This is an optimization exercise on Yosys and OpenROAD, whose aim is small area, not a production implementation.
RTL that was checked went through simulation tests only; none was proved equivalent to the original.
Some runs may be left out. An edit can pass the tests and still lose a function that they never use.
For runs 2, 3, 6, 13 and 15, only the layout was checked, not whether the RTL still works.
Power figures rest on the tool's default switching activity, not on a simulated workload.

### Sequential cells colored by netlist name, run 1

Scale: 3 px per um. Other sequential cells in the stronger gray, the rest of the logic in the fainter gray.
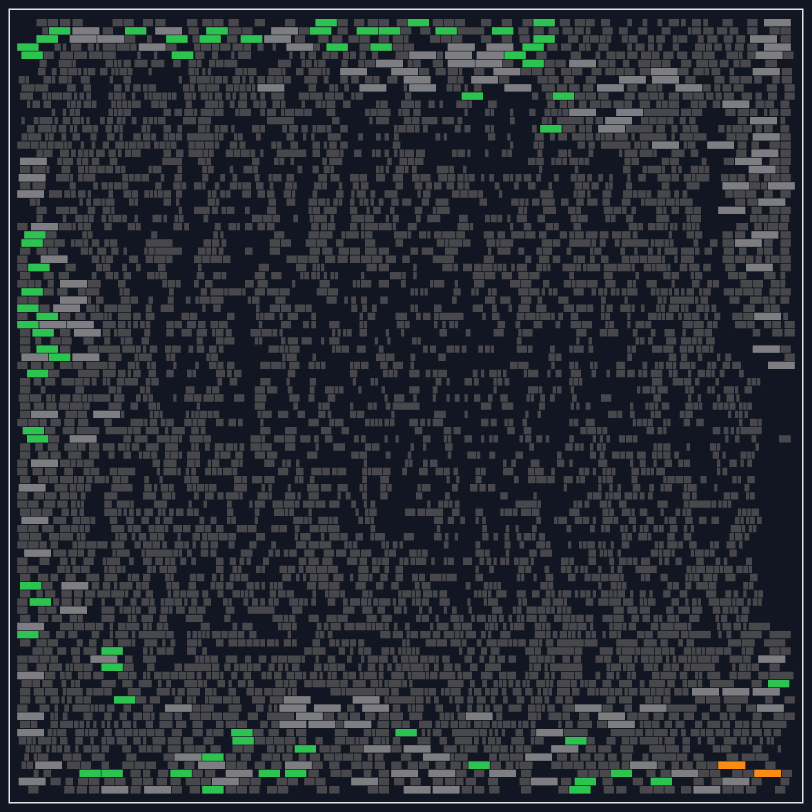
### Met3 routing, run 1

Scale: 2 px per um.
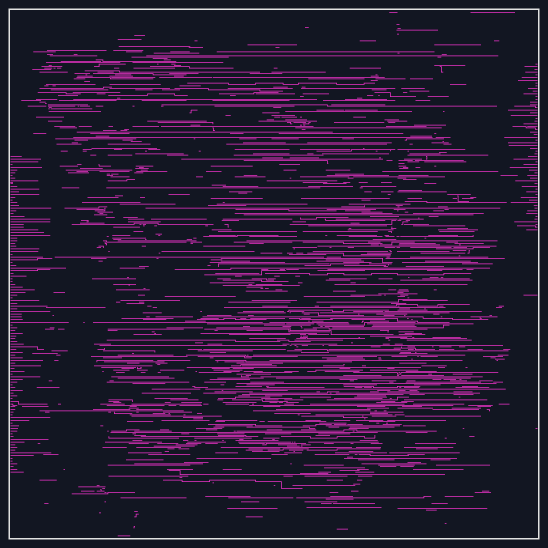
### Pin map, run 1

Scale: 2 px per um. Pins as bars across the die edge, other pins in gray.
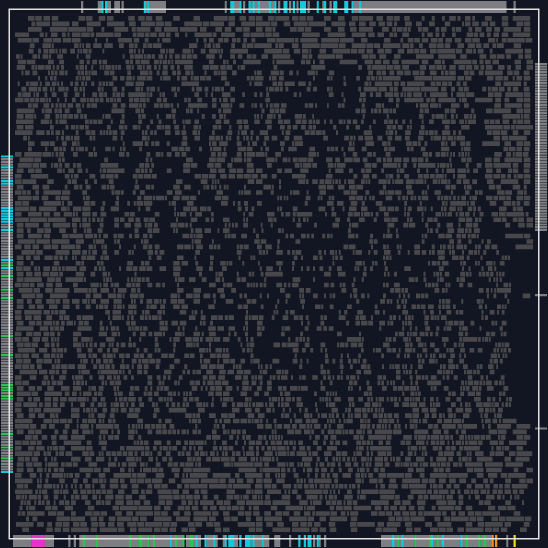
<file path="flow/design.v">
module alu (
    input [63:0] a,
    input [63:0] b,
    input [3:0] operation,
    output reg [63:0] result
);
always @* begin
    case (operation)
        4'h0: begin
            result = a + b;
        end
        4'h1: begin
            result = a - b;
        end
        4'h2: begin
            result = a << b;
        end
        4'h3: begin
            result = a < b;
        end
        4'h4: begin
            result = a ^ b;
        end
        4'h5: begin
            result = a >> b;
        end
        4'h6: begin
            result = a >>> b;
        end
        4'h7: begin
            result = a | b;
        end
        4'h8: begin
            result = a & b;
        end
        4'h9: begin
            result = a == b;
        end
        default: begin
            result = 64'h0;
        end
    endcase
end
endmodule
module riscv_zero_execute(
    input clk,
    input reset,
    input [63:0] pc_in,
    input [6:0] opcode,
    input [31:0] immediate,
    input [4:0]  reg_dest,
    input [63:0] rs1_data,
    input [63:0] rs2_data,
    input [6:0] funct7_out,
    input [2:0] funct3_out,
    input writeback_enable_in,
    input [1:0] writeback_source_in,
    input memory_access_in,
    input mem_wenable_in,
    input jump,
    input branch,
    input ALU_A_mux,
    input ALU_B_mux,
    input [3:0] ALU_op,
    output wire pc_src,
    output wire [63:0] pc_target,
    output reg [63:0] pc_out,
    output reg writeback_enable_out,
    output reg [1:0] writeback_source_out,
    output reg memory_access_out,
    output reg mem_wenable_out,
    output reg [63:0] ALU_out,
    output reg [63:0] mem_write_data
);
wire [63:0] ALU_A_src = ALU_A_mux ? pc_in : rs1_data;
wire [63:0] ALU_B_src = ALU_B_mux ? immediate : rs2_data;
wire [63:0] ALU_result;
assign pc_src = (ALU_result[0] & branch) | jump;
assign pc_target = pc_in + immediate;
alu execute_alu (
    .a(ALU_A_src),
    .b(ALU_B_src),
    .operation(ALU_op),
    .result(ALU_result)
);
always @(posedge clk or posedge reset) begin
    if (reset) begin
        pc_out <= 64'h0;
        ALU_out <= 64'h0;
        writeback_enable_out <= 1'b0;
        writeback_source_out <= 2'b00;
        memory_access_out <= 1'b0;
        mem_wenable_out <= 1'b0;
    end else begin
        pc_out <= pc_in;
        writeback_enable_out <= writeback_enable_in;
        writeback_source_out <= writeback_source_in;
        memory_access_out <= memory_access_in;
        mem_wenable_out <= mem_wenable_in;
        ALU_out <= ALU_result;
    end
end
always @(posedge clk) begin
    mem_write_data <= rs2_data;
end
endmodule
</file>
<file path="flow/run.sh">
#!/bin/bash
# synth_recipe.tcl (not shown) runs the flow's synth.tcl, then flattens the netlist and writes it again
# the make line also repeats each setting of config.mk as NAME=value (left out here)
make -C /OpenROAD-flow-scripts/flow DESIGN_CONFIG=/design/flow/config.mk WORK_HOME=/design/flow/orfs CLKGATE_MAP_FILE= SYNTH_SCRIPT=/design/flow/synth_recipe.tcl finish
</file>
<file path="flow/config.mk">
export PLATFORM = sky130hd
export DESIGN_NAME = riscv_zero_execute
export DESIGN_NICKNAME = riscv_zero_execute
export VERILOG_FILES = /design/flow/design.v
export SDC_FILE = /design/flow/constraint.sdc
export NUM_CORES = 4
export LEC_CHECK = 0
export CAP_MARGIN = 20
export CORE_MARGIN = 2
export CORE_UTILIZATION = 40
export SETUP_SLACK_MARGIN = 0.3
export SLEW_MARGIN = 20
</file>
<file path="flow/constraint.sdc">
create_clock -name core_clock -period 6.5 [get_ports {clk}]
set_input_delay 1.3000 -clock core_clock [delete_from_list [all_inputs] [get_ports {clk}]]
set_output_delay 1.3000 -clock core_clock [all_outputs]
set_load 0.01 [all_outputs]
</file>
==> reports/qor.csv, run 1 <==
stage,metric,value,unit
final_layout,Largest cell class,multi-input combinational cells,
final_layout,Inverters excl. clock,211,
place,placed insts,5427,
final_layout,sequential cell area share,0.1223,
detailed_routing,M1 WL,66010,um
sta,final worst path period share,0.9487,
floorplanning,Starting Density,0.4033,
detailed_routing,Starting DRT DRC Count,5128,
detailed_routing,post-route ant nets,0,
yosys,mux share of post-synthesis cell area,0.1383,
power,NetSw,2.939,mW
worst_hold_path,hold path endpoint,mem_write_data[0],
sta,final worst slack,0.3332,ns
worst_setup_path,Critical Path Sink Type,output pin,
global_routing,initial antenna violation count,15,
run_status,status,no timing/DRC/antenna violations,
clocking,"CTS clk-pin slew, worst paths",0.09,ns
power,Seq pwr share,0.211,
yosys,Synth async-reset ratio,0.6751,
yosys,post-synthesis register bit count,197,
final_layout,"commonest non-fill, non-tap cell in the layout",buf_4,
final_layout,registers with the most flip-flops,"ALU_out x64, mem_write_data x64, pc_out x64",
detailed_routing,top routing layer in use,met5,
worst_setup_path,worst setup path endpoint,pc_target[61],
yosys,sequential element share of the synthesized area,0.1705,
place,DP HPWL,128800,um
worst_setup_path,"most used cell, CP",buf_4,
clocking,Clock Path Buffers,2,
detailed_routing,drt wl/cell,29.11,um
floorplanning,die area,69690,um^2
floorplanning,die span in x,264.0,um
place,global placer's final weighted congestion,1.128,
clocking,CTS tree,built,
global_routing,met1 GRT Util,0.6046,
yosys,compound-cell area share of the yosys netlist,0.2973,
clocking,"Hold-fix buffers, CTS",0,
yosys,Synth Cell Area,27040,um^2
sta,setup violators final,0,
power,power in the clock group,1.17,mW
yosys,Post-synth EDFFs,0,
worst_setup_path,Setup crit start,pc_in[5],
sta,FMAX,162.2,MHz
global_routing,vias in the first global route,32260,
worst_setup_path,critical path peak fanout,16,
sta,Rel. slew slack,0.2185,
sta,total negative slack,0,ns
global_routing,Overall Global Routing Usage,0.4386,
worst_hold_path,WHS Path Cells,1,
power,total chip power,6.436,mW
yosys,Adder-Cell Fraction of Synth Area,0.1059,
Notes on 'Sequential cells colored by netlist name' above:
[mem_write_data] green | placed flops: 64 | where: all over the die
[writeback_source_out] orange | placed flops: 2
not colored: 131

Notes on 'Met3 routing' above:
main direction: horizontal
longest straight run: 179 um
nets with wire on the layer: 859
share of all routed wire: 13%

Notes on 'Pin map' above:
[opcode] magenta | pins: 7 | direction: input | edge: south
[immediate] green | pins: 32 | direction: input | edge: 18 south, 14 west
[reset] yellow | pins: 1 | direction: input | edge: south
[ALU_out] cyan | pins: 64 | direction: output | edge: 26 north, 24 south, 14 west
[writeback_source_out] orange | pins: 2 | direction: output | edge: south
all pins by edge: 193 south, 149 north, 117 west, 64 east

==> inputs of run 2 (changes only) <==
--- a/flow/design.v
+++ b/flow/design.v
@@ -2,45 +2,91 @@
     input [63:0] a,
     input [63:0] b,
     input [3:0] operation,
-    output reg [63:0] result
+    output [63:0] result
 );
-always @* begin
-    case (operation)
-        4'h0: begin
-            result = a + b;
+wire op_add = operation == 4'h0;
+wire op_sub = operation == 4'h1;
+wire op_sll = operation == 4'h2;
+wire op_slt = operation == 4'h3;
+wire op_xor = operation == 4'h4;
+wire op_srl = (operation == 4'h5) | (operation == 4'h6);
+wire op_or  = operation == 4'h7;
+wire op_and = operation == 4'h8;
+wire op_eq  = operation == 4'h9;
+wire sub = op_sub | op_slt;
+wire [63:0] bx = b ^ {64{sub}};
+wire [63:0] p = a ^ bx;
+wire [63:0] g = a & bx;
+wire [63:0] c;    
+bk64 u_bk (.g(g), .p(p), .cin(sub), .c(c));
+wire lt = ~c[63];
+wire eq = ~|p;    
+wire en_p = op_add | op_sub | op_xor | op_or;
+wire en_c = op_add | op_sub;
+wire en_g = op_or | op_and;
+wire [63:0] cin_v = {c[62:0], sub};
+wire [63:0] arith = ({64{en_p}} & p) ^ (({64{en_c}} & cin_v) | ({64{en_g}} & g));
+wire big = |b[63:6];
+wire [63:0] a_rev;
+wire [63:0] sh_rev;
+wire [63:0] sh;
+genvar i;
+generate
+    for (i = 0; i < 64; i = i + 1) begin : g_rev
+        assign a_rev[i] = a[63 - i];
+        assign sh_rev[i] = sh[63 - i];
+    end
+endgenerate
+wire [63:0] sh_in = op_sll ? a_rev : a;
+assign sh = sh_in >> b[5:0];
+wire en_l = op_sll & ~big;
+wire en_r = op_srl & ~big;
+assign result = arith
+              | ({64{en_l}} & sh_rev)
+              | ({64{en_r}} & sh)
+              | {63'b0, (op_slt & lt) | (op_eq & eq)};
+endmodule
+module bk64 (
+    input [63:0] g,
+    input [63:0] p,
+    input cin,
+    output [63:0] c
+);
+wire [63:0] gg [0:6];
+wire [63:0] pp [0:6];
+assign gg[0] = {g[63:1], g[0] | (p[0] & cin)};
+assign pp[0] = p;
+genvar l, i;
+generate
+    for (l = 1; l <= 6; l = l + 1) begin : up
+        for (i = 0; i < 64; i = i + 1) begin : b
+            if ((i % (1 << l)) == (1 << l) - 1) begin : n
+                assign gg[l][i] = gg[l-1][i] | (pp[l-1][i] & gg[l-1][i - (1 << (l-1))]);
+                assign pp[l][i] = pp[l-1][i] & pp[l-1][i - (1 << (l-1))];
+            end else begin : t
+                assign gg[l][i] = gg[l-1][i];
+                assign pp[l][i] = pp[l-1][i];
+            end
         end
-        4'h1: begin
-            result = a - b;
+    end
+endgenerate
+generate
+    for (i = 0; i < 64; i = i + 1) begin : dn
+        if (((i + 1) & i) == 0) begin : whole
+            assign c[i] = gg[tzf(i + 1)][i];
+        end else begin : part
+            assign c[i] = gg[tzf(i + 1)][i] | (pp[tzf(i + 1)][i] & c[i - (1 << tzf(i + 1))]);
         end
-        4'h2: begin
-            result = a << b;
-        end
-        4'h3: begin
-            result = a < b;
-        end
-        4'h4: begin
-            result = a ^ b;
-        end
-        4'h5: begin
-            result = a >> b;
-        end
-        4'h6: begin
-            result = a >>> b;
-        end
-        4'h7: begin
-            result = a | b;
-        end
-        4'h8: begin
-            result = a & b;
-        end
-        4'h9: begin
-            result = a == b;
-        end
-        default: begin
-            result = 64'h0;
-        end
-    endcase
-end
+    end
+endgenerate
+function integer tzf(input integer v);
+    integer k;
+    begin
+        tzf = 0;
+        for (k = 6; k >= 0; k = k - 1)
+            if (v % (1 << k) == 0 && tzf == 0) tzf = k;
+    end
+endfunction
 endmodule
 module riscv_zero_execute(
     input clk,
@@ -73,10 +119,10 @@
     output reg [63:0] mem_write_data
 );
 wire [63:0] ALU_A_src = ALU_A_mux ? pc_in : rs1_data;
-wire [63:0] ALU_B_src = ALU_B_mux ? immediate : rs2_data;
+wire [63:0] ALU_B_src = ALU_B_mux ? {32'b0, immediate} : rs2_data;
 wire [63:0] ALU_result;
 assign pc_src = (ALU_result[0] & branch) | jump;
-assign pc_target = pc_in + immediate;
+assign pc_target = pc_in + {32'b0, immediate};
 alu execute_alu (
     .a(ALU_A_src),
     .b(ALU_B_src),
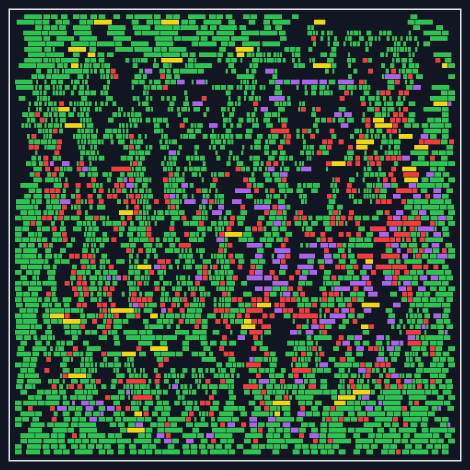
*Sizing map, run 2*
Scale: 2 px per um.
[x3 and x4] red | cells: 494 | share: 15% | most used: buf_4
[x6 and larger] yellow | cells: 46 | share: 1.4% | most used: clkbuf_16
[x1 and smaller] green | cells: 2509 | share: 78% | most used: clkdlybuf4s50_1
[x2] purple | cells: 163 | share: 5.1% | most used: mux2_2

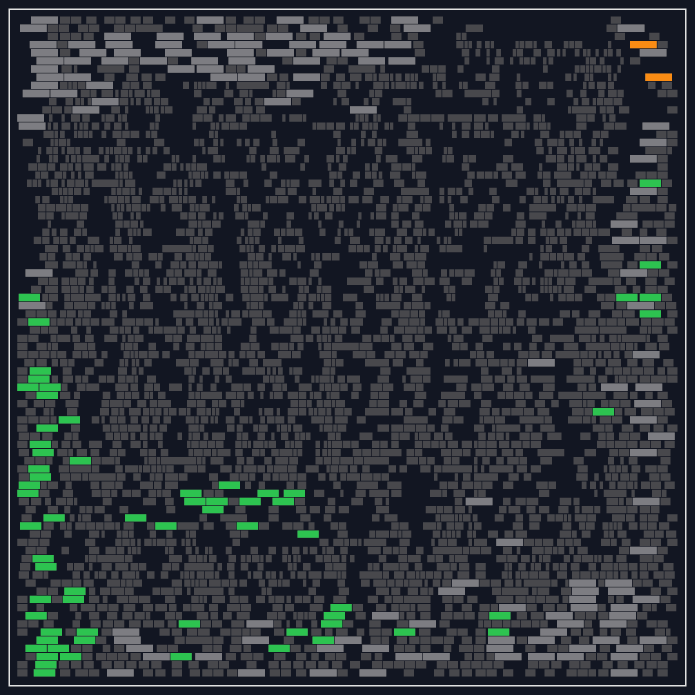
*Sequential cells colored by netlist name, run 2*
Scale: 3 px per um. Other sequential cells in the stronger gray, the rest of the logic in the fainter gray.
[writeback_source_out] orange | placed flops: 2
[mem_write_data] green | placed flops: 64

==> run 2 against run 1 <==
Compared with the run above:
- still clean
- sequential share of layout area grew 3.4 points
- non-clock buffer count decreased by 120
- count of clock-buffer cells in the layout decreased by 3
- die area decreased by 27%
- utilization rose by 4.6 points
==> reports/qor.csv, run 2 <==
stage,metric,value,unit,change
global_routing,gr ovfl total,0,,unchanged
run_status,status,no timing/DRC/antenna violations,,unchanged
floorplanning,die area,50640,um^2,was 69690 um^2
yosys,Post-synth EDFFs,0,,unchanged
global_routing,grt peak-use layer,met2,,unchanged
clocking,"Hold-fix buffers, CTS",0,,unchanged
place,placed insts,3795,,was 5427
detailed_routing,drt wl/cell,30.05,um,was 29.11 um
sta,total negative slack,0,ns,unchanged
yosys,sequential element share of the synthesized area,0.2359,,was 0.1705
worst_setup_path,critical path peak fanout,26,,was 16
final_layout,sequential cell area share,0.1560,,was 0.1223
clocking,CTS tree,built,,unchanged
global_routing,met1 GRT Util,0.5384,,was 0.6046
sta,setup violators final,0,,unchanged
sta,FMAX,158.4,MHz,was 162.2 MHz
yosys,post-synthesis register bit count,197,,unchanged
yosys,Synth async-reset ratio,0.6751,,unchanged
global_routing,vias in the first global route,23770,,was 32260
final_layout,"commonest non-fill, non-tap cell in the layout",clkdlybuf4s50_1,,was buf_4
yosys,Adder-Cell Fraction of Synth Area,0.06248,,was 0.1059
worst_setup_path,worst setup path endpoint,pc_src,,was pc_target[61]
global_routing,initial antenna violation count,13,,was 15
worst_setup_path,Setup crit start,ALU_A_mux,,was pc_in[5]
yosys,Synth Cell Area,19540,um^2,was 27040 um^2
sta,final worst slack,0.1881,ns,was 0.3332 ns
floorplanning,die span in x,225.0,um,was 264.0 um
power,power in the clock group,1.17,mW,about the same
power,combinational logic power,3.12,mW,was 3.91 mW
sta,Rel. slew slack,0.3085,,was 0.2185
final_layout,multi-input gate share of total cell area,0.4937,,was 0.5544
worst_setup_path,"most used cell, CP",buf_4,,unchanged
detailed_routing,M1 WL,42630,um,was 66010 um
sta,final worst path period share,0.9711,,was 0.9487
yosys,mux share of post-synthesis cell area,0.1814,,was 0.1383
global_routing,Overall Global Routing Usage,0.4448,,was 0.4386
worst_setup_path,Critical Path Sink Type,output pin,,unchanged
final_layout,Inverters excl. clock,40,,was 211
floorplanning,Starting Density,0.4026,,was 0.4033
final_layout,Largest cell class,multi-input combinational cells,,unchanged
power,Seq pwr share,0.240,,was 0.211
power,NetSw,2.403,mW,was 2.939 mW
clocking,Clock Path Buffers,2,,unchanged
final_layout,registers with the most flip-flops,"ALU_out x64, mem_write_data x64, pc_out x64",,unchanged
clocking,"CTS clk-pin slew, worst paths",0.08,ns,was 0.09 ns
detailed_routing,top routing layer in use,met5,,unchanged
==> inputs of run 3 (changes only) <==
==> flow/flow/run.sh (new file) <==
#!/bin/bash
export BUFFER_PORTS_ARGS="-buffer_cell sky130_fd_sc_hd__buf_1"
bash standard.sh > standard.log 2>&1
==> flow/standard.sh (new file) <==
#!/bin/bash
# synth_recipe.tcl (not shown) runs the flow's synth.tcl, then flattens the netlist and writes it again
# the make line also repeats each setting of config.mk as NAME=value (left out here)
make -C /OpenROAD-flow-scripts/flow DESIGN_CONFIG=/design/flow/config.mk WORK_HOME=/design/flow/orfs CLKGATE_MAP_FILE= SYNTH_SCRIPT=/design/flow/synth_recipe.tcl "${@:-finish}"
removed: flow/run.sh
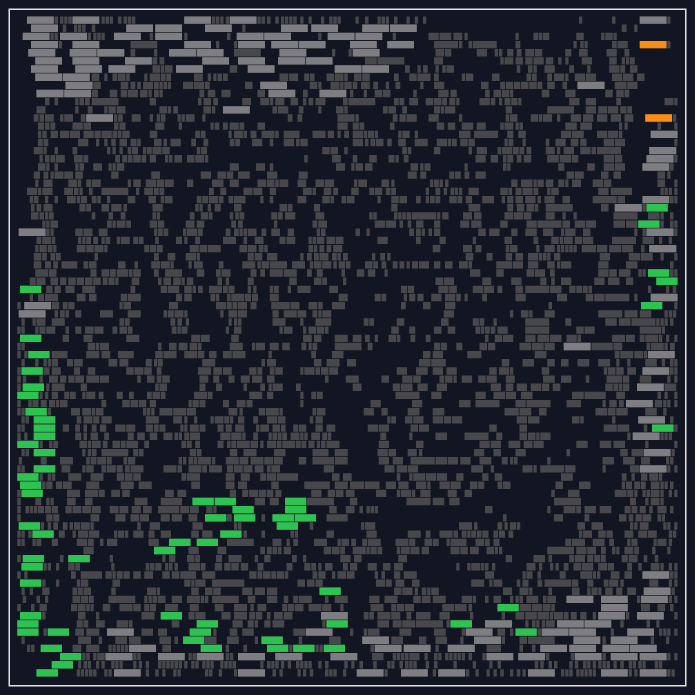
*Sequential cells colored by netlist name, run 3*
Scale: 3 px per um. Other sequential cells in the stronger gray, the rest of the logic in the fainter gray.
[writeback_source_out] orange | placed flops: 2
[mem_write_data] green | placed flops: 64

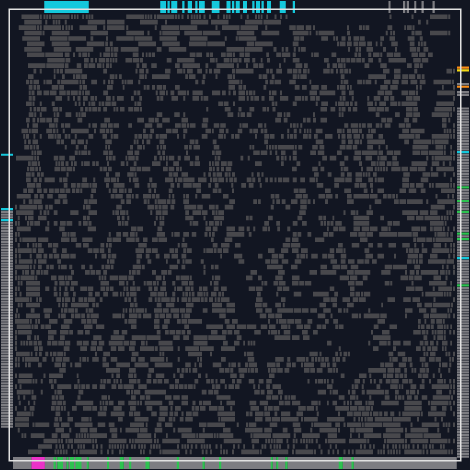
*Pin map, run 3*
Scale: 2 px per um. Pins as bars across the die edge, other pins in gray.
[ALU_out] cyan | pins: 64 | direction: output | edge: 59 north, 3 west, 2 east
[opcode] magenta | pins: 7 | direction: input | edge: south
[immediate] green | pins: 32 | direction: input | edge: 26 south, 6 east
[writeback_source_out] orange | pins: 2 | direction: output | edge: east
[reset] yellow | pins: 1 | direction: input | edge: east
all pins by edge: 241 south, 135 east, 82 west, 65 north

==> run 3 against run 2 <==
Compared with the run above:
- total power is 11% lower
- still clean on timing, DRC and antenna
- highest routed layer is now met4
- clock power is 5% lower
- critical path type unchanged
- maximum frequency is 3.2% higher
- critical path depth is 4 lower
- global-route usage is 1.5 points lower
- first-iteration DRC count is 12% lower
- synthesized area stayed put
- via count is 6.9% lower
- hold slack worse by 0.36 ns
- utilization is 12 points lower
- largest cell class unchanged
==> reports/qor.csv, run 3 <==
stage,metric,value,unit,change
run_status,status,no timing/DRC/antenna violations,,unchanged
place,DP HPWL,92610,um,was 95330 um
final_layout,multi-input gate share of total cell area,0.5986,,was 0.4937
detailed_routing,drt wl/cell,31.61,um,was 30.05 um
sta,Rel. slew slack,0.2696,,was 0.3085
yosys,sequential element share of the synthesized area,0.2359,,unchanged
worst_setup_path,"most used cell, CP",buf_4,,unchanged
floorplanning,die span in x,225.0,um,unchanged
detailed_routing,post-route ant nets,0,,unchanged
global_routing,gr ovfl total,0,,unchanged
sta,total negative slack,0,ns,unchanged
sta,final worst slack,0.3853,ns,was 0.1881 ns
clocking,H-tree depth,4,,unchanged
place,global placer's final weighted congestion,1.026,,was 1.118
place,placed insts,3515,,was 3795
global_routing,vias in the first global route,21680,,was 23770
worst_setup_path,worst setup path endpoint,pc_src,,unchanged
power,power in the clock group,1.11,mW,was 1.17 mW
worst_setup_path,Setup crit start,ALU_A_mux,,unchanged
final_layout,"commonest non-fill, non-tap cell in the layout",buf_1,,was clkdlybuf4s50_1
floorplanning,die area,50640,um^2,unchanged
global_routing,met1 GRT Util,0.5446,,was 0.5384
clocking,"Hold-fix buffers, CTS",0,,unchanged
global_routing,initial antenna violation count,3,,was 13
power,total chip power,5.030,mW,was 5.636 mW
yosys,Ys Warns,2,,unchanged
yosys,Synth async-reset ratio,0.6751,,unchanged
clocking,CTS tree,built,,unchanged
global_routing,grt peak-use layer,met2,,unchanged
final_layout,registers with the most flip-flops,"ALU_out x64, mem_write_data x64, pc_out x64",,unchanged
final_layout,Inverters excl. clock,40,,unchanged
power,combinational logic power,2.57,mW,was 3.12 mW
final_layout,Largest cell class,multi-input combinational cells,,unchanged
detailed_routing,M1 WL,44790,um,was 42630 um
sta,RSZ-0062 raised after global routing,no,,was yes
yosys,mux share of post-synthesis cell area,0.1814,,unchanged
clocking,Clock Path Buffers,2,,unchanged
yosys,compound-cell area share of the yosys netlist,0.2340,,unchanged
power,combinational share of power,0.511,,was 0.553
sta,final worst path period share,0.9407,,was 0.9711
clocking,CTS Buf Count,17,,unchanged
final_layout,ANT cells,4,,was 13
yosys,Adder-Cell Fraction of Synth Area,0.06248,,unchanged
worst_setup_path,critical path peak fanout,13,,was 26
floorplanning,Starting Density,0.4026,,unchanged
power,Seq pwr share,0.269,,was 0.240
final_layout,sequential cell area share,0.1924,,was 0.1560
clocking,"CTS clk-pin slew, worst paths",0.07,ns,was 0.08 ns
power,NetSw,2.279,mW,was 2.403 mW
yosys,Synth Cell Area,19540,um^2,unchanged
detailed_routing,top routing layer in use,met4,,was met5
detailed_routing,Starting DRT DRC Count,3150,,was 3563
yosys,"top cells by area, synth","dfrtp_1 17%, mux2i_1 10%, dfxtp_1 6.6%",,unchanged
global_routing,Overall Global Routing Usage,0.4299,,was 0.4448
power,Peak supply drop,0.1577,mV,was 0.1643 mV
worst_setup_path,Critical Path Sink Type,output pin,,unchanged
sta,FMAX,163.5,MHz,was 158.4 MHz
yosys,post-synthesis register bit count,197,,unchanged
==> inputs of run 4 (changes only) <==
--- a/flow/design.v
+++ b/flow/design.v
@@ -38,7 +38,17 @@
     end
 endgenerate
 wire [63:0] sh_in = op_sll ? a_rev : a;
-assign sh = sh_in >> b[5:0];
+wire [3:0] d0 = 4'b1 << b[1:0];
+wire [3:0] d1 = 4'b1 << b[3:2];
+wire [3:0] d2 = 4'b1 << b[5:4];
+wire [127:0] x0 = {64'b0, sh_in};
+wire [63:0] s1, s2;
+genvar k;
+for (k = 0; k < 64; k = k + 1) begin : st
+  assign s1[k] = (d2[0] & sh_in[k]) | (d2[1] & (k+16 < 64 ? sh_in[(k+16)%64] : 1'b0)) | (d2[2] & (k+32 < 64 ? sh_in[(k+32)%64] : 1'b0)) | (d2[3] & (k+48 < 64 ? sh_in[(k+48)%64] : 1'b0));
+  assign s2[k] = (d1[0] & s1[k]) | (d1[1] & (k+4 < 64 ? s1[(k+4)%64] : 1'b0)) | (d1[2] & (k+8 < 64 ? s1[(k+8)%64] : 1'b0)) | (d1[3] & (k+12 < 64 ? s1[(k+12)%64] : 1'b0));
+  assign sh[k] = (d0[0] & s2[k]) | (d0[1] & (k+1 < 64 ? s2[(k+1)%64] : 1'b0)) | (d0[2] & (k+2 < 64 ? s2[(k+2)%64] : 1'b0)) | (d0[3] & (k+3 < 64 ? s2[(k+3)%64] : 1'b0));
+end
 wire en_l = op_sll & ~big;
 wire en_r = op_srl & ~big;
 assign result = arith
--- a/flow/config.mk
+++ b/flow/config.mk
@@ -8,5 +8,6 @@
 export CAP_MARGIN = 20
 export CORE_MARGIN = 2
 export CORE_UTILIZATION = 40
+export GPL_TIMING_DRIVEN = 0
 export SETUP_SLACK_MARGIN = 0.3
 export SLEW_MARGIN = 20
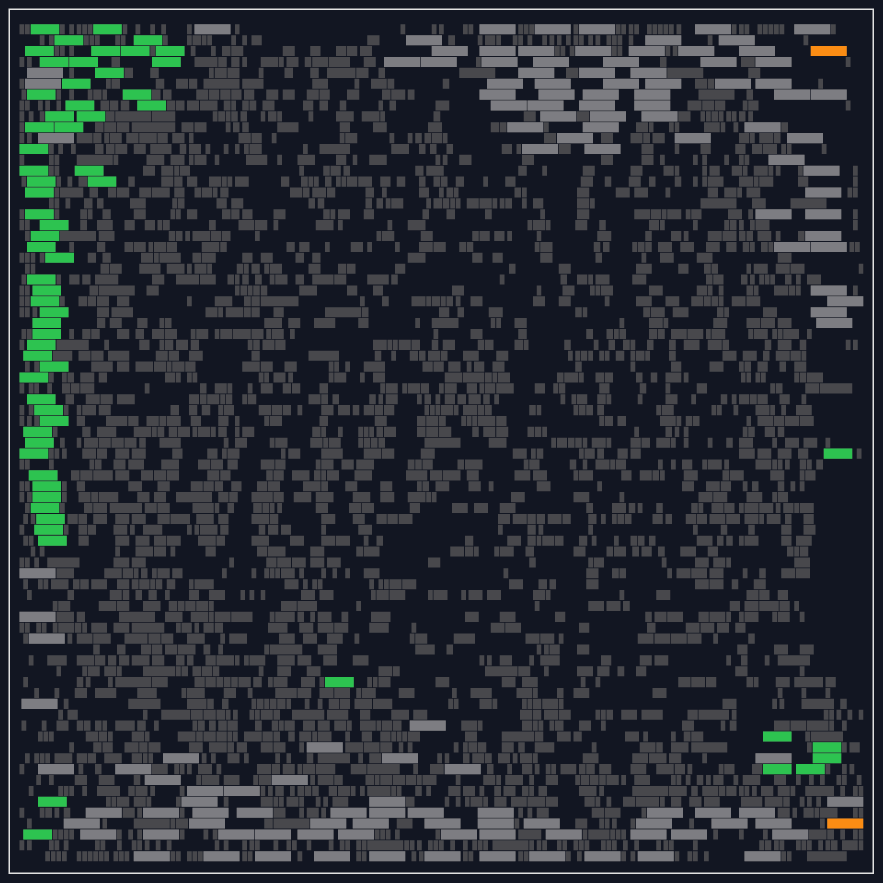
*Sequential cells colored by netlist name, run 4*
Scale: 4 px per um. Other sequential cells in the stronger gray, the rest of the logic in the fainter gray.
[writeback_source_out] orange | placed flops: 2
[mem_write_data] green | placed flops: 64
not colored: 131

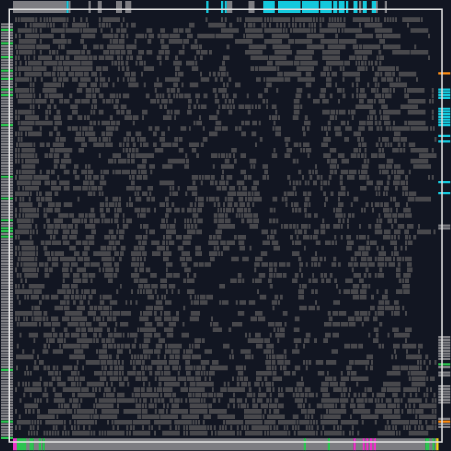
*Pin map, run 4*
Scale: 2 px per um. Pins as bars across the die edge, other pins in gray.
[opcode] magenta | pins: 7 | direction: input | edge: south
[immediate] green | pins: 32 | direction: input | edge: 17 west, 14 south, 1 east
[ALU_out] cyan | pins: 64 | direction: output | edge: 49 north, 15 east
[writeback_source_out] orange | pins: 2 | direction: output | edge: east
[reset] yellow | pins: 1 | direction: input | edge: south

==> run 4 against run 3 <==
Compared with the run above:
- highest routed layer is now met5
- worst setup slack got worse by 0.13 ns
- design area decreased by 7.3%
- still clean
- sequential power about the same
==> reports/qor.csv, run 4 <==
stage,metric,value,unit,change
clocking,CTS tree,built,,unchanged
power,power in the clock group,1.13,mW,was 1.11 mW
yosys,compound-cell area share of the yosys netlist,0.2273,,was 0.2340
worst_setup_path,critical path peak fanout,10,,was 13
worst_setup_path,Setup crit start,ALU_A_mux,,unchanged
sta,FMAX,160.1,MHz,was 163.5 MHz
yosys,"top cells by area, synth","dfrtp_1 19%, mux2i_1 11%, dfxtp_1 7.2%",,"was dfrtp_1 17%, mux2i_1 10%, dfxtp_1 6.6%"
yosys,sequential element share of the synthesized area,0.2573,,was 0.2359
floorplanning,die area,46500,um^2,was 50640 um^2
sta,Rel. slew slack,0.2814,,was 0.2696
clocking,CTS Buf Count,17,,unchanged
global_routing,met1 GRT Util,0.5703,,was 0.5446
clocking,"CTS clk-pin slew, worst paths",0.09,ns,was 0.07 ns
detailed_routing,drt wl/cell,32.61,um,was 31.61 um
final_layout,sequential cell area share,0.2074,,was 0.1924
power,combinational logic power,2.27,mW,was 2.57 mW
global_routing,Overall Global Routing Usage,0.4448,,was 0.4299
worst_setup_path,Critical Path Sink Type,output pin,,unchanged
yosys,Post-synth EDFFs,0,,unchanged
clocking,"Hold-fix buffers, CTS",0,,unchanged
power,Peak supply drop,0.2058,mV,was 0.1577 mV
global_routing,gr ovfl total,0,,unchanged
sta,setup violators final,0,,unchanged
place,DP HPWL,87820,um,was 92610 um
power,combinational share of power,0.478,,was 0.511
detailed_routing,top routing layer in use,met5,,was met4
clocking,Clock Path Buffers,2,,unchanged
final_layout,Inverters excl. clock,68,,was 40
run_status,status,no timing/DRC/antenna violations,,unchanged
global_routing,initial antenna violation count,7,,was 3
clocking,H-tree depth,4,,unchanged
global_routing,grt peak-use layer,met2,,unchanged
power,total chip power,4.756,mW,was 5.030 mW
final_layout,Largest cell class,multi-input combinational cells,,unchanged
final_layout,ANT cells,6,,was 4
final_layout,"commonest non-fill, non-tap cell in the layout",buf_1,,unchanged
sta,final worst path period share,0.9611,,was 0.9407
sta,RSZ-0062 raised after global routing,yes,,was no
power,NetSw,2.139,mW,was 2.279 mW
yosys,Ys Warns,2,,unchanged
power,Seq pwr share,0.284,,was 0.269
==> inputs of run 5 (changes only) <==
--- a/flow/config.mk
+++ b/flow/config.mk
@@ -8,6 +8,5 @@
 export CAP_MARGIN = 20
 export CORE_MARGIN = 2
 export CORE_UTILIZATION = 40
-export GPL_TIMING_DRIVEN = 0
 export SETUP_SLACK_MARGIN = 0.3
 export SLEW_MARGIN = 20
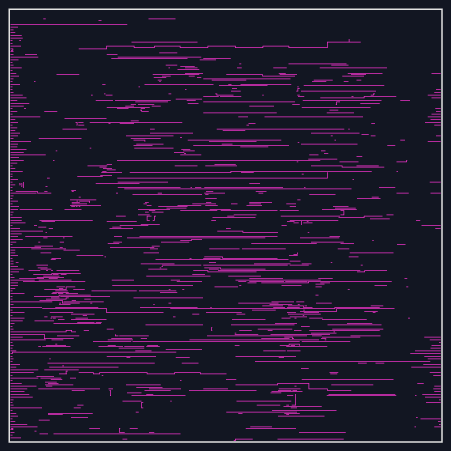
*Met3 routing, run 5*
Scale: 2 px per um.
nets with wire on the layer: 599
longest straight run: 113 um
wire length on this layer: 8590 um
main direction: horizontal
share of all routed wire: 8.8%

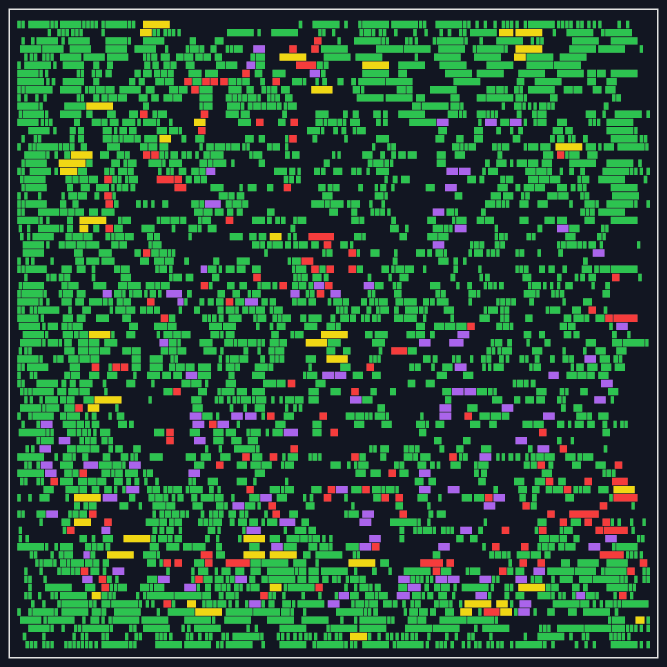
*Sizing map, run 5*
Scale: 3 px per um.
[x2] purple | cells: 107 | share: 4.0% | most used: mux2_2
[x6 and larger] yellow | cells: 45 | share: 1.7% | most used: clkbuf_16
[x3 and x4] red | cells: 134 | share: 5.1% | most used: buf_4
[x1 and smaller] green | cells: 2363 | share: 89% | most used: buf_1

==> run 5 against run 4 <==
Compared with the run above:
- count of clock-buffer cells in the layout rose by 1
- clock power barely moved
- design area fell by 1.3%
- via count fell by 5.0%
- combinational power fell by 4%
- maximum frequency rose by 2.5%
- synthesized area did not move
- sequential share of layout area rose by 0.27 points
- hold slack improved by 0.024 ns
- non-clock buffer count fell by 27
- global-route usage fell by 4.1 points
- critical endpoint unchanged
- still clean
- total power fell by 2.8%
==> reports/qor.csv, run 5 <==
stage,metric,value,unit,change
floorplanning,Site Rows,77,,unchanged
sta,fin crit period,6.096,ns,was 6.247 ns
sta,final worst slack,0.4038,ns,was 0.2527 ns
final_layout,sequential standard cell area,4609,um^2,unchanged
sta,setup violators final,0,,unchanged
yosys,sequential element share of the synthesized area,0.2573,,unchanged
yosys,Synth Area per Inst,8.446,um^2,unchanged
final_layout,Inverters excl. clock,68,,unchanged
final_layout,number of clock buffers in the layout,18,,was 17
yosys,Synth async-reset ratio,0.6751,,unchanged
global_routing,initial antenna violation count,7,,unchanged
yosys,Syn Inst Count,2121,,unchanged
global_routing,Overall Global Routing Usage,0.4041,,was 0.4448
power,PwrDens,210.7,nW/um^2,was 214.0 nW/um^2
yosys,"top cells by area, synth","dfrtp_1 19%, mux2i_1 11%, dfxtp_1 7.2%",,unchanged
worst_setup_path,worst setup path endpoint,pc_src,,unchanged
worst_setup_path,Critical Path Sink Type,output pin,,unchanged
global_routing,met1 GRT Util,0.5431,,was 0.5703
global_routing,global-route wire length before repair,135900,um,was 148300 um
final_layout,# nets final,2994,,was 3021
final_layout,ANT cells,2,,was 6
clocking,H-tree depth,4,,unchanged
clocking,Clock Path Buffers,2,,unchanged
floorplanning,I/O pin cnt,523,,unchanged
power,clock network fraction of design power,0.239,,was 0.238
detailed_routing,post-route ant nets,0,,unchanged
final_layout,registers with the most flip-flops,"ALU_out x64, mem_write_data x64, pc_out x64",,unchanged
global_routing,gr ovfl total,0,,unchanged
worst_setup_path,Startpoint Class,input port,,unchanged
power,combinational logic power,2.17,mW,was 2.27 mW
yosys,Post-synth EDFFs,0,,unchanged
yosys,Synth Cell Area,17910,um^2,unchanged
power,NetSw,2.043,mW,was 2.139 mW
run_status,status,no timing/DRC/antenna violations,,unchanged
worst_setup_path,worst setup path class,in -> out,,unchanged
yosys,Ys Warns,2,,unchanged
final_layout,"commonest non-fill, non-tap cell in the layout",buf_1,,unchanged
power,combinational share of power,0.470,,was 0.478
floorplanning,Die Y,215.6,um,unchanged
sta,total negative slack,0,ns,unchanged
final_layout,signal buffers share of area,0.1370,,was 0.1287
final_layout,multi-input gate share of total cell area,0.5802,,was 0.5901
worst_setup_path,Setup crit start,ALU_op[2],,was ALU_A_mux
detailed_routing,top routing layer in use,met5,,unchanged
worst_setup_path,critical path peak fanout,11,,was 10
final_layout,Largest cell class,multi-input combinational cells,,unchanged
floorplanning,Well Taps,592,,unchanged
floorplanning,die area,46500,um^2,unchanged
clocking,CTS tree,built,,unchanged
detailed_routing,metal3 WL,8587,um,was 13050 um
global_routing,vias in the first global route,19080,,was 20450
power,Sw Share,0.4419,,was 0.4499
worst_setup_path,Crit path max-delay family,simple AND/OR/NAND/NOR gates,,unchanged
sta,fin. max-slew vios,0,,unchanged
floorplanning,Starting Density,0.4051,,unchanged
sta,RSZ-0062 raised after global routing,no,,was yes
place,placed insts,3202,,was 3209
yosys,mux share of post-synthesis cell area,0.1566,,unchanged
place,DP HPWL,79920,um,was 87820 um
detailed_routing,Starting DRT DRC Count,2516,,was 3106
final_layout,clk cell area share,0.02686,,was 0.02787
sta,Rel. slew slack,0.3195,,was 0.2814
clocking,"Hold-fix buffers, CTS",0,,unchanged
place,placed inst area,21120,um^2,was 20550 um^2
power,total chip power,4.623,mW,was 4.756 mW
detailed_routing,M1 WL,40670,um,was 41460 um
power,Seq pwr share,0.291,,was 0.284
yosys,compound-cell area share of the yosys netlist,0.2273,,unchanged
yosys,post-synth net total,2479,,unchanged
clocking,"CTS clk-pin slew, worst paths",0.10,ns,was 0.09 ns
final_layout,sequential cell area share,0.2101,,was 0.2074
global_routing,grt peak-use layer,met2,,unchanged
yosys,post-synthesis register bit count,197,,unchanged
sta,Final Hold Fails,0,,unchanged
power,Peak supply drop,0.1851,mV,was 0.2058 mV
clocking,CTS Buf Count,17,,unchanged
yosys,Adder-Cell Fraction of Synth Area,0.06817,,unchanged
detailed_routing,drt wl/cell,30.04,um,was 32.61 um
sta,final worst path period share,0.9379,,was 0.9611
sta,worst hold slack,0.8609,ns,was 0.8365 ns
worst_setup_path,CP Data Required Time,5.20,ns,about the same
yosys,Yosys cell types,78,,unchanged
floorplanning,die span in x,215.6,um,unchanged
sta,FMAX,164.0,MHz,was 160.1 MHz
yosys,largest family of logic cells by synthesized area,compound AO/OA/AOI/OAI gates,,unchanged
place,global placer's final weighted congestion,1.048,,was 1.060
power,power in the clock group,1.10,mW,was 1.13 mW
yosys,most common cell in the netlist,nand2_1,,unchanged
==> inputs of run 6 (changes only) <==
--- a/flow/design.v
+++ b/flow/design.v
@@ -132,7 +132,8 @@
 wire [63:0] ALU_B_src = ALU_B_mux ? {32'b0, immediate} : rs2_data;
 wire [63:0] ALU_result;
 assign pc_src = (ALU_result[0] & branch) | jump;
-assign pc_target = pc_in + {32'b0, immediate};
+wire [32:0] pt_lo = {1'b0, pc_in[31:0]} + {1'b0, immediate};
+assign pc_target = {pc_in[63:32] + {31'b0, pt_lo[32]}, pt_lo[31:0]};
 alu execute_alu (
     .a(ALU_A_src),
     .b(ALU_B_src),
--- a/flow/config.mk
+++ b/flow/config.mk
@@ -8,5 +8,6 @@
 export CAP_MARGIN = 20
 export CORE_MARGIN = 2
 export CORE_UTILIZATION = 40
-export SETUP_SLACK_MARGIN = 0.3
+export GPL_TIMING_DRIVEN = 0
+export SETUP_SLACK_MARGIN = 0.2
 export SLEW_MARGIN = 20
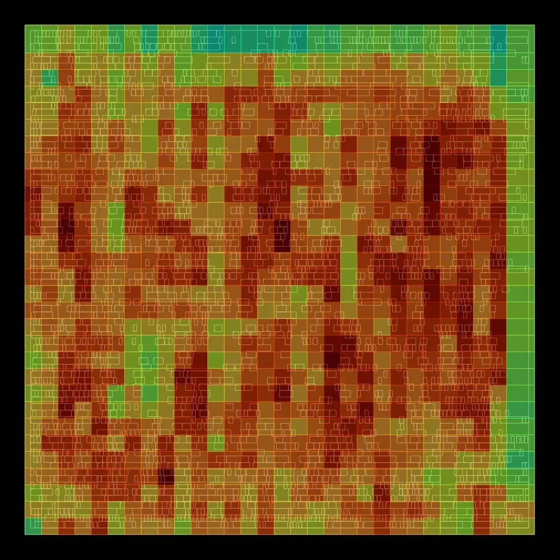
*Routing congestion, run 6*
grt peak-use layer: met2
drt wl/cell: 32.45 um

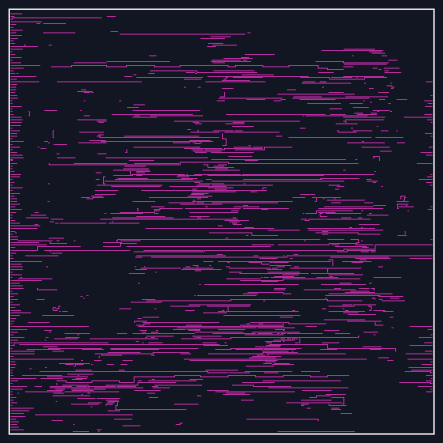
*Met3 routing, run 6*
Scale: 2 px per um.
main direction: horizontal
nets with wire on the layer: 660

==> run 6 against run 5 <==
Compared with the run above:
- now fails the layout checks on setup timing
- wire length increased by 3.4%
- first-iteration DRC count rose by 13%
- sequential share of layout area up 0.50 points
- non-clock buffer count grew 27
- count of clock-buffer cells in the layout grew 1
- worst setup slack got worse by 0.59 ns
- critical path type unchanged
- critical endpoint is now pc_target[60]
==> reports/qor.csv, run 6 <==
stage,metric,value,unit,change
final_layout,registers with the most flip-flops,"ALU_out x64, mem_write_data x64, pc_out x64",,unchanged
clocking,CTS Buf Count,17,,unchanged
worst_setup_path,worst setup path class,in -> out,,unchanged
yosys,compound-cell area share of the yosys netlist,0.2213,,was 0.2273
detailed_routing,top routing layer in use,met5,,unchanged
detailed_routing,metal3 WL,10780,um,was 8587 um
sta,FMAX,149.7,MHz,was 164.0 MHz
clocking,root buf cell,clkbuf_16,,unchanged
power,Peak supply drop,0.2066,mV,was 0.1851 mV
clocking,CTS tree,built,,unchanged
place,placed inst area,19870,um^2,was 21120 um^2
yosys,Ys Warns,2,,unchanged
power,power in the clock group,1.11,mW,was 1.10 mW
detailed_routing,post-route ant nets,0,,unchanged
worst_setup_path,Setup crit start,immediate[0],,was ALU_op[2]
yosys,"top cells by area, synth","dfrtp_1 19%, mux2i_1 10%, xnor2_1 7.7%",,"was dfrtp_1 19%, mux2i_1 11%, dfxtp_1 7.2%"
sta,Final Hold Fails,0,,unchanged
yosys,Yosys cell types,86,,was 78
sta,total negative slack,-1.009,ns,was 0 ns
floorplanning,I/O pin cnt,523,,unchanged
place,placed insts,3033,,was 3202
global_routing,initial antenna violation count,10,,was 7
final_layout,clk cell area share,0.02773,,was 0.02686
final_layout,Largest cell class,multi-input combinational cells,,unchanged
sta,worst hold slack,0.8440,ns,was 0.8609 ns
job,max-cap violations,0,,unchanged
sta,Rel. slew slack,0.2310,,was 0.3195
sta,fin crit period,6.682,ns,was 6.096 ns
power,combinational logic power,2.17,mW,about the same
yosys,largest family of logic cells by synthesized area,compound AO/OA/AOI/OAI gates,,unchanged
clocking,Clock Path Buffers,2,,unchanged
power,PwrDens,215.3,nW/um^2,was 210.7 nW/um^2
sta,fin. max-slew vios,0,,unchanged
floorplanning,die span in x,211.7,um,was 215.6 um
sta,setup violators final,8,,was 0
final_layout,sequential standard cell area,4609,um^2,unchanged
clocking,H-tree depth,4,,unchanged
global_routing,gr ovfl total,0,,unchanged
yosys,Syn Inst Count,1991,,was 2121
power,NetSw,2.054,mW,was 2.043 mW
floorplanning,Site Rows,76,,was 77
yosys,Adder-Cell Fraction of Synth Area,0.07224,,was 0.06817
global_routing,Overall Global Routing Usage,0.4401,,was 0.4041
sta,final worst slack,-0.1818,ns,was 0.4038 ns
yosys,post-synth net total,2351,,was 2479
floorplanning,die area,44810,um^2,was 46500 um^2
clocking,Clock Sinks,197,,unchanged
yosys,Synth Cell Area,17250,um^2,was 17910 um^2
worst_setup_path,CP Data Required Time,5.20,ns,about the same
yosys,xor/xnor share of the synthesized area,0.09088,,was 0.08898
run_status,Failed Checks,setup timing,,
detailed_routing,Starting DRT DRC Count,2831,,was 2516
final_layout,Inverters excl. clock,42,,was 68
detailed_routing,M1 WL,39850,um,was 40670 um
yosys,sequential element share of the synthesized area,0.2672,,was 0.2573
yosys,Post-synth EDFFs,0,,unchanged
detailed_routing,DR pass1 iterations,12,,was 9
run_status,status,"complete, but fails checks",,was no timing/DRC/antenna violations
place,DP HPWL,82490,um,was 79920 um
clocking,"Hold-fix buffers, CTS",0,,unchanged
final_layout,multi-input gates,1625,,was 1723
floorplanning,Well Taps,546,,was 592
final_layout,ANT cells,7,,was 2
worst_setup_path,Startpoint Class,input port,,unchanged
sta,RSZ-0062 raised after global routing,yes,,was no
power,combinational share of power,0.469,,was 0.470
worst_setup_path,critical path peak fanout,3,,was 11
floorplanning,Die Y,211.7,um,was 215.6 um
final_layout,multi-input gate share of total cell area,0.5784,,was 0.5802
power,Sw Share,0.4450,,was 0.4419
final_layout,# nets final,2899,,was 2994
place,global placer's final weighted congestion,1.079,,was 1.048
floorplanning,Starting Density,0.4032,,was 0.4051
worst_setup_path,Critical Path Sink Type,output pin,,unchanged
worst_setup_path,worst setup path endpoint,pc_target[60],,was pc_src
final_layout,signal buffers share of area,0.1384,,was 0.1370
final_layout,sequential cell area share,0.2150,,was 0.2101
global_routing,vias in the first global route,19020,,was 19080
yosys,most common cell in the netlist,nand2_1,,unchanged
worst_setup_path,Crit path max-delay family,compound AO/OA/AOI/OAI gates,,was simple AND/OR/NAND/NOR gates
sta,final worst path period share,1.028,,was 0.9379
final_layout,"commonest non-fill, non-tap cell in the layout",buf_1,,unchanged
global_routing,met1 GRT Util,0.5709,,was 0.5431
==> inputs of run 7 (changes only) <==
--- a/flow/design.v
+++ b/flow/design.v
@@ -132,8 +132,7 @@
 wire [63:0] ALU_B_src = ALU_B_mux ? {32'b0, immediate} : rs2_data;
 wire [63:0] ALU_result;
 assign pc_src = (ALU_result[0] & branch) | jump;
-wire [32:0] pt_lo = {1'b0, pc_in[31:0]} + {1'b0, immediate};
-assign pc_target = {pc_in[63:32] + {31'b0, pt_lo[32]}, pt_lo[31:0]};
+assign pc_target = pc_in + {32'b0, immediate};
 alu execute_alu (
     .a(ALU_A_src),
     .b(ALU_B_src),
==> flow/flow/run.sh (replaced) <==
#!/bin/bash
# The standard layout with the smallest buffer on the ports and
# non-critical gates downsized after global routing.
bash standard.sh "BUFFER_PORTS_ARGS=-buffer_cell sky130_fd_sc_hd__buf_1" \
  RECOVER_POWER=100 MATCH_CELL_FOOTPRINT=0 finish > standard.log 2>&1
--- a/flow/config.mk
+++ b/flow/config.mk
@@ -8,6 +8,5 @@
 export CAP_MARGIN = 20
 export CORE_MARGIN = 2
 export CORE_UTILIZATION = 40
-export GPL_TIMING_DRIVEN = 0
-export SETUP_SLACK_MARGIN = 0.2
+export SETUP_SLACK_MARGIN = 0.3
 export SLEW_MARGIN = 20
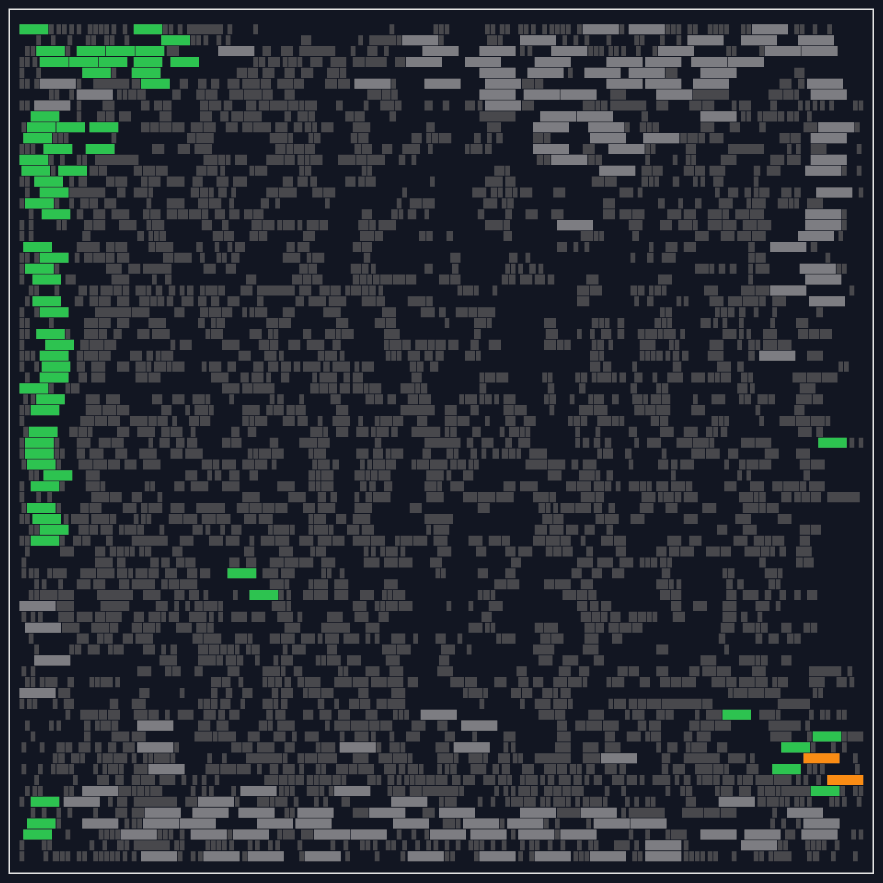
*Sequential cells colored by netlist name, run 7*
Scale: 4 px per um. Other sequential cells in the stronger gray, the rest of the logic in the fainter gray.
[mem_write_data] green | placed flops: 64
[writeback_source_out] orange | placed flops: 2

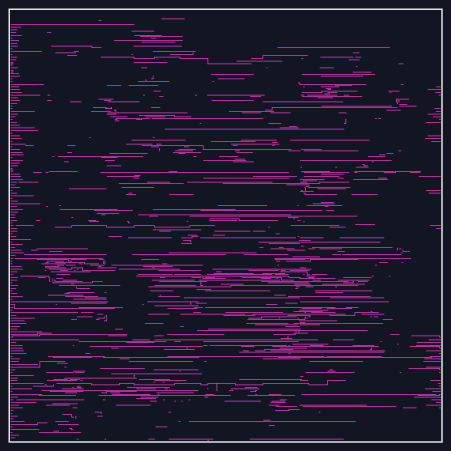
*Met3 routing, run 7*
Scale: 2 px per um.
longest straight run: 94.1 um
share of all routed wire: 10%
wire length on this layer: 9820 um

==> run 7 against run 6 <==
Compared with the run above:
- the layout fails its checks (capacitance limit, slew limit)
- sequential cell count stayed put
- via count is 0.40% higher
- utilization is 0.30 points lower
- total power is 1.9% higher
- sequential power hardly changed
- critical path type unchanged
- largest cell class unchanged
- largest power group unchanged
==> reports/qor.csv, run 7 <==
stage,metric,value,unit,change
run_status,status,"complete, but fails checks",,unchanged
run_status,Failed Checks,"capacitance limit, slew limit",,was setup timing
final_layout,Largest cell class,multi-input combinational cells,,unchanged
sta,RSZ-0062 raised after global routing,no,,was yes
sta,final worst path period share,0.9645,,was 1.028
final_layout,number of clock buffers in the layout,18,,was 19
job,max-cap violations,2,,was 0
power,combinational share of power,0.465,,was 0.469
yosys,Synth async-reset ratio,0.6751,,unchanged
floorplanning,die area,46500,um^2,was 44810 um^2
power,total chip power,4.702,mW,was 4.616 mW
clocking,CTS tree,built,,unchanged
final_layout,# nets final,3021,,was 2899
sta,worst hold slack,0.8788,ns,was 0.8440 ns
sta,final worst slack,0.2309,ns,was -0.1818 ns
floorplanning,Starting Density,0.4051,,was 0.4032
final_layout,multi-input gates,1723,,was 1625
yosys,Post-synth EDFFs,0,,unchanged
yosys,Adder-Cell Fraction of Synth Area,0.06817,,was 0.07224
yosys,Syn Inst Count,2121,,was 1991
global_routing,global-route wire length before repair,135300,um,was 139400 um
final_layout,"commonest non-fill, non-tap cell in the layout",buf_1,,unchanged
worst_setup_path,Crit path max-delay family,buffers and inverters,,was compound AO/OA/AOI/OAI gates
worst_setup_path,worst setup path class,in -> out,,unchanged
detailed_routing,metal3 WL,9821,um,was 10780 um
final_layout,sequential cell area share,0.2094,,was 0.2150
clocking,CTS Buf Count,17,,unchanged
yosys,compound-cell area share of the yosys netlist,0.2273,,was 0.2213
power,Sw Share,0.4362,,was 0.4450
worst_hold_path,hold path endpoint,writeback_enable_out,,
floorplanning,Site Rows,77,,was 76
detailed_routing,post-route ant nets,0,,unchanged
place,DP HPWL,79940,um,was 82490 um
yosys,post-synthesis register bit count,197,,unchanged
final_layout,ANT cells,2,,was 7
detailed_routing,DR pass1 iterations,10,,was 12
sta,total negative slack,0,ns,was -1.009 ns
power,NetSw,2.051,mW,was 2.054 mW
sta,fin. max-slew vios,136,,was 0
yosys,Ys Warns,2,,unchanged
final_layout,sequential standard cell area,4609,um^2,unchanged
power,Seq pwr share,0.287,,was 0.291
worst_hold_path,WHS Path Cells,1,,
power,PwrDens,213.6,nW/um^2,was 215.3 nW/um^2
global_routing,gr ovfl total,0,,unchanged
clocking,Clock Sinks,197,,unchanged
yosys,Synth Cell Area,17910,um^2,was 17250 um^2
sta,Rel. slew slack,-1.243,,was 0.2310
place,placed insts,3233,,was 3033
floorplanning,Well Taps,592,,was 546
detailed_routing,Starting DRT DRC Count,2806,,was 2831
yosys,"top cells by area, synth","dfrtp_1 19%, mux2i_1 11%, dfxtp_1 7.2%",,"was dfrtp_1 19%, mux2i_1 10%, xnor2_1 7.7%"
final_layout,clk cell area share,0.02853,,was 0.02773
worst_setup_path,Critical Path Sink Type,output pin,,unchanged
global_routing,vias in the first global route,19180,,was 19020
global_routing,met1 GRT Util,0.5308,,was 0.5709
worst_setup_path,worst setup path endpoint,pc_src,,was pc_target[60]
sta,FMAX,159.5,MHz,was 149.7 MHz
==> inputs of run 8 (changes only) <==
==> flow/flow/run.sh (replaced) <==
#!/bin/bash
# The standard layout with the smallest buffer on the ports.
bash standard.sh "BUFFER_PORTS_ARGS=-buffer_cell sky130_fd_sc_hd__buf_1" finish > standard.log 2>&1
--- a/flow/config.mk
+++ b/flow/config.mk
@@ -8,5 +8,5 @@
 export CAP_MARGIN = 20
 export CORE_MARGIN = 2
 export CORE_UTILIZATION = 40
-export SETUP_SLACK_MARGIN = 0.3
+export SETUP_SLACK_MARGIN = 0.15
 export SLEW_MARGIN = 20
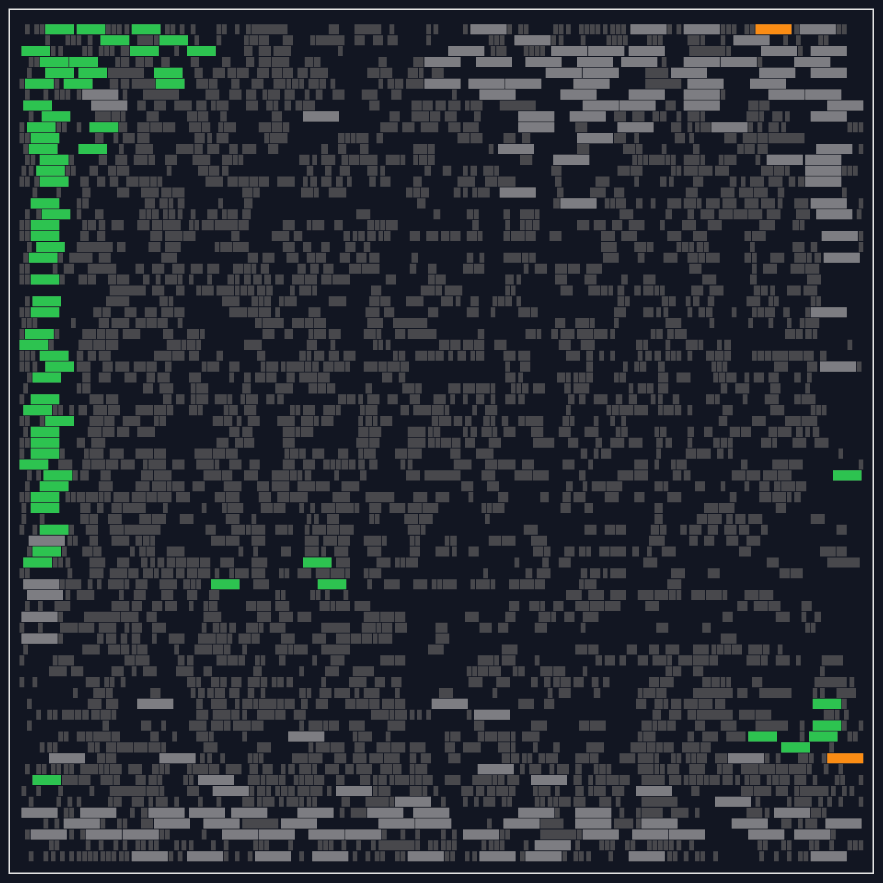
*Sequential cells colored by netlist name, run 8*
Scale: 4 px per um. Other sequential cells in the stronger gray, the rest of the logic in the fainter gray.
[mem_write_data] green | placed flops: 64
[writeback_source_out] orange | placed flops: 2

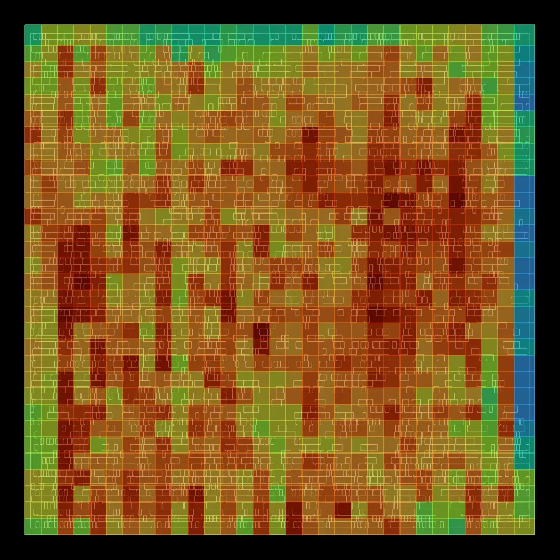
*Routing congestion, run 8*
met3 Use GR: 0.08668
met2 Use GR: 0.6243
met1 GRT Util: 0.5332
drt wl/cell: 29.77 um
Overall Global Routing Usage: 0.4017

==> run 8 against run 7 <==
Compared with the run above:
- now clean on timing, DRC and antenna
- maximum frequency is 0.47% higher
- worst setup slack better by 0.029 ns
- largest cell class unchanged
- clock power is 3% lower
- count of clock-buffer cells in the layout is 1 lower
- design area is 0.60% lower
==> reports/qor.csv, run 8 <==
stage,metric,value,unit,change
worst_setup_path,peak per-stage delay on the critical path,0.53,ns,was 0.48 ns
power,total chip power,4.631,mW,was 4.702 mW
clocking,CTS tree,built,,unchanged
yosys,post-synth net total,2479,,unchanged
yosys,Ys Warns,2,,unchanged
clocking,H-tree depth,4,,unchanged
final_layout,sequential cell area share,0.2106,,was 0.2094
yosys,sequential element share of the synthesized area,0.2573,,unchanged
detailed_routing,M1 WL,39640,um,was 39660 um
place,placed insts,3205,,was 3233
sta,Rel. slew slack,0.3482,,was -1.243
sta,fin. max-slew vios,0,,was 136
power,power in the clock group,1.13,mW,was 1.17 mW
floorplanning,die area,46500,um^2,unchanged
final_layout,Non-clock buffers,631,,was 656
final_layout,post-route cell area,21880,um^2,was 22020 um^2
global_routing,global-route wire length before repair,135100,um,was 135300 um
final_layout,clk cell area share,0.02841,,was 0.02853
sta,setup violators final,0,,unchanged
sta,RSZ-0062 raised after global routing,no,,unchanged
clocking,CTS Buf Count,17,,unchanged
sta,fin crit period,6.240,ns,was 6.269 ns
sta,worst hold slack,0.8794,ns,was 0.8788 ns
floorplanning,I/O pin cnt,523,,unchanged
worst_setup_path,Worst path slowest cell,ha_1,,was nor4b_4
yosys,Synth Area per Inst,8.446,um^2,unchanged
global_routing,vias in the first global route,18950,,was 19180
place,global placer's final weighted congestion,1.042,,was 1.034
detailed_routing,top routing layer in use,met5,,unchanged
sta,final worst slack,0.2600,ns,was 0.2309 ns
yosys,Synth async-reset ratio,0.6751,,unchanged
final_layout,# nets final,2996,,was 3021
clocking,postcts setup bufs,0,,unchanged
worst_setup_path,CP Data Required Time,5.20,ns,about the same
yosys,Post-synth EDFFs,0,,unchanged
final_layout,share of cells above drive strength 1,0.1056,,was 0.1050
sta,total negative slack,0,ns,unchanged
power,Seq pwr share,0.291,,was 0.287
worst_setup_path,Critical Path Stages,11,,was 15
worst_setup_path,critical path peak fanout,13,,was 36
power,combinational logic power,2.15,mW,was 2.19 mW
detailed_routing,post-route ant nets,0,,unchanged
final_layout,Area Overhead vs Synth,22.16,%,was 22.89%
yosys,compound-cell area share of the yosys netlist,0.2273,,unchanged
final_layout,"commonest non-fill, non-tap cell in the layout",buf_1,,unchanged
yosys,most common cell in the netlist,nand2_1,,unchanged
clocking,root buf cell,clkbuf_16,,unchanged
power,clock network fraction of design power,0.244,,was 0.248
sta,Final Hold Fails,0,,unchanged
place,Placement Setup Slack,0.04579,ns,was 0.1007 ns
clocking,"Hold-fix buffers, CTS",0,,unchanged
place,placed inst area,21130,um^2,was 21330 um^2
yosys,Adder-Cell Fraction of Synth Area,0.06817,,unchanged
floorplanning,Site Rows,77,,unchanged
global_routing,initial antenna violation count,6,,was 9
worst_setup_path,Critical Path Sink Type,output pin,,unchanged
floorplanning,die span in x,215.6,um,unchanged
detailed_routing,DR pass1 iterations,8,,was 10
worst_setup_path,"most used cell, CP",buf_1,,
global_routing,grt peak-use layer,met2,,unchanged
clocking,Clock Path Buffers,2,,unchanged
sta,worst slew pin tran,0.9777,ns,was 3.346 ns
final_layout,sequential standard cell area,4609,um^2,unchanged
yosys,mux share of post-synthesis cell area,0.1566,,unchanged
worst_setup_path,worst setup path class,in -> out,,unchanged
yosys,"top cells by area, synth","dfrtp_1 19%, mux2i_1 11%, dfxtp_1 7.2%",,unchanged
global_routing,pin count of the biggest net entering global routing,71,,was 72
run_status,status,no timing/DRC/antenna violations,,"was complete, but fails checks"
detailed_routing,metal3 WL,9409,um,was 9821 um
worst_setup_path,Crit path arrival time,4.94,ns,was 4.97 ns
power,PwrDens,211.6,nW/um^2,was 213.6 nW/um^2
final_layout,registers with the most flip-flops,"ALU_out x64, mem_write_data x64, pc_out x64",,unchanged
sta,FMAX,160.3,MHz,was 159.5 MHz
power,NetSw,2.055,mW,was 2.051 mW
place,DP HPWL,79500,um,was 79940 um
final_layout,multi-input gates,1723,,unchanged
floorplanning,Die Y,215.6,um,unchanged
power,P_int,2.576,mW,was 2.651 mW
final_layout,ANT cells,2,,unchanged
floorplanning,Starting Density,0.4051,,unchanged
yosys,Yosys cell types,78,,unchanged
worst_setup_path,Crit path max-delay family,compound AO/OA/AOI/OAI gates,,was buffers and inverters
final_layout,number of clock buffers in the layout,17,,was 18
yosys,biggest area consumer among synthesized cells,dfrtp_1,,unchanged
final_layout,signal buffers share of area,0.1362,,was 0.1412
yosys,Syn Inst Count,2121,,unchanged
global_routing,gr ovfl total,0,,unchanged
clocking,Clock Sinks,197,,unchanged
final_layout,Largest cell class,multi-input combinational cells,,unchanged
power,combinational share of power,0.465,,about the same
sta,final worst path period share,0.9600,,was 0.9645
worst_setup_path,worst setup path endpoint,pc_target[59],,was pc_src
power,Peak supply drop,0.1677,mV,was 0.1832 mV
job,max-cap violations,0,,was 2
clocking,"CTS clk-pin slew, worst paths",0.09,ns,was 0.08 ns
worst_setup_path,Startpoint Class,input port,,unchanged
detailed_routing,Starting DRT DRC Count,2532,,was 2806
final_layout,Inverters excl. clock,68,,unchanged
worst_setup_path,Setup crit start,immediate[7],,was ALU_op[3]
floorplanning,Well Taps,592,,unchanged
power,Sw Share,0.4437,,was 0.4362
yosys,Synth Cell Area,17910,um^2,unchanged
final_layout,final std cells w/o fill,3245,,was 3270
yosys,xor/xnor share of the synthesized area,0.08898,,unchanged
yosys,largest family of logic cells by synthesized area,compound AO/OA/AOI/OAI gates,,unchanged
final_layout,multi-input gate share of total cell area,0.5788,,was 0.5754
yosys,post-synthesis register bit count,197,,unchanged
==> inputs of run 9 (changes only) <==
--- a/flow/config.mk
+++ b/flow/config.mk
@@ -5,8 +5,9 @@
 export SDC_FILE = /design/flow/constraint.sdc
 export NUM_CORES = 4
 export LEC_CHECK = 0
-export CAP_MARGIN = 20
+export CAP_MARGIN = 10
 export CORE_MARGIN = 2
 export CORE_UTILIZATION = 40
+export CTS_BUF_LIST = sky130_fd_sc_hd__clkbuf_8 sky130_fd_sc_hd__clkbuf_16
 export SETUP_SLACK_MARGIN = 0.15
-export SLEW_MARGIN = 20
+export SLEW_MARGIN = 10
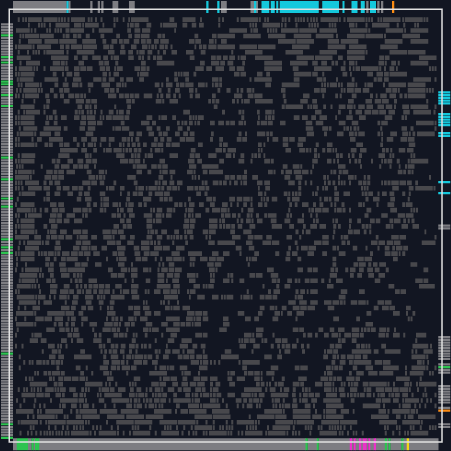
*Pin map, run 9*
Scale: 2 px per um. Pins as bars across the die edge, other pins in gray.
[reset] yellow | pins: 1 | direction: input | edge: south
[ALU_out] cyan | pins: 64 | direction: output | edge: 50 north, 14 east
[immediate] green | pins: 32 | direction: input | edge: 17 west, 14 south, 1 east
[writeback_source_out] orange | pins: 2 | direction: output | edge: 1 east, 1 north
[opcode] magenta | pins: 7 | direction: input | edge: south

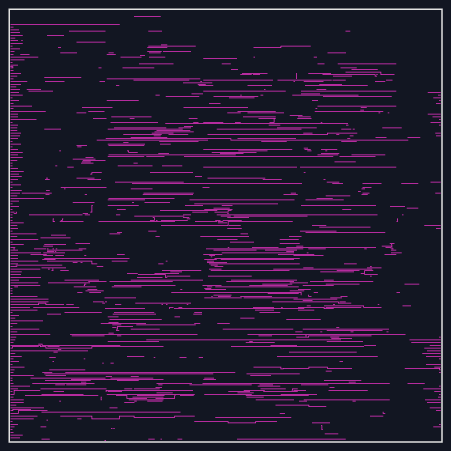
*Met3 routing, run 9*
Scale: 2 px per um.
nets with wire on the layer: 588
share of all routed wire: 9.7%
wire length on this layer: 9410 um

==> run 9 against run 8 <==
Compared with the run above:
- combinational power hardly changed
- count of clock-buffer cells in the layout stayed put
- design area stayed put
- utilization stayed put
- clock power hardly changed
- sequential power hardly changed
- wire length stayed put
- critical path depth stayed put
- worst setup slack stayed put
- still clean
==> reports/qor.csv, run 9 <==
stage,metric,value,unit,change
run_status,status,no timing/DRC/antenna violations,,unchanged
final_layout,final std cells w/o fill,3245,,unchanged
final_layout,Non-clock buffers,631,,unchanged
yosys,post-synth net total,2479,,unchanged
final_layout,Largest cell class,multi-input combinational cells,,unchanged
detailed_routing,post-route ant nets,0,,unchanged
worst_setup_path,critical path peak fanout,13,,unchanged
place,DP HPWL,79500,um,unchanged
sta,RSZ-0062 raised after global routing,no,,unchanged
power,Seq pwr share,0.291,,about the same
final_layout,# nets final,2996,,unchanged
clocking,CTS Buf Count,17,,unchanged
yosys,Synth Area per Inst,8.446,um^2,unchanged
yosys,Syn Inst Count,2121,,unchanged
clocking,"CTS clk-pin slew, worst paths",0.09,ns,about the same
floorplanning,I/O pin cnt,523,,unchanged
final_layout,share of cells above drive strength 1,0.1056,,unchanged
yosys,mux share of post-synthesis cell area,0.1566,,unchanged
power,power in the clock group,1.13,mW,about the same
global_routing,met2 Use GR,0.6243,,unchanged
sta,Final Hold Fails,0,,unchanged
clocking,H-tree depth,4,,unchanged
global_routing,global-route wire length before repair,135100,um,unchanged
worst_setup_path,Startpoint Class,input port,,unchanged
yosys,most common cell in the netlist,nand2_1,,unchanged
power,clock network fraction of design power,0.244,,about the same
yosys,xor/xnor share of the synthesized area,0.08898,,unchanged
global_routing,initial antenna violation count,6,,unchanged
yosys,Ys Warns,2,,unchanged
yosys,Post-synth EDFFs,0,,unchanged
worst_setup_path,"most used cell, CP",buf_1,,unchanged
clocking,postcts setup bufs,0,,unchanged
global_routing,met1 GRT Util,0.5332,,unchanged
clocking,CTS tree,built,,unchanged
sta,Rel. slew slack,0.3482,,unchanged
power,total chip power,4.631,mW,unchanged
detailed_routing,top routing layer in use,met5,,unchanged
clocking,Clock Sinks,197,,unchanged
sta,final worst path period share,0.9600,,unchanged
yosys,biggest area consumer among synthesized cells,dfrtp_1,,unchanged
power,NetSw,2.055,mW,unchanged
yosys,Adder-Cell Fraction of Synth Area,0.06817,,unchanged
final_layout,Area Overhead vs Synth,22.16,%,unchanged
floorplanning,Starting Density,0.4051,,unchanged
power,combinational logic power,2.15,mW,about the same
sta,worst slew pin tran,0.9777,ns,unchanged
sta,worst hold slack,0.8794,ns,unchanged
detailed_routing,DR pass1 iterations,8,,unchanged
worst_setup_path,Worst path slowest cell,ha_1,,unchanged
yosys,sequential element share of the synthesized area,0.2573,,unchanged
sta,FMAX,160.3,MHz,unchanged
worst_setup_path,worst setup path endpoint,pc_target[59],,unchanged
place,global placer's final weighted congestion,1.042,,unchanged
yosys,Yosys cell types,78,,unchanged
final_layout,number of clock buffers in the layout,17,,unchanged
yosys,Synth Cell Area,17910,um^2,unchanged
sta,total negative slack,0,ns,unchanged
yosys,"top cells by area, synth","dfrtp_1 19%, mux2i_1 11%, dfxtp_1 7.2%",,unchanged
power,combinational share of power,0.465,,about the same
final_layout,sequential cell area share,0.2106,,unchanged
detailed_routing,Starting DRT DRC Count,2532,,unchanged
sta,fin crit period,6.240,ns,unchanged
final_layout,post-route cell area,21880,um^2,unchanged
yosys,post-synthesis register bit count,197,,unchanged
detailed_routing,metal3 WL,9409,um,unchanged
final_layout,multi-input gates,1723,,unchanged
yosys,Synth async-reset ratio,0.6751,,unchanged
final_layout,"commonest non-fill, non-tap cell in the layout",buf_1,,unchanged
floorplanning,Well Taps,592,,unchanged
final_layout,sequential standard cell area,4609,um^2,unchanged
yosys,largest family of logic cells by synthesized area,compound AO/OA/AOI/OAI gates,,unchanged
worst_setup_path,Crit path arrival time,4.94,ns,about the same
global_routing,pin count of the biggest net entering global routing,71,,unchanged
place,placed insts,3205,,unchanged
worst_setup_path,peak per-stage delay on the critical path,0.53,ns,about the same
yosys,compound-cell area share of the yosys netlist,0.2273,,unchanged
worst_setup_path,Crit path max-delay family,compound AO/OA/AOI/OAI gates,,unchanged
place,placed inst area,21130,um^2,unchanged
final_layout,multi-input gate share of total cell area,0.5788,,unchanged
global_routing,vias in the first global route,18950,,unchanged
global_routing,met3 Use GR,0.08668,,unchanged
detailed_routing,M1 WL,39640,um,unchanged
clocking,Clock Path Buffers,2,,unchanged
final_layout,ANT cells,2,,unchanged
final_layout,Inverters excl. clock,68,,unchanged
worst_setup_path,Setup crit start,immediate[7],,unchanged
worst_setup_path,Critical Path Stages,11,,unchanged
sta,fin. max-slew vios,0,,unchanged
job,max-cap violations,0,,unchanged
place,Placement Setup Slack,0.04579,ns,unchanged
==> inputs of run 10 (changes only) <==
==> flow/flow/run.sh (replaced) <==
#!/bin/bash
# The standard layout with the smallest buffer on the ports; timing-driven
# global placement only reweights nets and does not keep its trial buffering.
bash standard.sh "BUFFER_PORTS_ARGS=-buffer_cell sky130_fd_sc_hd__buf_1" \
  GPL_KEEP_OVERFLOW=0 finish > standard.log 2>&1
==> flow/config.mk (replaced) <==
export PLATFORM = sky130hd
export DESIGN_NAME = riscv_zero_execute
export DESIGN_NICKNAME = riscv_zero_execute
export VERILOG_FILES = /design/flow/design.v
export SDC_FILE = /design/flow/constraint.sdc
export NUM_CORES = 4
export LEC_CHECK = 0
export CAP_MARGIN = 20
export CORE_MARGIN = 2
export CORE_UTILIZATION = 40
export SETUP_SLACK_MARGIN = 0.15
export SLEW_MARGIN = 20
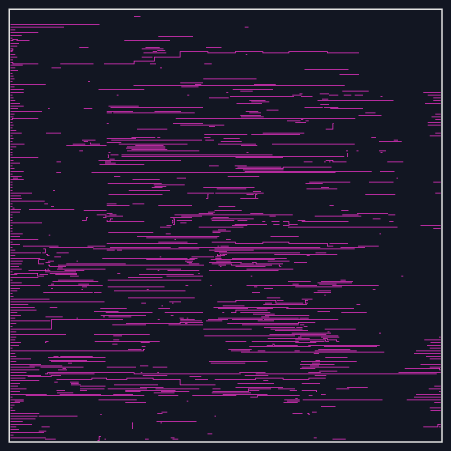
*Met3 routing, run 10*
Scale: 2 px per um.
longest straight run: 122 um
wire length on this layer: 8780 um
main direction: horizontal
share of all routed wire: 9.4%

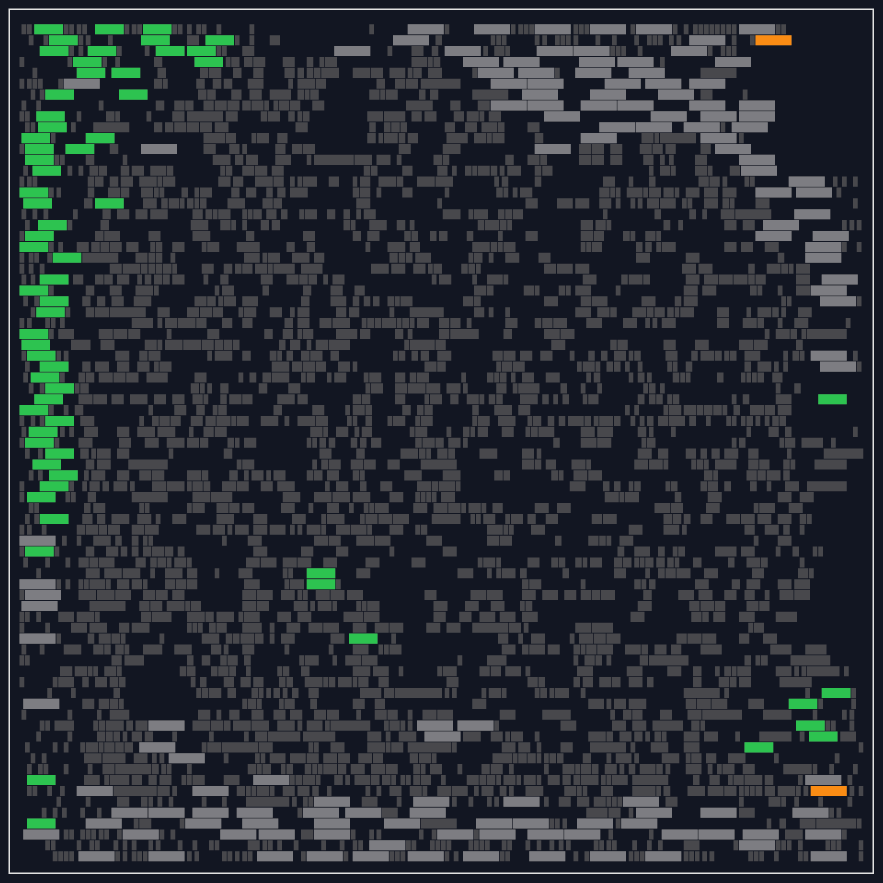
*Sequential cells colored by netlist name, run 10*
Scale: 4 px per um. Other sequential cells in the stronger gray, the rest of the logic in the fainter gray.
[mem_write_data] green | placed flops: 64
[writeback_source_out] orange | placed flops: 2
not colored: 131

==> run 10 against run 9 <==
Compared with the run above:
- clock power about the same
- non-clock buffer count decreased by 79
- via count is 2.7% lower
- critical endpoint is now pc_src
- global-route usage down 1.3 points
- design area fell by 0.57%
- largest cell class unchanged
- worst setup slack got worse by 0.067 ns
==> reports/qor.csv, run 10 <==
stage,metric,value,unit,change
run_status,status,no timing/DRC/antenna violations,,unchanged
yosys,Ys Warns,2,,unchanged
clocking,"Hold-fix buffers, CTS",0,,unchanged
clocking,CTS tree,built,,unchanged
final_layout,Area Overhead vs Synth,21.46,%,was 22.16%
floorplanning,Site Rows,77,,unchanged
detailed_routing,M1 WL,38800,um,was 39640 um
final_layout,ANT cells,5,,was 2
yosys,compound-cell area share of the yosys netlist,0.2273,,unchanged
power,combinational share of power,0.457,,was 0.465
yosys,post-synth net total,2479,,unchanged
worst_setup_path,"most used cell, CP",nor4_1,,was buf_1
yosys,Synth Cell Area,17910,um^2,unchanged
detailed_routing,Starting DRT DRC Count,2620,,was 2532
yosys,biggest area consumer among synthesized cells,dfrtp_1,,unchanged
global_routing,initial antenna violation count,8,,was 6
yosys,Synth Area per Inst,8.446,um^2,unchanged
yosys,post-synthesis register bit count,197,,unchanged
sta,worst slew pin tran,1.188,ns,was 0.9777 ns
sta,total negative slack,0,ns,unchanged
final_layout,sequential standard cell area,4609,um^2,unchanged
floorplanning,Starting Density,0.4051,,unchanged
worst_setup_path,Critical Path Sink Type,output pin,,unchanged
sta,setup violators final,0,,unchanged
yosys,Post-synth EDFFs,0,,unchanged
clocking,Clock Sinks,197,,unchanged
yosys,sequential element share of the synthesized area,0.2573,,unchanged
clocking,postcts setup bufs,10,,was 0
final_layout,Inverters excl. clock,68,,unchanged
power,Sw Share,0.4264,,was 0.4437
yosys,largest family of logic cells by synthesized area,compound AO/OA/AOI/OAI gates,,unchanged
global_routing,global-route wire length before repair,131500,um,was 135100 um
power,PwrDens,212.3,nW/um^2,was 211.6 nW/um^2
place,DP HPWL,76790,um,was 79500 um
place,Placement Setup Slack,-0.7832,ns,was 0.04579 ns
yosys,mux share of post-synthesis cell area,0.1566,,unchanged
yosys,Syn Inst Count,2121,,unchanged
global_routing,Overall Global Routing Usage,0.3886,,was 0.4017
floorplanning,Die Y,215.6,um,unchanged
power,total chip power,4.620,mW,was 4.631 mW
sta,fin crit period,6.307,ns,was 6.240 ns
worst_setup_path,Setup crit start,ALU_A_mux,,was immediate[7]
power,Seq pwr share,0.292,,was 0.291
yosys,most common cell in the netlist,nand2_1,,unchanged
clocking,Clock Path Buffers,2,,unchanged
power,P_int,2.650,mW,was 2.576 mW
==> inputs of run 11 (changes only) <==
--- a/flow/config.mk
+++ b/flow/config.mk
@@ -8,5 +8,7 @@
 export CAP_MARGIN = 20
 export CORE_MARGIN = 2
 export CORE_UTILIZATION = 40
-export SETUP_SLACK_MARGIN = 0.15
+export CTS_BUF_LIST = sky130_fd_sc_hd__clkbuf_8
+export CTS_CLUSTER_SIZE = 10
+export SETUP_SLACK_MARGIN = 0.1
 export SLEW_MARGIN = 20
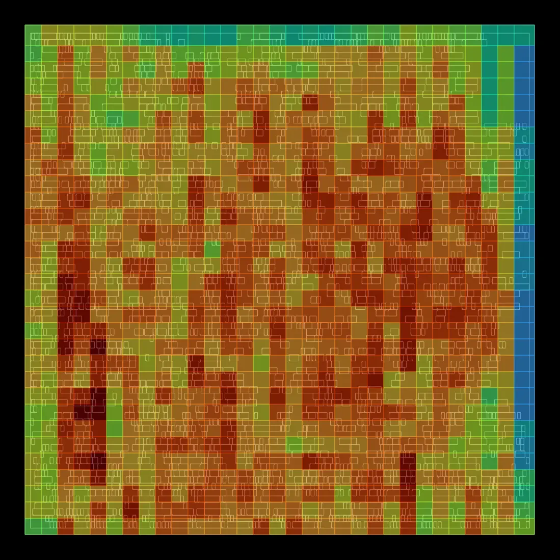
*Routing congestion, run 11*
Overall Global Routing Usage: 0.3879
met3 Use GR: 0.06822

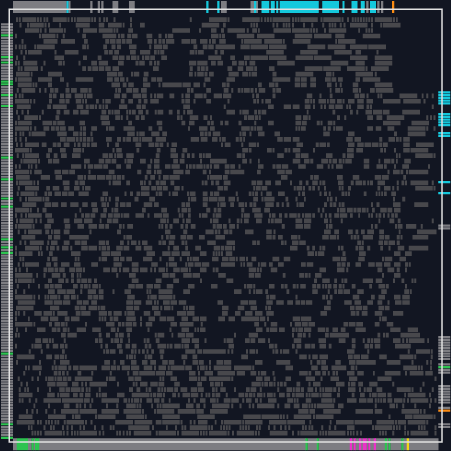
*Pin map, run 11*
Scale: 2 px per um. Pins as bars across the die edge, other pins in gray.
[ALU_out] cyan | pins: 64 | direction: output | edge: 50 north, 14 east
[opcode] magenta | pins: 7 | direction: input | edge: south
[reset] yellow | pins: 1 | direction: input | edge: south
[writeback_source_out] orange | pins: 2 | direction: output | edge: 1 east, 1 north
[immediate] green | pins: 32 | direction: input | edge: 17 west, 14 south, 1 east

==> run 11 against run 10 <==
Compared with the run above:
- sequential share of layout area rose by 0.19 points
- clock power fell by 23%
- combinational power is essentially flat
- maximum frequency is 0.23% lower
- total power shrank 5.7%
- critical path depth is 1 higher
- non-clock buffer count is the same
- utilization decreased by 0.45 points
- sequential power barely moved
- global-route usage down 0.073 points
- largest cell class unchanged
==> reports/qor.csv, run 11 <==
stage,metric,value,unit,change
worst_setup_path,CP Data Required Time,5.20,ns,about the same
sta,total negative slack,0,ns,unchanged
yosys,compound-cell area share of the yosys netlist,0.2273,,unchanged
power,clock network fraction of design power,0.206,,was 0.251
detailed_routing,drt wl/cell,29.49,um,was 29.54 um
worst_setup_path,Crit path max-delay family,simple AND/OR/NAND/NOR gates,,unchanged
yosys,xor/xnor share of the synthesized area,0.08898,,unchanged
detailed_routing,metal3 WL,8561,um,was 8779 um
final_layout,clk cell area share,0.01990,,was 0.02852
worst_setup_path,worst setup path class,in -> out,,unchanged
floorplanning,Site Rows,77,,unchanged
detailed_routing,top routing layer in use,met5,,unchanged
floorplanning,die area,46500,um^2,unchanged
worst_setup_path,worst setup path endpoint,pc_src,,unchanged
place,placed inst area,20750,um^2,unchanged
clocking,Clock Path Buffers,2,,unchanged
yosys,Synth Area per Inst,8.446,um^2,unchanged
yosys,most common cell in the netlist,nand2_1,,unchanged
clocking,"CTS clk-pin slew, worst paths",0.10,ns,was 0.07 ns
place,global placer's final weighted congestion,0.9876,,unchanged
yosys,mux share of post-synthesis cell area,0.1566,,unchanged
power,P_int,2.419,mW,was 2.650 mW
global_routing,met1 GRT Util,0.5249,,was 0.5186
worst_setup_path,Critical Path Stages,16,,was 15
final_layout,Inverters excl. clock,68,,unchanged
worst_setup_path,Startpoint Class,input port,,unchanged
final_layout,post-route cell area,21560,um^2,was 21760 um^2
yosys,Adder-Cell Fraction of Synth Area,0.06817,,unchanged
floorplanning,I/O pin cnt,523,,unchanged
clocking,H-tree depth,4,,unchanged
final_layout,"commonest non-fill, non-tap cell in the layout",buf_1,,unchanged
final_layout,multi-input gates,1723,,unchanged
global_routing,met2 Use GR,0.6081,,was 0.6124
yosys,Syn Inst Count,2121,,unchanged
final_layout,multi-input gate share of total cell area,0.5950,,was 0.5893
yosys,biggest area consumer among synthesized cells,dfrtp_1,,unchanged
floorplanning,Starting Density,0.4051,,unchanged
final_layout,number of clock buffers in the layout,17,,was 20
power,total chip power,4.356,mW,was 4.620 mW
global_routing,grt peak-use layer,met2,,unchanged
place,Placement Setup Slack,-0.7832,ns,unchanged
sta,worst slew pin tran,1.175,ns,was 1.188 ns
yosys,sequential element share of the synthesized area,0.2573,,unchanged
final_layout,final std cells w/o fill,3168,,was 3169
power,combinational logic power,2.11,mW,about the same
yosys,Post-synth EDFFs,0,,unchanged
detailed_routing,Starting DRT DRC Count,2784,,was 2620
final_layout,share of cells above drive strength 1,0.09137,,unchanged
yosys,Synth async-reset ratio,0.6751,,unchanged
yosys,"top cells by area, synth","dfrtp_1 19%, mux2i_1 11%, dfxtp_1 7.2%",,unchanged
floorplanning,die span in x,215.6,um,unchanged
worst_setup_path,Critical Path Sink Type,output pin,,unchanged
job,max-cap violations,0,,unchanged
final_layout,registers with the most flip-flops,"ALU_out x64, mem_write_data x64, pc_out x64",,unchanged
final_layout,sequential cell area share,0.2138,,was 0.2118
power,Sw Share,0.4446,,was 0.4264
power,NetSw,1.936,mW,was 1.970 mW
sta,FMAX,158.2,MHz,was 158.6 MHz
global_routing,gr ovfl total,0,,unchanged
place,placed insts,3118,,unchanged
floorplanning,Well Taps,592,,unchanged
sta,fin. max-slew vios,0,,unchanged
yosys,Yosys cell types,78,,unchanged
worst_setup_path,Worst path slowest cell,ha_2,,was nor4_1
power,Peak supply drop,0.1765,mV,was 0.1723 mV
clocking,Clock Sinks,197,,unchanged
detailed_routing,post-route ant nets,0,,unchanged
detailed_routing,M1 WL,39100,um,was 38800 um
power,power in the clock group,0.896,mW,was 1.16 mW
sta,fin crit period,6.321,ns,was 6.307 ns
yosys,largest family of logic cells by synthesized area,compound AO/OA/AOI/OAI gates,,unchanged
power,Seq pwr share,0.309,,was 0.292
sta,RSZ-0062 raised after global routing,yes,,unchanged
final_layout,Largest cell class,multi-input combinational cells,,unchanged
final_layout,Area Overhead vs Synth,20.36,%,was 21.46%
clocking,root buf cell,clkbuf_8,,was clkbuf_16
global_routing,global-route wire length before repair,131200,um,was 131500 um
worst_setup_path,critical path peak fanout,12,,was 14
run_status,status,no timing/DRC/antenna violations,,unchanged
clocking,CTS Buf Count,17,,unchanged
power,combinational share of power,0.485,,was 0.457
worst_setup_path,peak per-stage delay on the critical path,0.42,ns,was 0.62 ns
==> inputs of run 12 (changes only) <==
==> flow/flow/run.sh (replaced) <==
#!/bin/bash
# The standard layout with the smallest buffer on the ports; timing-driven
# global placement only reweights nets and does not keep its trial buffering;
# CTS as the standard flow runs it (same buffers and clustering) but without
# dummy loads on the clock tree.
bash standard.sh "BUFFER_PORTS_ARGS=-buffer_cell sky130_fd_sc_hd__buf_1" \
  GPL_KEEP_OVERFLOW=0 \
  "CTS_ARGS=-sink_clustering_enable -repair_clock_nets -sink_clustering_size 10 -buf_list sky130_fd_sc_hd__clkbuf_8 -dont_use_dummy_load" \
  finish > standard.log 2>&1
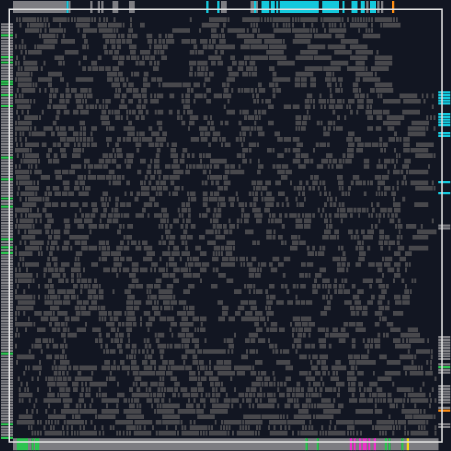
*Pin map, run 12*
Scale: 2 px per um. Pins as bars across the die edge, other pins in gray.
[ALU_out] cyan | pins: 64 | direction: output | edge: 50 north, 14 east
[immediate] green | pins: 32 | direction: input | edge: 17 west, 14 south, 1 east
[opcode] magenta | pins: 7 | direction: input | edge: south
[reset] yellow | pins: 1 | direction: input | edge: south
[writeback_source_out] orange | pins: 2 | direction: output | edge: 1 east, 1 north
all pins by edge: 231 south, 153 west, 99 north, 40 east

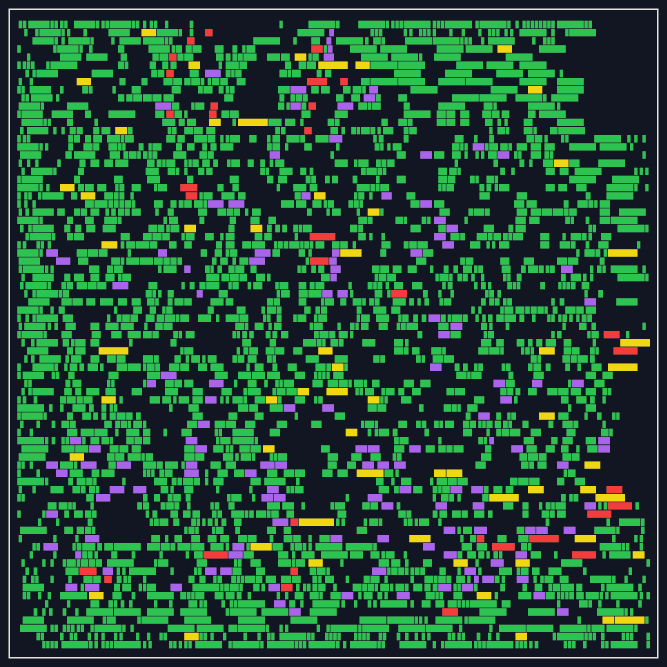
*Sizing map, run 12*
Scale: 3 px per um.
[x1 and smaller] green | cells: 2332 | share: 91% | most used: buf_1
[x2] purple | cells: 134 | share: 5.2% | most used: mux2_2
[x3 and x4] red | cells: 33 | share: 1.3% | most used: buf_4
[x6 and larger] yellow | cells: 58 | share: 2.3%

==> run 12 against run 11 <==
Compared with the run above:
- global-route usage fell by 0.050 points
- hold slack better by 0.029 ns
- critical endpoint is now pc_target[54]
- count of clock-buffer cells in the layout is the same
- sequential share of layout area is 0.20 points higher
- critical path type unchanged
- via count is essentially flat
- critical path depth stayed put
- non-clock buffer count unchanged
==> reports/qor.csv, run 12 <==
stage,metric,value,unit,change
yosys,Adder-Cell Fraction of Synth Area,0.06817,,unchanged
final_layout,sequential cell area share,0.2157,,was 0.2138
place,global placer's final weighted congestion,0.9876,,unchanged
yosys,Synth Area per Inst,8.446,um^2,unchanged
power,clock network fraction of design power,0.158,,was 0.206
yosys,sequential element share of the synthesized area,0.2573,,unchanged
yosys,Synth Cell Area,17910,um^2,unchanged
worst_setup_path,worst setup path class,in -> out,,unchanged
floorplanning,Die Y,215.6,um,unchanged
clocking,root buf cell,clkbuf_8,,unchanged
final_layout,signal buffers share of area,0.1255,,was 0.1244
yosys,mux share of post-synthesis cell area,0.1566,,unchanged
clocking,postcts setup bufs,4,,unchanged
power,NetSw,1.847,mW,was 1.936 mW
power,Sw Share,0.4499,,was 0.4446
clocking,H-tree depth,4,,unchanged
worst_setup_path,Crit path max-delay family,compound AO/OA/AOI/OAI gates,,was simple AND/OR/NAND/NOR gates
floorplanning,I/O pin cnt,523,,unchanged
sta,total negative slack,0,ns,unchanged
yosys,Post-synth EDFFs,0,,unchanged
sta,setup violators final,0,,unchanged
worst_setup_path,Crit path arrival time,5.05,ns,was 5.02 ns
floorplanning,Starting Density,0.4051,,unchanged
sta,worst slew pin tran,1.192,ns,was 1.175 ns
sta,RSZ-0062 raised after global routing,yes,,unchanged
worst_setup_path,Worst path slowest cell,fa_1,,was ha_2
clocking,"CTS clk-pin slew, worst paths",0.10,ns,about the same
yosys,post-synthesis register bit count,197,,unchanged
yosys,xor/xnor share of the synthesized area,0.08898,,unchanged
global_routing,met1 GRT Util,0.5180,,was 0.5249
global_routing,gr ovfl total,0,,unchanged
run_status,status,no timing/DRC/antenna violations,,unchanged
global_routing,vias in the first global route,18620,,was 18640
worst_setup_path,critical path peak fanout,5,,was 12
floorplanning,Well Taps,592,,unchanged
worst_setup_path,Setup crit start,immediate[0],,was ALU_op[3]
sta,fin crit period,6.348,ns,was 6.321 ns
final_layout,sequential standard cell area,4609,um^2,unchanged
floorplanning,Site Rows,77,,unchanged
yosys,biggest area consumer among synthesized cells,dfrtp_1,,unchanged
detailed_routing,drt wl/cell,29.68,um,was 29.49 um
detailed_routing,DR pass1 iterations,9,,was 8
sta,worst hold slack,0.7991,ns,was 0.7700 ns
yosys,post-synth net total,2479,,unchanged
clocking,Clock Path Buffers,2,,unchanged
yosys,compound-cell area share of the yosys netlist,0.2273,,unchanged
final_layout,multi-input gate share of total cell area,0.6006,,was 0.5950
worst_setup_path,"most used cell, CP",buf_1,,
final_layout,final std cells w/o fill,3151,,was 3168
worst_setup_path,Critical Path Sink Type,output pin,,unchanged
global_routing,initial antenna violation count,8,,was 6
global_routing,Overall Global Routing Usage,0.3874,,was 0.3879
final_layout,Inverters excl. clock,68,,unchanged
sta,final worst path period share,0.9766,,was 0.9725
power,P_int,2.259,mW,was 2.419 mW
final_layout,ANT cells,2,,was 4
worst_setup_path,worst setup path endpoint,pc_target[54],,was pc_src
place,placed inst area,20750,um^2,unchanged
place,Placement Setup Slack,-0.7832,ns,unchanged
power,combinational logic power,2.11,mW,about the same
sta,Rel. slew slack,0.2051,,was 0.2166
final_layout,multi-input gates,1723,,unchanged
floorplanning,die span in x,215.6,um,unchanged
global_routing,global-route wire length before repair,130900,um,was 131200 um
final_layout,Largest cell class,multi-input combinational cells,,unchanged
==> inputs of run 13 (changes only) <==
--- a/flow/design.v
+++ b/flow/design.v
@@ -132,7 +132,8 @@
 wire [63:0] ALU_B_src = ALU_B_mux ? {32'b0, immediate} : rs2_data;
 wire [63:0] ALU_result;
 assign pc_src = (ALU_result[0] & branch) | jump;
-assign pc_target = pc_in + {32'b0, immediate};
+wire [32:0] pt_lo = {1'b0, pc_in[31:0]} + {1'b0, immediate};
+assign pc_target = {pc_in[63:32] + {31'b0, pt_lo[32]}, pt_lo[31:0]};
 alu execute_alu (
     .a(ALU_A_src),
     .b(ALU_B_src),
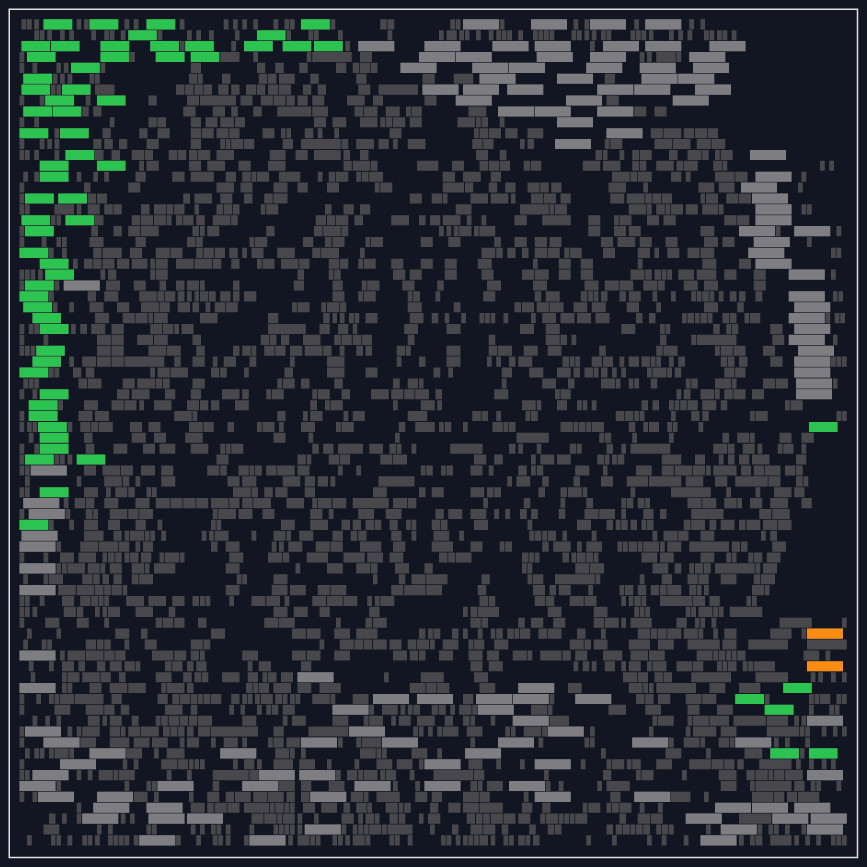
*Sequential cells colored by netlist name, run 13*
Scale: 4 px per um. Other sequential cells in the stronger gray, the rest of the logic in the fainter gray.
[writeback_source_out] orange | placed flops: 2
[mem_write_data] green | placed flops: 64
not colored: 131

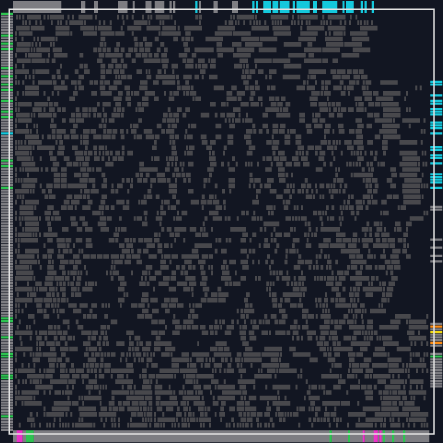
*Pin map, run 13*
Scale: 2 px per um. Pins as bars across the die edge, other pins in gray.
[opcode] magenta | pins: 7 | direction: input | edge: south
[immediate] green | pins: 32 | direction: input | edge: 22 west, 9 south, 1 east
[reset] yellow | pins: 1 | direction: input | edge: east
[ALU_out] cyan | pins: 64 | direction: output | edge: 41 north, 22 east, 1 west
[writeback_source_out] orange | pins: 2 | direction: output | edge: east
all pins by edge: 226 south, 154 west, 93 north, 50 east

==> run 13 against run 12 <==
Compared with the run above:
- the layout now fails its checks (setup timing)
- synthesized area down 3.7%
- cell count shrank 4.4%
- die area fell by 3.6%
- critical path depth fell by 2
- maximum frequency is 3.9% lower
- via count decreased by 6.2%
- global-route usage is 0.67 points lower
- total power down 1.5%
- sequential cell count unchanged
- hold slack worse by 0.054 ns
- first-iteration DRC count is 26% lower
- non-clock buffer count rose by 25
- highest routed layer unchanged
==> reports/qor.csv, run 13 <==
stage,metric,value,unit,change
run_status,Failed Checks,setup timing,,
final_layout,multi-input gate share of total cell area,0.5895,,was 0.6006
sta,setup violators final,6,,was 0
power,Sw Share,0.4423,,was 0.4499
floorplanning,die span in x,211.7,um,was 215.6 um
final_layout,"commonest non-fill, non-tap cell in the layout",buf_1,,unchanged
final_layout,ANT cells,6,,was 2
yosys,post-synthesis register bit count,197,,unchanged
yosys,Synth Area per Inst,8.665,um^2,was 8.446 um^2
global_routing,met2 Use GR,0.6019,,was 0.6064
place,placed inst area,19940,um^2,was 20750 um^2
final_layout,Inverters excl. clock,42,,was 68
sta,total negative slack,-0.3512,ns,was 0 ns
yosys,Post-synth EDFFs,0,,unchanged
detailed_routing,DR pass1 iterations,7,,was 9
sta,worst slew pin tran,1.020,ns,was 1.192 ns
clocking,H-tree depth,4,,unchanged
floorplanning,Site Rows,76,,was 77
final_layout,# nets final,2821,,was 2917
sta,final worst slack,-0.1048,ns,was 0.1523 ns
sta,RSZ-0062 raised after global routing,yes,,unchanged
yosys,Synth Cell Area,17250,um^2,was 17910 um^2
power,NetSw,1.790,mW,was 1.847 mW
final_layout,multi-input gates,1626,,was 1723
yosys,most common cell in the netlist,nand2_1,,unchanged
power,power in the clock group,0.642,mW,was 0.647 mW
global_routing,global-route wire length before repair,121500,um,was 130900 um
worst_setup_path,critical path peak fanout,17,,was 5
final_layout,Largest cell class,multi-input combinational cells,,unchanged
detailed_routing,post-route ant nets,0,,unchanged
final_layout,registers with the most flip-flops,"ALU_out x64, mem_write_data x64, pc_out x64",,unchanged
run_status,status,"complete, but fails checks",,was no timing/DRC/antenna violations
sta,fin crit period,6.605,ns,was 6.348 ns
final_layout,post-route cell area,21080,um^2,was 21370 um^2
global_routing,met1 GRT Util,0.4926,,was 0.5180
final_layout,signal buffers share of area,0.1398,,was 0.1255
worst_setup_path,Worst path slowest cell,nor4_2,,was fa_1
yosys,mux share of post-synthesis cell area,0.1569,,was 0.1566
detailed_routing,top routing layer in use,met5,,unchanged
sta,worst hold slack,0.7452,ns,was 0.7991 ns
==> inputs of run 14 (changes only) <==
--- a/flow/design.v
+++ b/flow/design.v
@@ -132,8 +132,7 @@
 wire [63:0] ALU_B_src = ALU_B_mux ? {32'b0, immediate} : rs2_data;
 wire [63:0] ALU_result;
 assign pc_src = (ALU_result[0] & branch) | jump;
-wire [32:0] pt_lo = {1'b0, pc_in[31:0]} + {1'b0, immediate};
-assign pc_target = {pc_in[63:32] + {31'b0, pt_lo[32]}, pt_lo[31:0]};
+assign pc_target = pc_in + {32'b0, immediate};
 alu execute_alu (
     .a(ALU_A_src),
     .b(ALU_B_src),
==> flow/config.mk (replaced) <==
export PLATFORM = sky130hd
export DESIGN_NAME = riscv_zero_execute
export DESIGN_NICKNAME = riscv_zero_execute
export VERILOG_FILES = /design/flow/design.v
export SDC_FILE = /design/flow/constraint.sdc
export NUM_CORES = 4
export LEC_CHECK = 0
export CAP_MARGIN = 5
export CORE_MARGIN = 2
export CORE_UTILIZATION = 40
export SETUP_SLACK_MARGIN = 0.1
export SLEW_MARGIN = 5
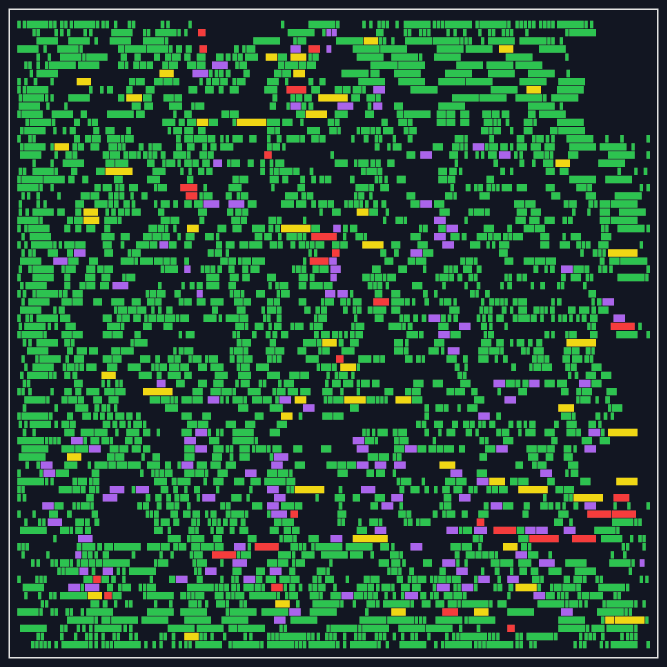
*Sizing map, run 14*
Scale: 3 px per um.
[x1 and smaller] green | cells: 2343 | share: 92% | most used: buf_1
[x3 and x4] red | cells: 28 | share: 1.1% | most used: buf_4
[x6 and larger] yellow | cells: 51 | share: 2.0% | most used: clkbuf_8
[x2] purple | cells: 124 | share: 4.9% | most used: mux2_2

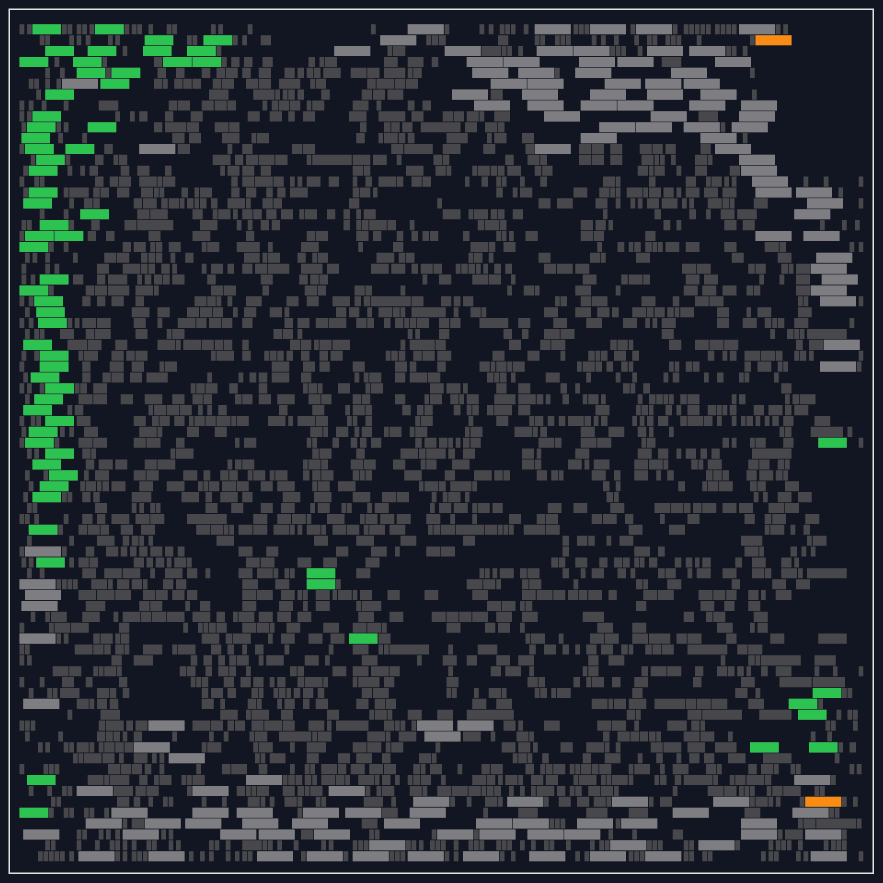
*Sequential cells colored by netlist name, run 14*
Scale: 4 px per um. Other sequential cells in the stronger gray, the rest of the logic in the fainter gray.
[mem_write_data] green | placed flops: 64
[writeback_source_out] orange | placed flops: 2

==> run 14 against run 13 <==
Compared with the run above:
- now clean on timing, DRC and antenna
- die area up 3.8%
- sequential power about the same
- non-clock buffer count down 36
- critical path depth up 1
- total power up 1.2%
- critical path type unchanged
==> reports/qor.csv, run 14 <==
stage,metric,value,unit,change
run_status,status,no timing/DRC/antenna violations,,"was complete, but fails checks"
yosys,post-synthesis register bit count,197,,unchanged
final_layout,clk cell area share,0.01101,,was 0.01110
sta,final worst slack,0.1077,ns,was -0.1048 ns
global_routing,Overall Global Routing Usage,0.3891,,was 0.3807
sta,Rel. slew slack,0.1296,,was 0.3197
floorplanning,die area,46500,um^2,was 44810 um^2
detailed_routing,drt wl/cell,29.75,um,was 29.09 um
yosys,largest family of logic cells by synthesized area,compound AO/OA/AOI/OAI gates,,unchanged
final_layout,post-route cell area,21260,um^2,was 21080 um^2
detailed_routing,metal3 WL,8530,um,was 7939 um
final_layout,# nets final,2906,,was 2821
clocking,CTS Buf Count,17,,unchanged
yosys,biggest area consumer among synthesized cells,dfrtp_1,,unchanged
worst_setup_path,Critical Path Stages,15,,was 14
final_layout,signal buffers share of area,0.1227,,was 0.1398
clocking,"Hold-fix buffers, CTS",0,,unchanged
floorplanning,die span in x,215.6,um,was 211.7 um
place,global placer's final weighted congestion,0.9876,,was 1.017
worst_setup_path,peak per-stage delay on the critical path,0.51,ns,was 0.64 ns
power,PwrDens,192.5,nW/um^2,was 192.0 nW/um^2
worst_setup_path,Critical Path Sink Type,output pin,,unchanged
clocking,postcts setup bufs,6,,was 17
worst_setup_path,Worst path slowest cell,mux2i_1,,was nor4_2
global_routing,met1 GRT Util,0.5224,,was 0.4926
power,Peak supply drop,0.1374,mV,was 0.1508 mV
final_layout,Non-clock buffers,541,,was 577
worst_setup_path,Setup crit start,ALU_A_mux,,was ALU_op[3]
final_layout,sequential standard cell area,4609,um^2,unchanged
clocking,CTS tree,built,,unchanged
final_layout,multi-input gate share of total cell area,0.6017,,was 0.5895
final_layout,"commonest non-fill, non-tap cell in the layout",buf_1,,unchanged
power,P_int,2.251,mW,was 2.256 mW
sta,worst hold slack,0.8104,ns,was 0.7452 ns
detailed_routing,Starting DRT DRC Count,2607,,was 2071
yosys,Synth Cell Area,17910,um^2,was 17250 um^2
job,max-cap violations,0,,unchanged
final_layout,ANT cells,6,,unchanged
floorplanning,I/O pin cnt,523,,unchanged
final_layout,Area Overhead vs Synth,18.67,%,was 22.16%
yosys,mux share of post-synthesis cell area,0.1566,,was 0.1569
worst_setup_path,worst setup path endpoint,pc_src,,unchanged
floorplanning,Starting Density,0.4051,,was 0.4032
worst_setup_path,worst setup path class,in -> out,,unchanged
power,power in the clock group,0.643,mW,was 0.642 mW
sta,RSZ-0062 raised after global routing,yes,,unchanged
floorplanning,Die Y,215.6,um,was 211.7 um
yosys,xor/xnor share of the synthesized area,0.08898,,was 0.09088
place,Placement Setup Slack,-0.8430,ns,was -1.410 ns
sta,fin. max-slew vios,0,,unchanged
power,clock network fraction of design power,0.157,,was 0.159
yosys,"top cells by area, synth","dfrtp_1 19%, mux2i_1 11%, dfxtp_1 7.2%",,"was dfrtp_1 19%, mux2i_1 10%, xnor2_1 7.7%"
power,total chip power,4.093,mW,was 4.046 mW
sta,total negative slack,0,ns,was -0.3512 ns
clocking,Clock Sinks,197,,unchanged
==> inputs of run 15 (changes only) <==
--- a/flow/design.v
+++ b/flow/design.v
@@ -132,7 +132,40 @@
 wire [63:0] ALU_B_src = ALU_B_mux ? {32'b0, immediate} : rs2_data;
 wire [63:0] ALU_result;
 assign pc_src = (ALU_result[0] & branch) | jump;
-assign pc_target = pc_in + {32'b0, immediate};
+wire [32:0] pt_lo = {1'b0, pc_in[31:0]} + {1'b0, immediate};
+wire [31:0] hi_all;
+wire [31:0] pa [0:5];
+assign pa[0] = pc_in[63:32];
+genvar l, j;
+generate
+    for (l = 1; l <= 5; l = l + 1) begin : g_up
+        for (j = 0; j < 32; j = j + 1) begin : b
+            if ((j % (1 << l)) == (1 << l) - 1) begin : n
+                assign pa[l][j] = pa[l-1][j] & pa[l-1][j - (1 << (l-1))];
+            end else begin : t
+                assign pa[l][j] = pa[l-1][j];
+            end
+        end
+    end
+    wire [31:0] pre;    
+    for (j = 0; j < 32; j = j + 1) begin : g_dn
+        if (((j + 1) & j) == 0) begin : whole
+            assign pre[j] = pa[tzf(j + 1)][j];
+        end else begin : part
+            assign pre[j] = pa[tzf(j + 1)][j] & pre[j - (1 << tzf(j + 1))];
+        end
+    end
+endgenerate
+assign hi_all = {pre[30:0], 1'b1};
+function integer tzf(input integer v);
+    integer k;
+    begin
+        tzf = 0;
+        for (k = 6; k >= 0; k = k - 1)
+            if (v % (1 << k) == 0 && tzf == 0) tzf = k;
+    end
+endfunction
+assign pc_target = {pc_in[63:32] ^ (hi_all & {32{pt_lo[32]}}), pt_lo[31:0]};
 alu execute_alu (
     .a(ALU_A_src),
     .b(ALU_B_src),
==> flow/flow/run.sh (replaced) <==
#!/bin/bash
# The standard layout with the smallest buffer on the ports; timing-driven
# global placement only reweights nets and does not keep its trial buffering.
bash standard.sh "BUFFER_PORTS_ARGS=-buffer_cell sky130_fd_sc_hd__buf_1" \
  GPL_KEEP_OVERFLOW=0 finish > standard.log 2>&1
--- a/flow/config.mk
+++ b/flow/config.mk
@@ -5,8 +5,8 @@
 export SDC_FILE = /design/flow/constraint.sdc
 export NUM_CORES = 4
 export LEC_CHECK = 0
-export CAP_MARGIN = 5
+export CAP_MARGIN = 20
 export CORE_MARGIN = 2
 export CORE_UTILIZATION = 40
-export SETUP_SLACK_MARGIN = 0.1
-export SLEW_MARGIN = 5
+export SETUP_SLACK_MARGIN = 0.15
+export SLEW_MARGIN = 20
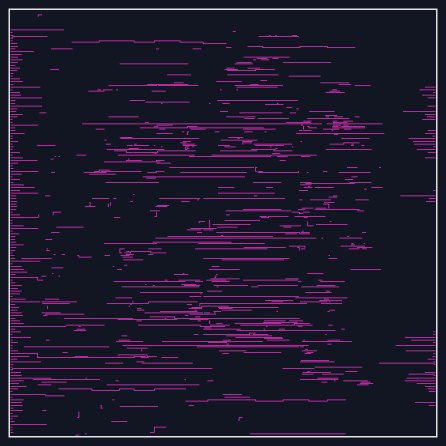
*Met3 routing, run 15*
Scale: 2 px per um.
wire length on this layer: 6710 um
longest straight run: 120 um

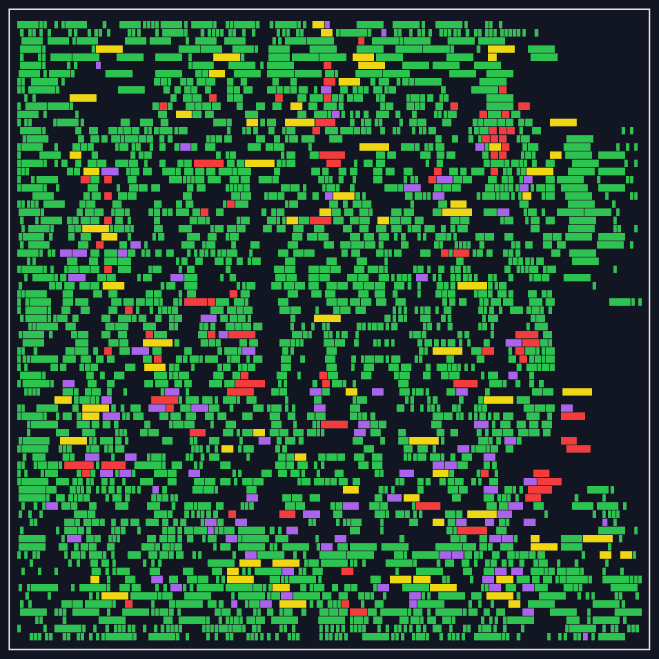
*Sizing map, run 15*
Scale: 3 px per um.
[x3 and x4] red | cells: 83 | share: 3.3% | most used: buf_4
[x2] purple | cells: 97 | share: 3.8% | most used: mux2_2
[x1 and smaller] green | cells: 2286 | share: 90% | most used: buf_1
[x6 and larger] yellow | cells: 73 | share: 2.9% | most used: clkbuf_16

==> run 15 against run 14 <==
Compared with the run above:
- the layout now fails its checks (setup timing)
- synthesized cell count shrank 3.3%
- via count shrank 4.2%
- hold slack gained 0.027 ns
- total power grew 10%
- maximum frequency shrank 1.7%
- first-iteration DRC count shrank 12%
- largest power group unchanged
- sequential power is essentially flat
- sequential share of layout area shrank 0.47 points
- global-route usage shrank 2.4 points
- worst setup slack lost 0.11 ns
==> reports/qor.csv, run 15 <==
stage,metric,value,unit,change
place,Placement Setup Slack,-2.400,ns,was -0.8430 ns
job,max-cap violations,0,,unchanged
sta,worst hold slack,0.8375,ns,was 0.8104 ns
final_layout,"commonest non-fill, non-tap cell in the layout",buf_1,,unchanged
run_status,Failed Checks,setup timing,,
clocking,H-tree depth,4,,unchanged
final_layout,final std cells w/o fill,3127,,was 3144
worst_setup_path,Startpoint Class,input port,,unchanged
power,power in the clock group,1.09,mW,was 0.643 mW
sta,fin crit period,6.506,ns,was 6.392 ns
final_layout,share of cells above drive strength 1,0.09965,,was 0.07973
sta,setup violators final,1,,was 0
global_routing,met1 GRT Util,0.4732,,was 0.5224
yosys,mux share of post-synthesis cell area,0.1636,,was 0.1566
worst_setup_path,"most used cell, CP",buf_8,,was nor4_1
sta,final worst path period share,1.001,,was 0.9834
run_status,status,"complete, but fails checks",,was no timing/DRC/antenna violations
floorplanning,die span in x,213.0,um,was 215.6 um
final_layout,Non-clock buffers,585,,was 541
clocking,"Hold-fix buffers, CTS",0,,unchanged
final_layout,number of clock buffers in the layout,17,,unchanged
global_routing,global-route wire length before repair,119800,um,was 131500 um
final_layout,post-route cell area,21730,um^2,was 21260 um^2
final_layout,Largest cell class,multi-input combinational cells,,unchanged
power,Seq pwr share,0.299,,was 0.329
detailed_routing,top routing layer in use,met5,,unchanged
worst_setup_path,Critical Path Sink Type,output pin,,unchanged
global_routing,initial antenna violation count,4,,was 8
power,PwrDens,208.0,nW/um^2,was 192.5 nW/um^2
yosys,compound-cell area share of the yosys netlist,0.2123,,was 0.2273
final_layout,ANT cells,3,,was 6
worst_setup_path,Crit path max-delay family,compound AO/OA/AOI/OAI gates,,was simple AND/OR/NAND/NOR gates
floorplanning,Starting Density,0.4054,,was 0.4051
floorplanning,Die Y,213.0,um,was 215.6 um
place,placed insts,3048,,was 3110
power,combinational logic power,2.08,mW,was 2.10 mW
final_layout,Inverters excl. clock,57,,was 68
power,Peak supply drop,0.1755,mV,was 0.1374 mV
floorplanning,I/O pin cnt,523,,unchanged
global_routing,pin count of the biggest net entering global routing,68,,was 72
yosys,Syn Inst Count,2051,,was 2121
sta,Final Hold Fails,0,,unchanged
clocking,Clock Path Buffers,2,,unchanged
power,clock network fraction of design power,0.241,,was 0.157
yosys,Synth Cell Area,17460,um^2,was 17910 um^2
final_layout,registers with the most flip-flops,"ALU_out x64, mem_write_data x64, pc_out x64",,unchanged
yosys,post-synthesis register bit count,197,,unchanged
yosys,post-synth net total,2410,,was 2479
sta,FMAX,153.7,MHz,was 156.4 MHz
sta,Rel. slew slack,0.2812,,was 0.1296
power,NetSw,1.945,mW,was 1.843 mW
worst_setup_path,worst setup path endpoint,pc_src,,unchanged
final_layout,multi-input gates,1668,,was 1723
detailed_routing,metal3 WL,6708,um,was 8530 um
final_layout,Area Overhead vs Synth,24.42,%,was 18.67%
sta,final worst slack,-0.006017,ns,was 0.1077 ns
detailed_routing,drt wl/cell,26.92,um,was 29.75 um

-- what the ideal ports hide --
No port has a modelled driver above. Below, the same layouts with a new extraction and two added sets of constraints. Step 1 assumes that a clkbuf_16 drives the clock port and a buf_2 every other input. Step 2 times the ports against the registers' clock, not the clock port: input delays grow and output delays shrink by t, the midpoint of the rising clock arrivals with the driver on. a / b / c = ideal ports / drivers / drivers and shift; a / b = the first two.
run	t, ns	setup slack, ns	worst register clock-pin slew, ns
run 1	0.579	0.333 / 0.312 / -0.054	0.09 / 0.09
run 2	0.575	0.188 / 0.130 / 0.130	0.09 / 0.09
run 3	0.563	0.385 / 0.335 / 0.335	0.08 / 0.08
run 4	0.553	0.253 / 0.218 / 0.115	0.09 / 0.09
run 5	0.551	0.404 / 0.325 / 0.325	0.10 / 0.10
run 6	0.554	-0.182 / -0.235 / -0.235	0.08 / 0.08
run 7	0.562	0.231 / 0.197 / 0.197	0.09 / 0.09
run 8	0.556	0.260 / 0.234 / 0.234	0.09 / 0.09
run 9	0.556	0.260 / 0.234 / 0.234	0.09 / 0.09
run 10	0.547	0.193 / 0.125 / 0.125	0.08 / 0.08
run 11	0.618	0.179 / 0.103 / 0.103	0.12 / 0.12
run 12	0.609	0.152 / 0.120 / 0.120	0.11 / 0.11
run 13	0.615	-0.105 / -0.137 / -0.137	0.11 / 0.11
run 14	0.608	0.108 / 0.079 / 0.079	0.11 / 0.11
run 15	0.546	-0.006 / -0.058 / -0.287	0.08 / 0.08
With both steps, setup timing fails in run 1, where it was met with ideal ports. The setup slack of run 1, which loses most, moves by -0.021 ns with the drivers and by -0.387 ns with both steps.
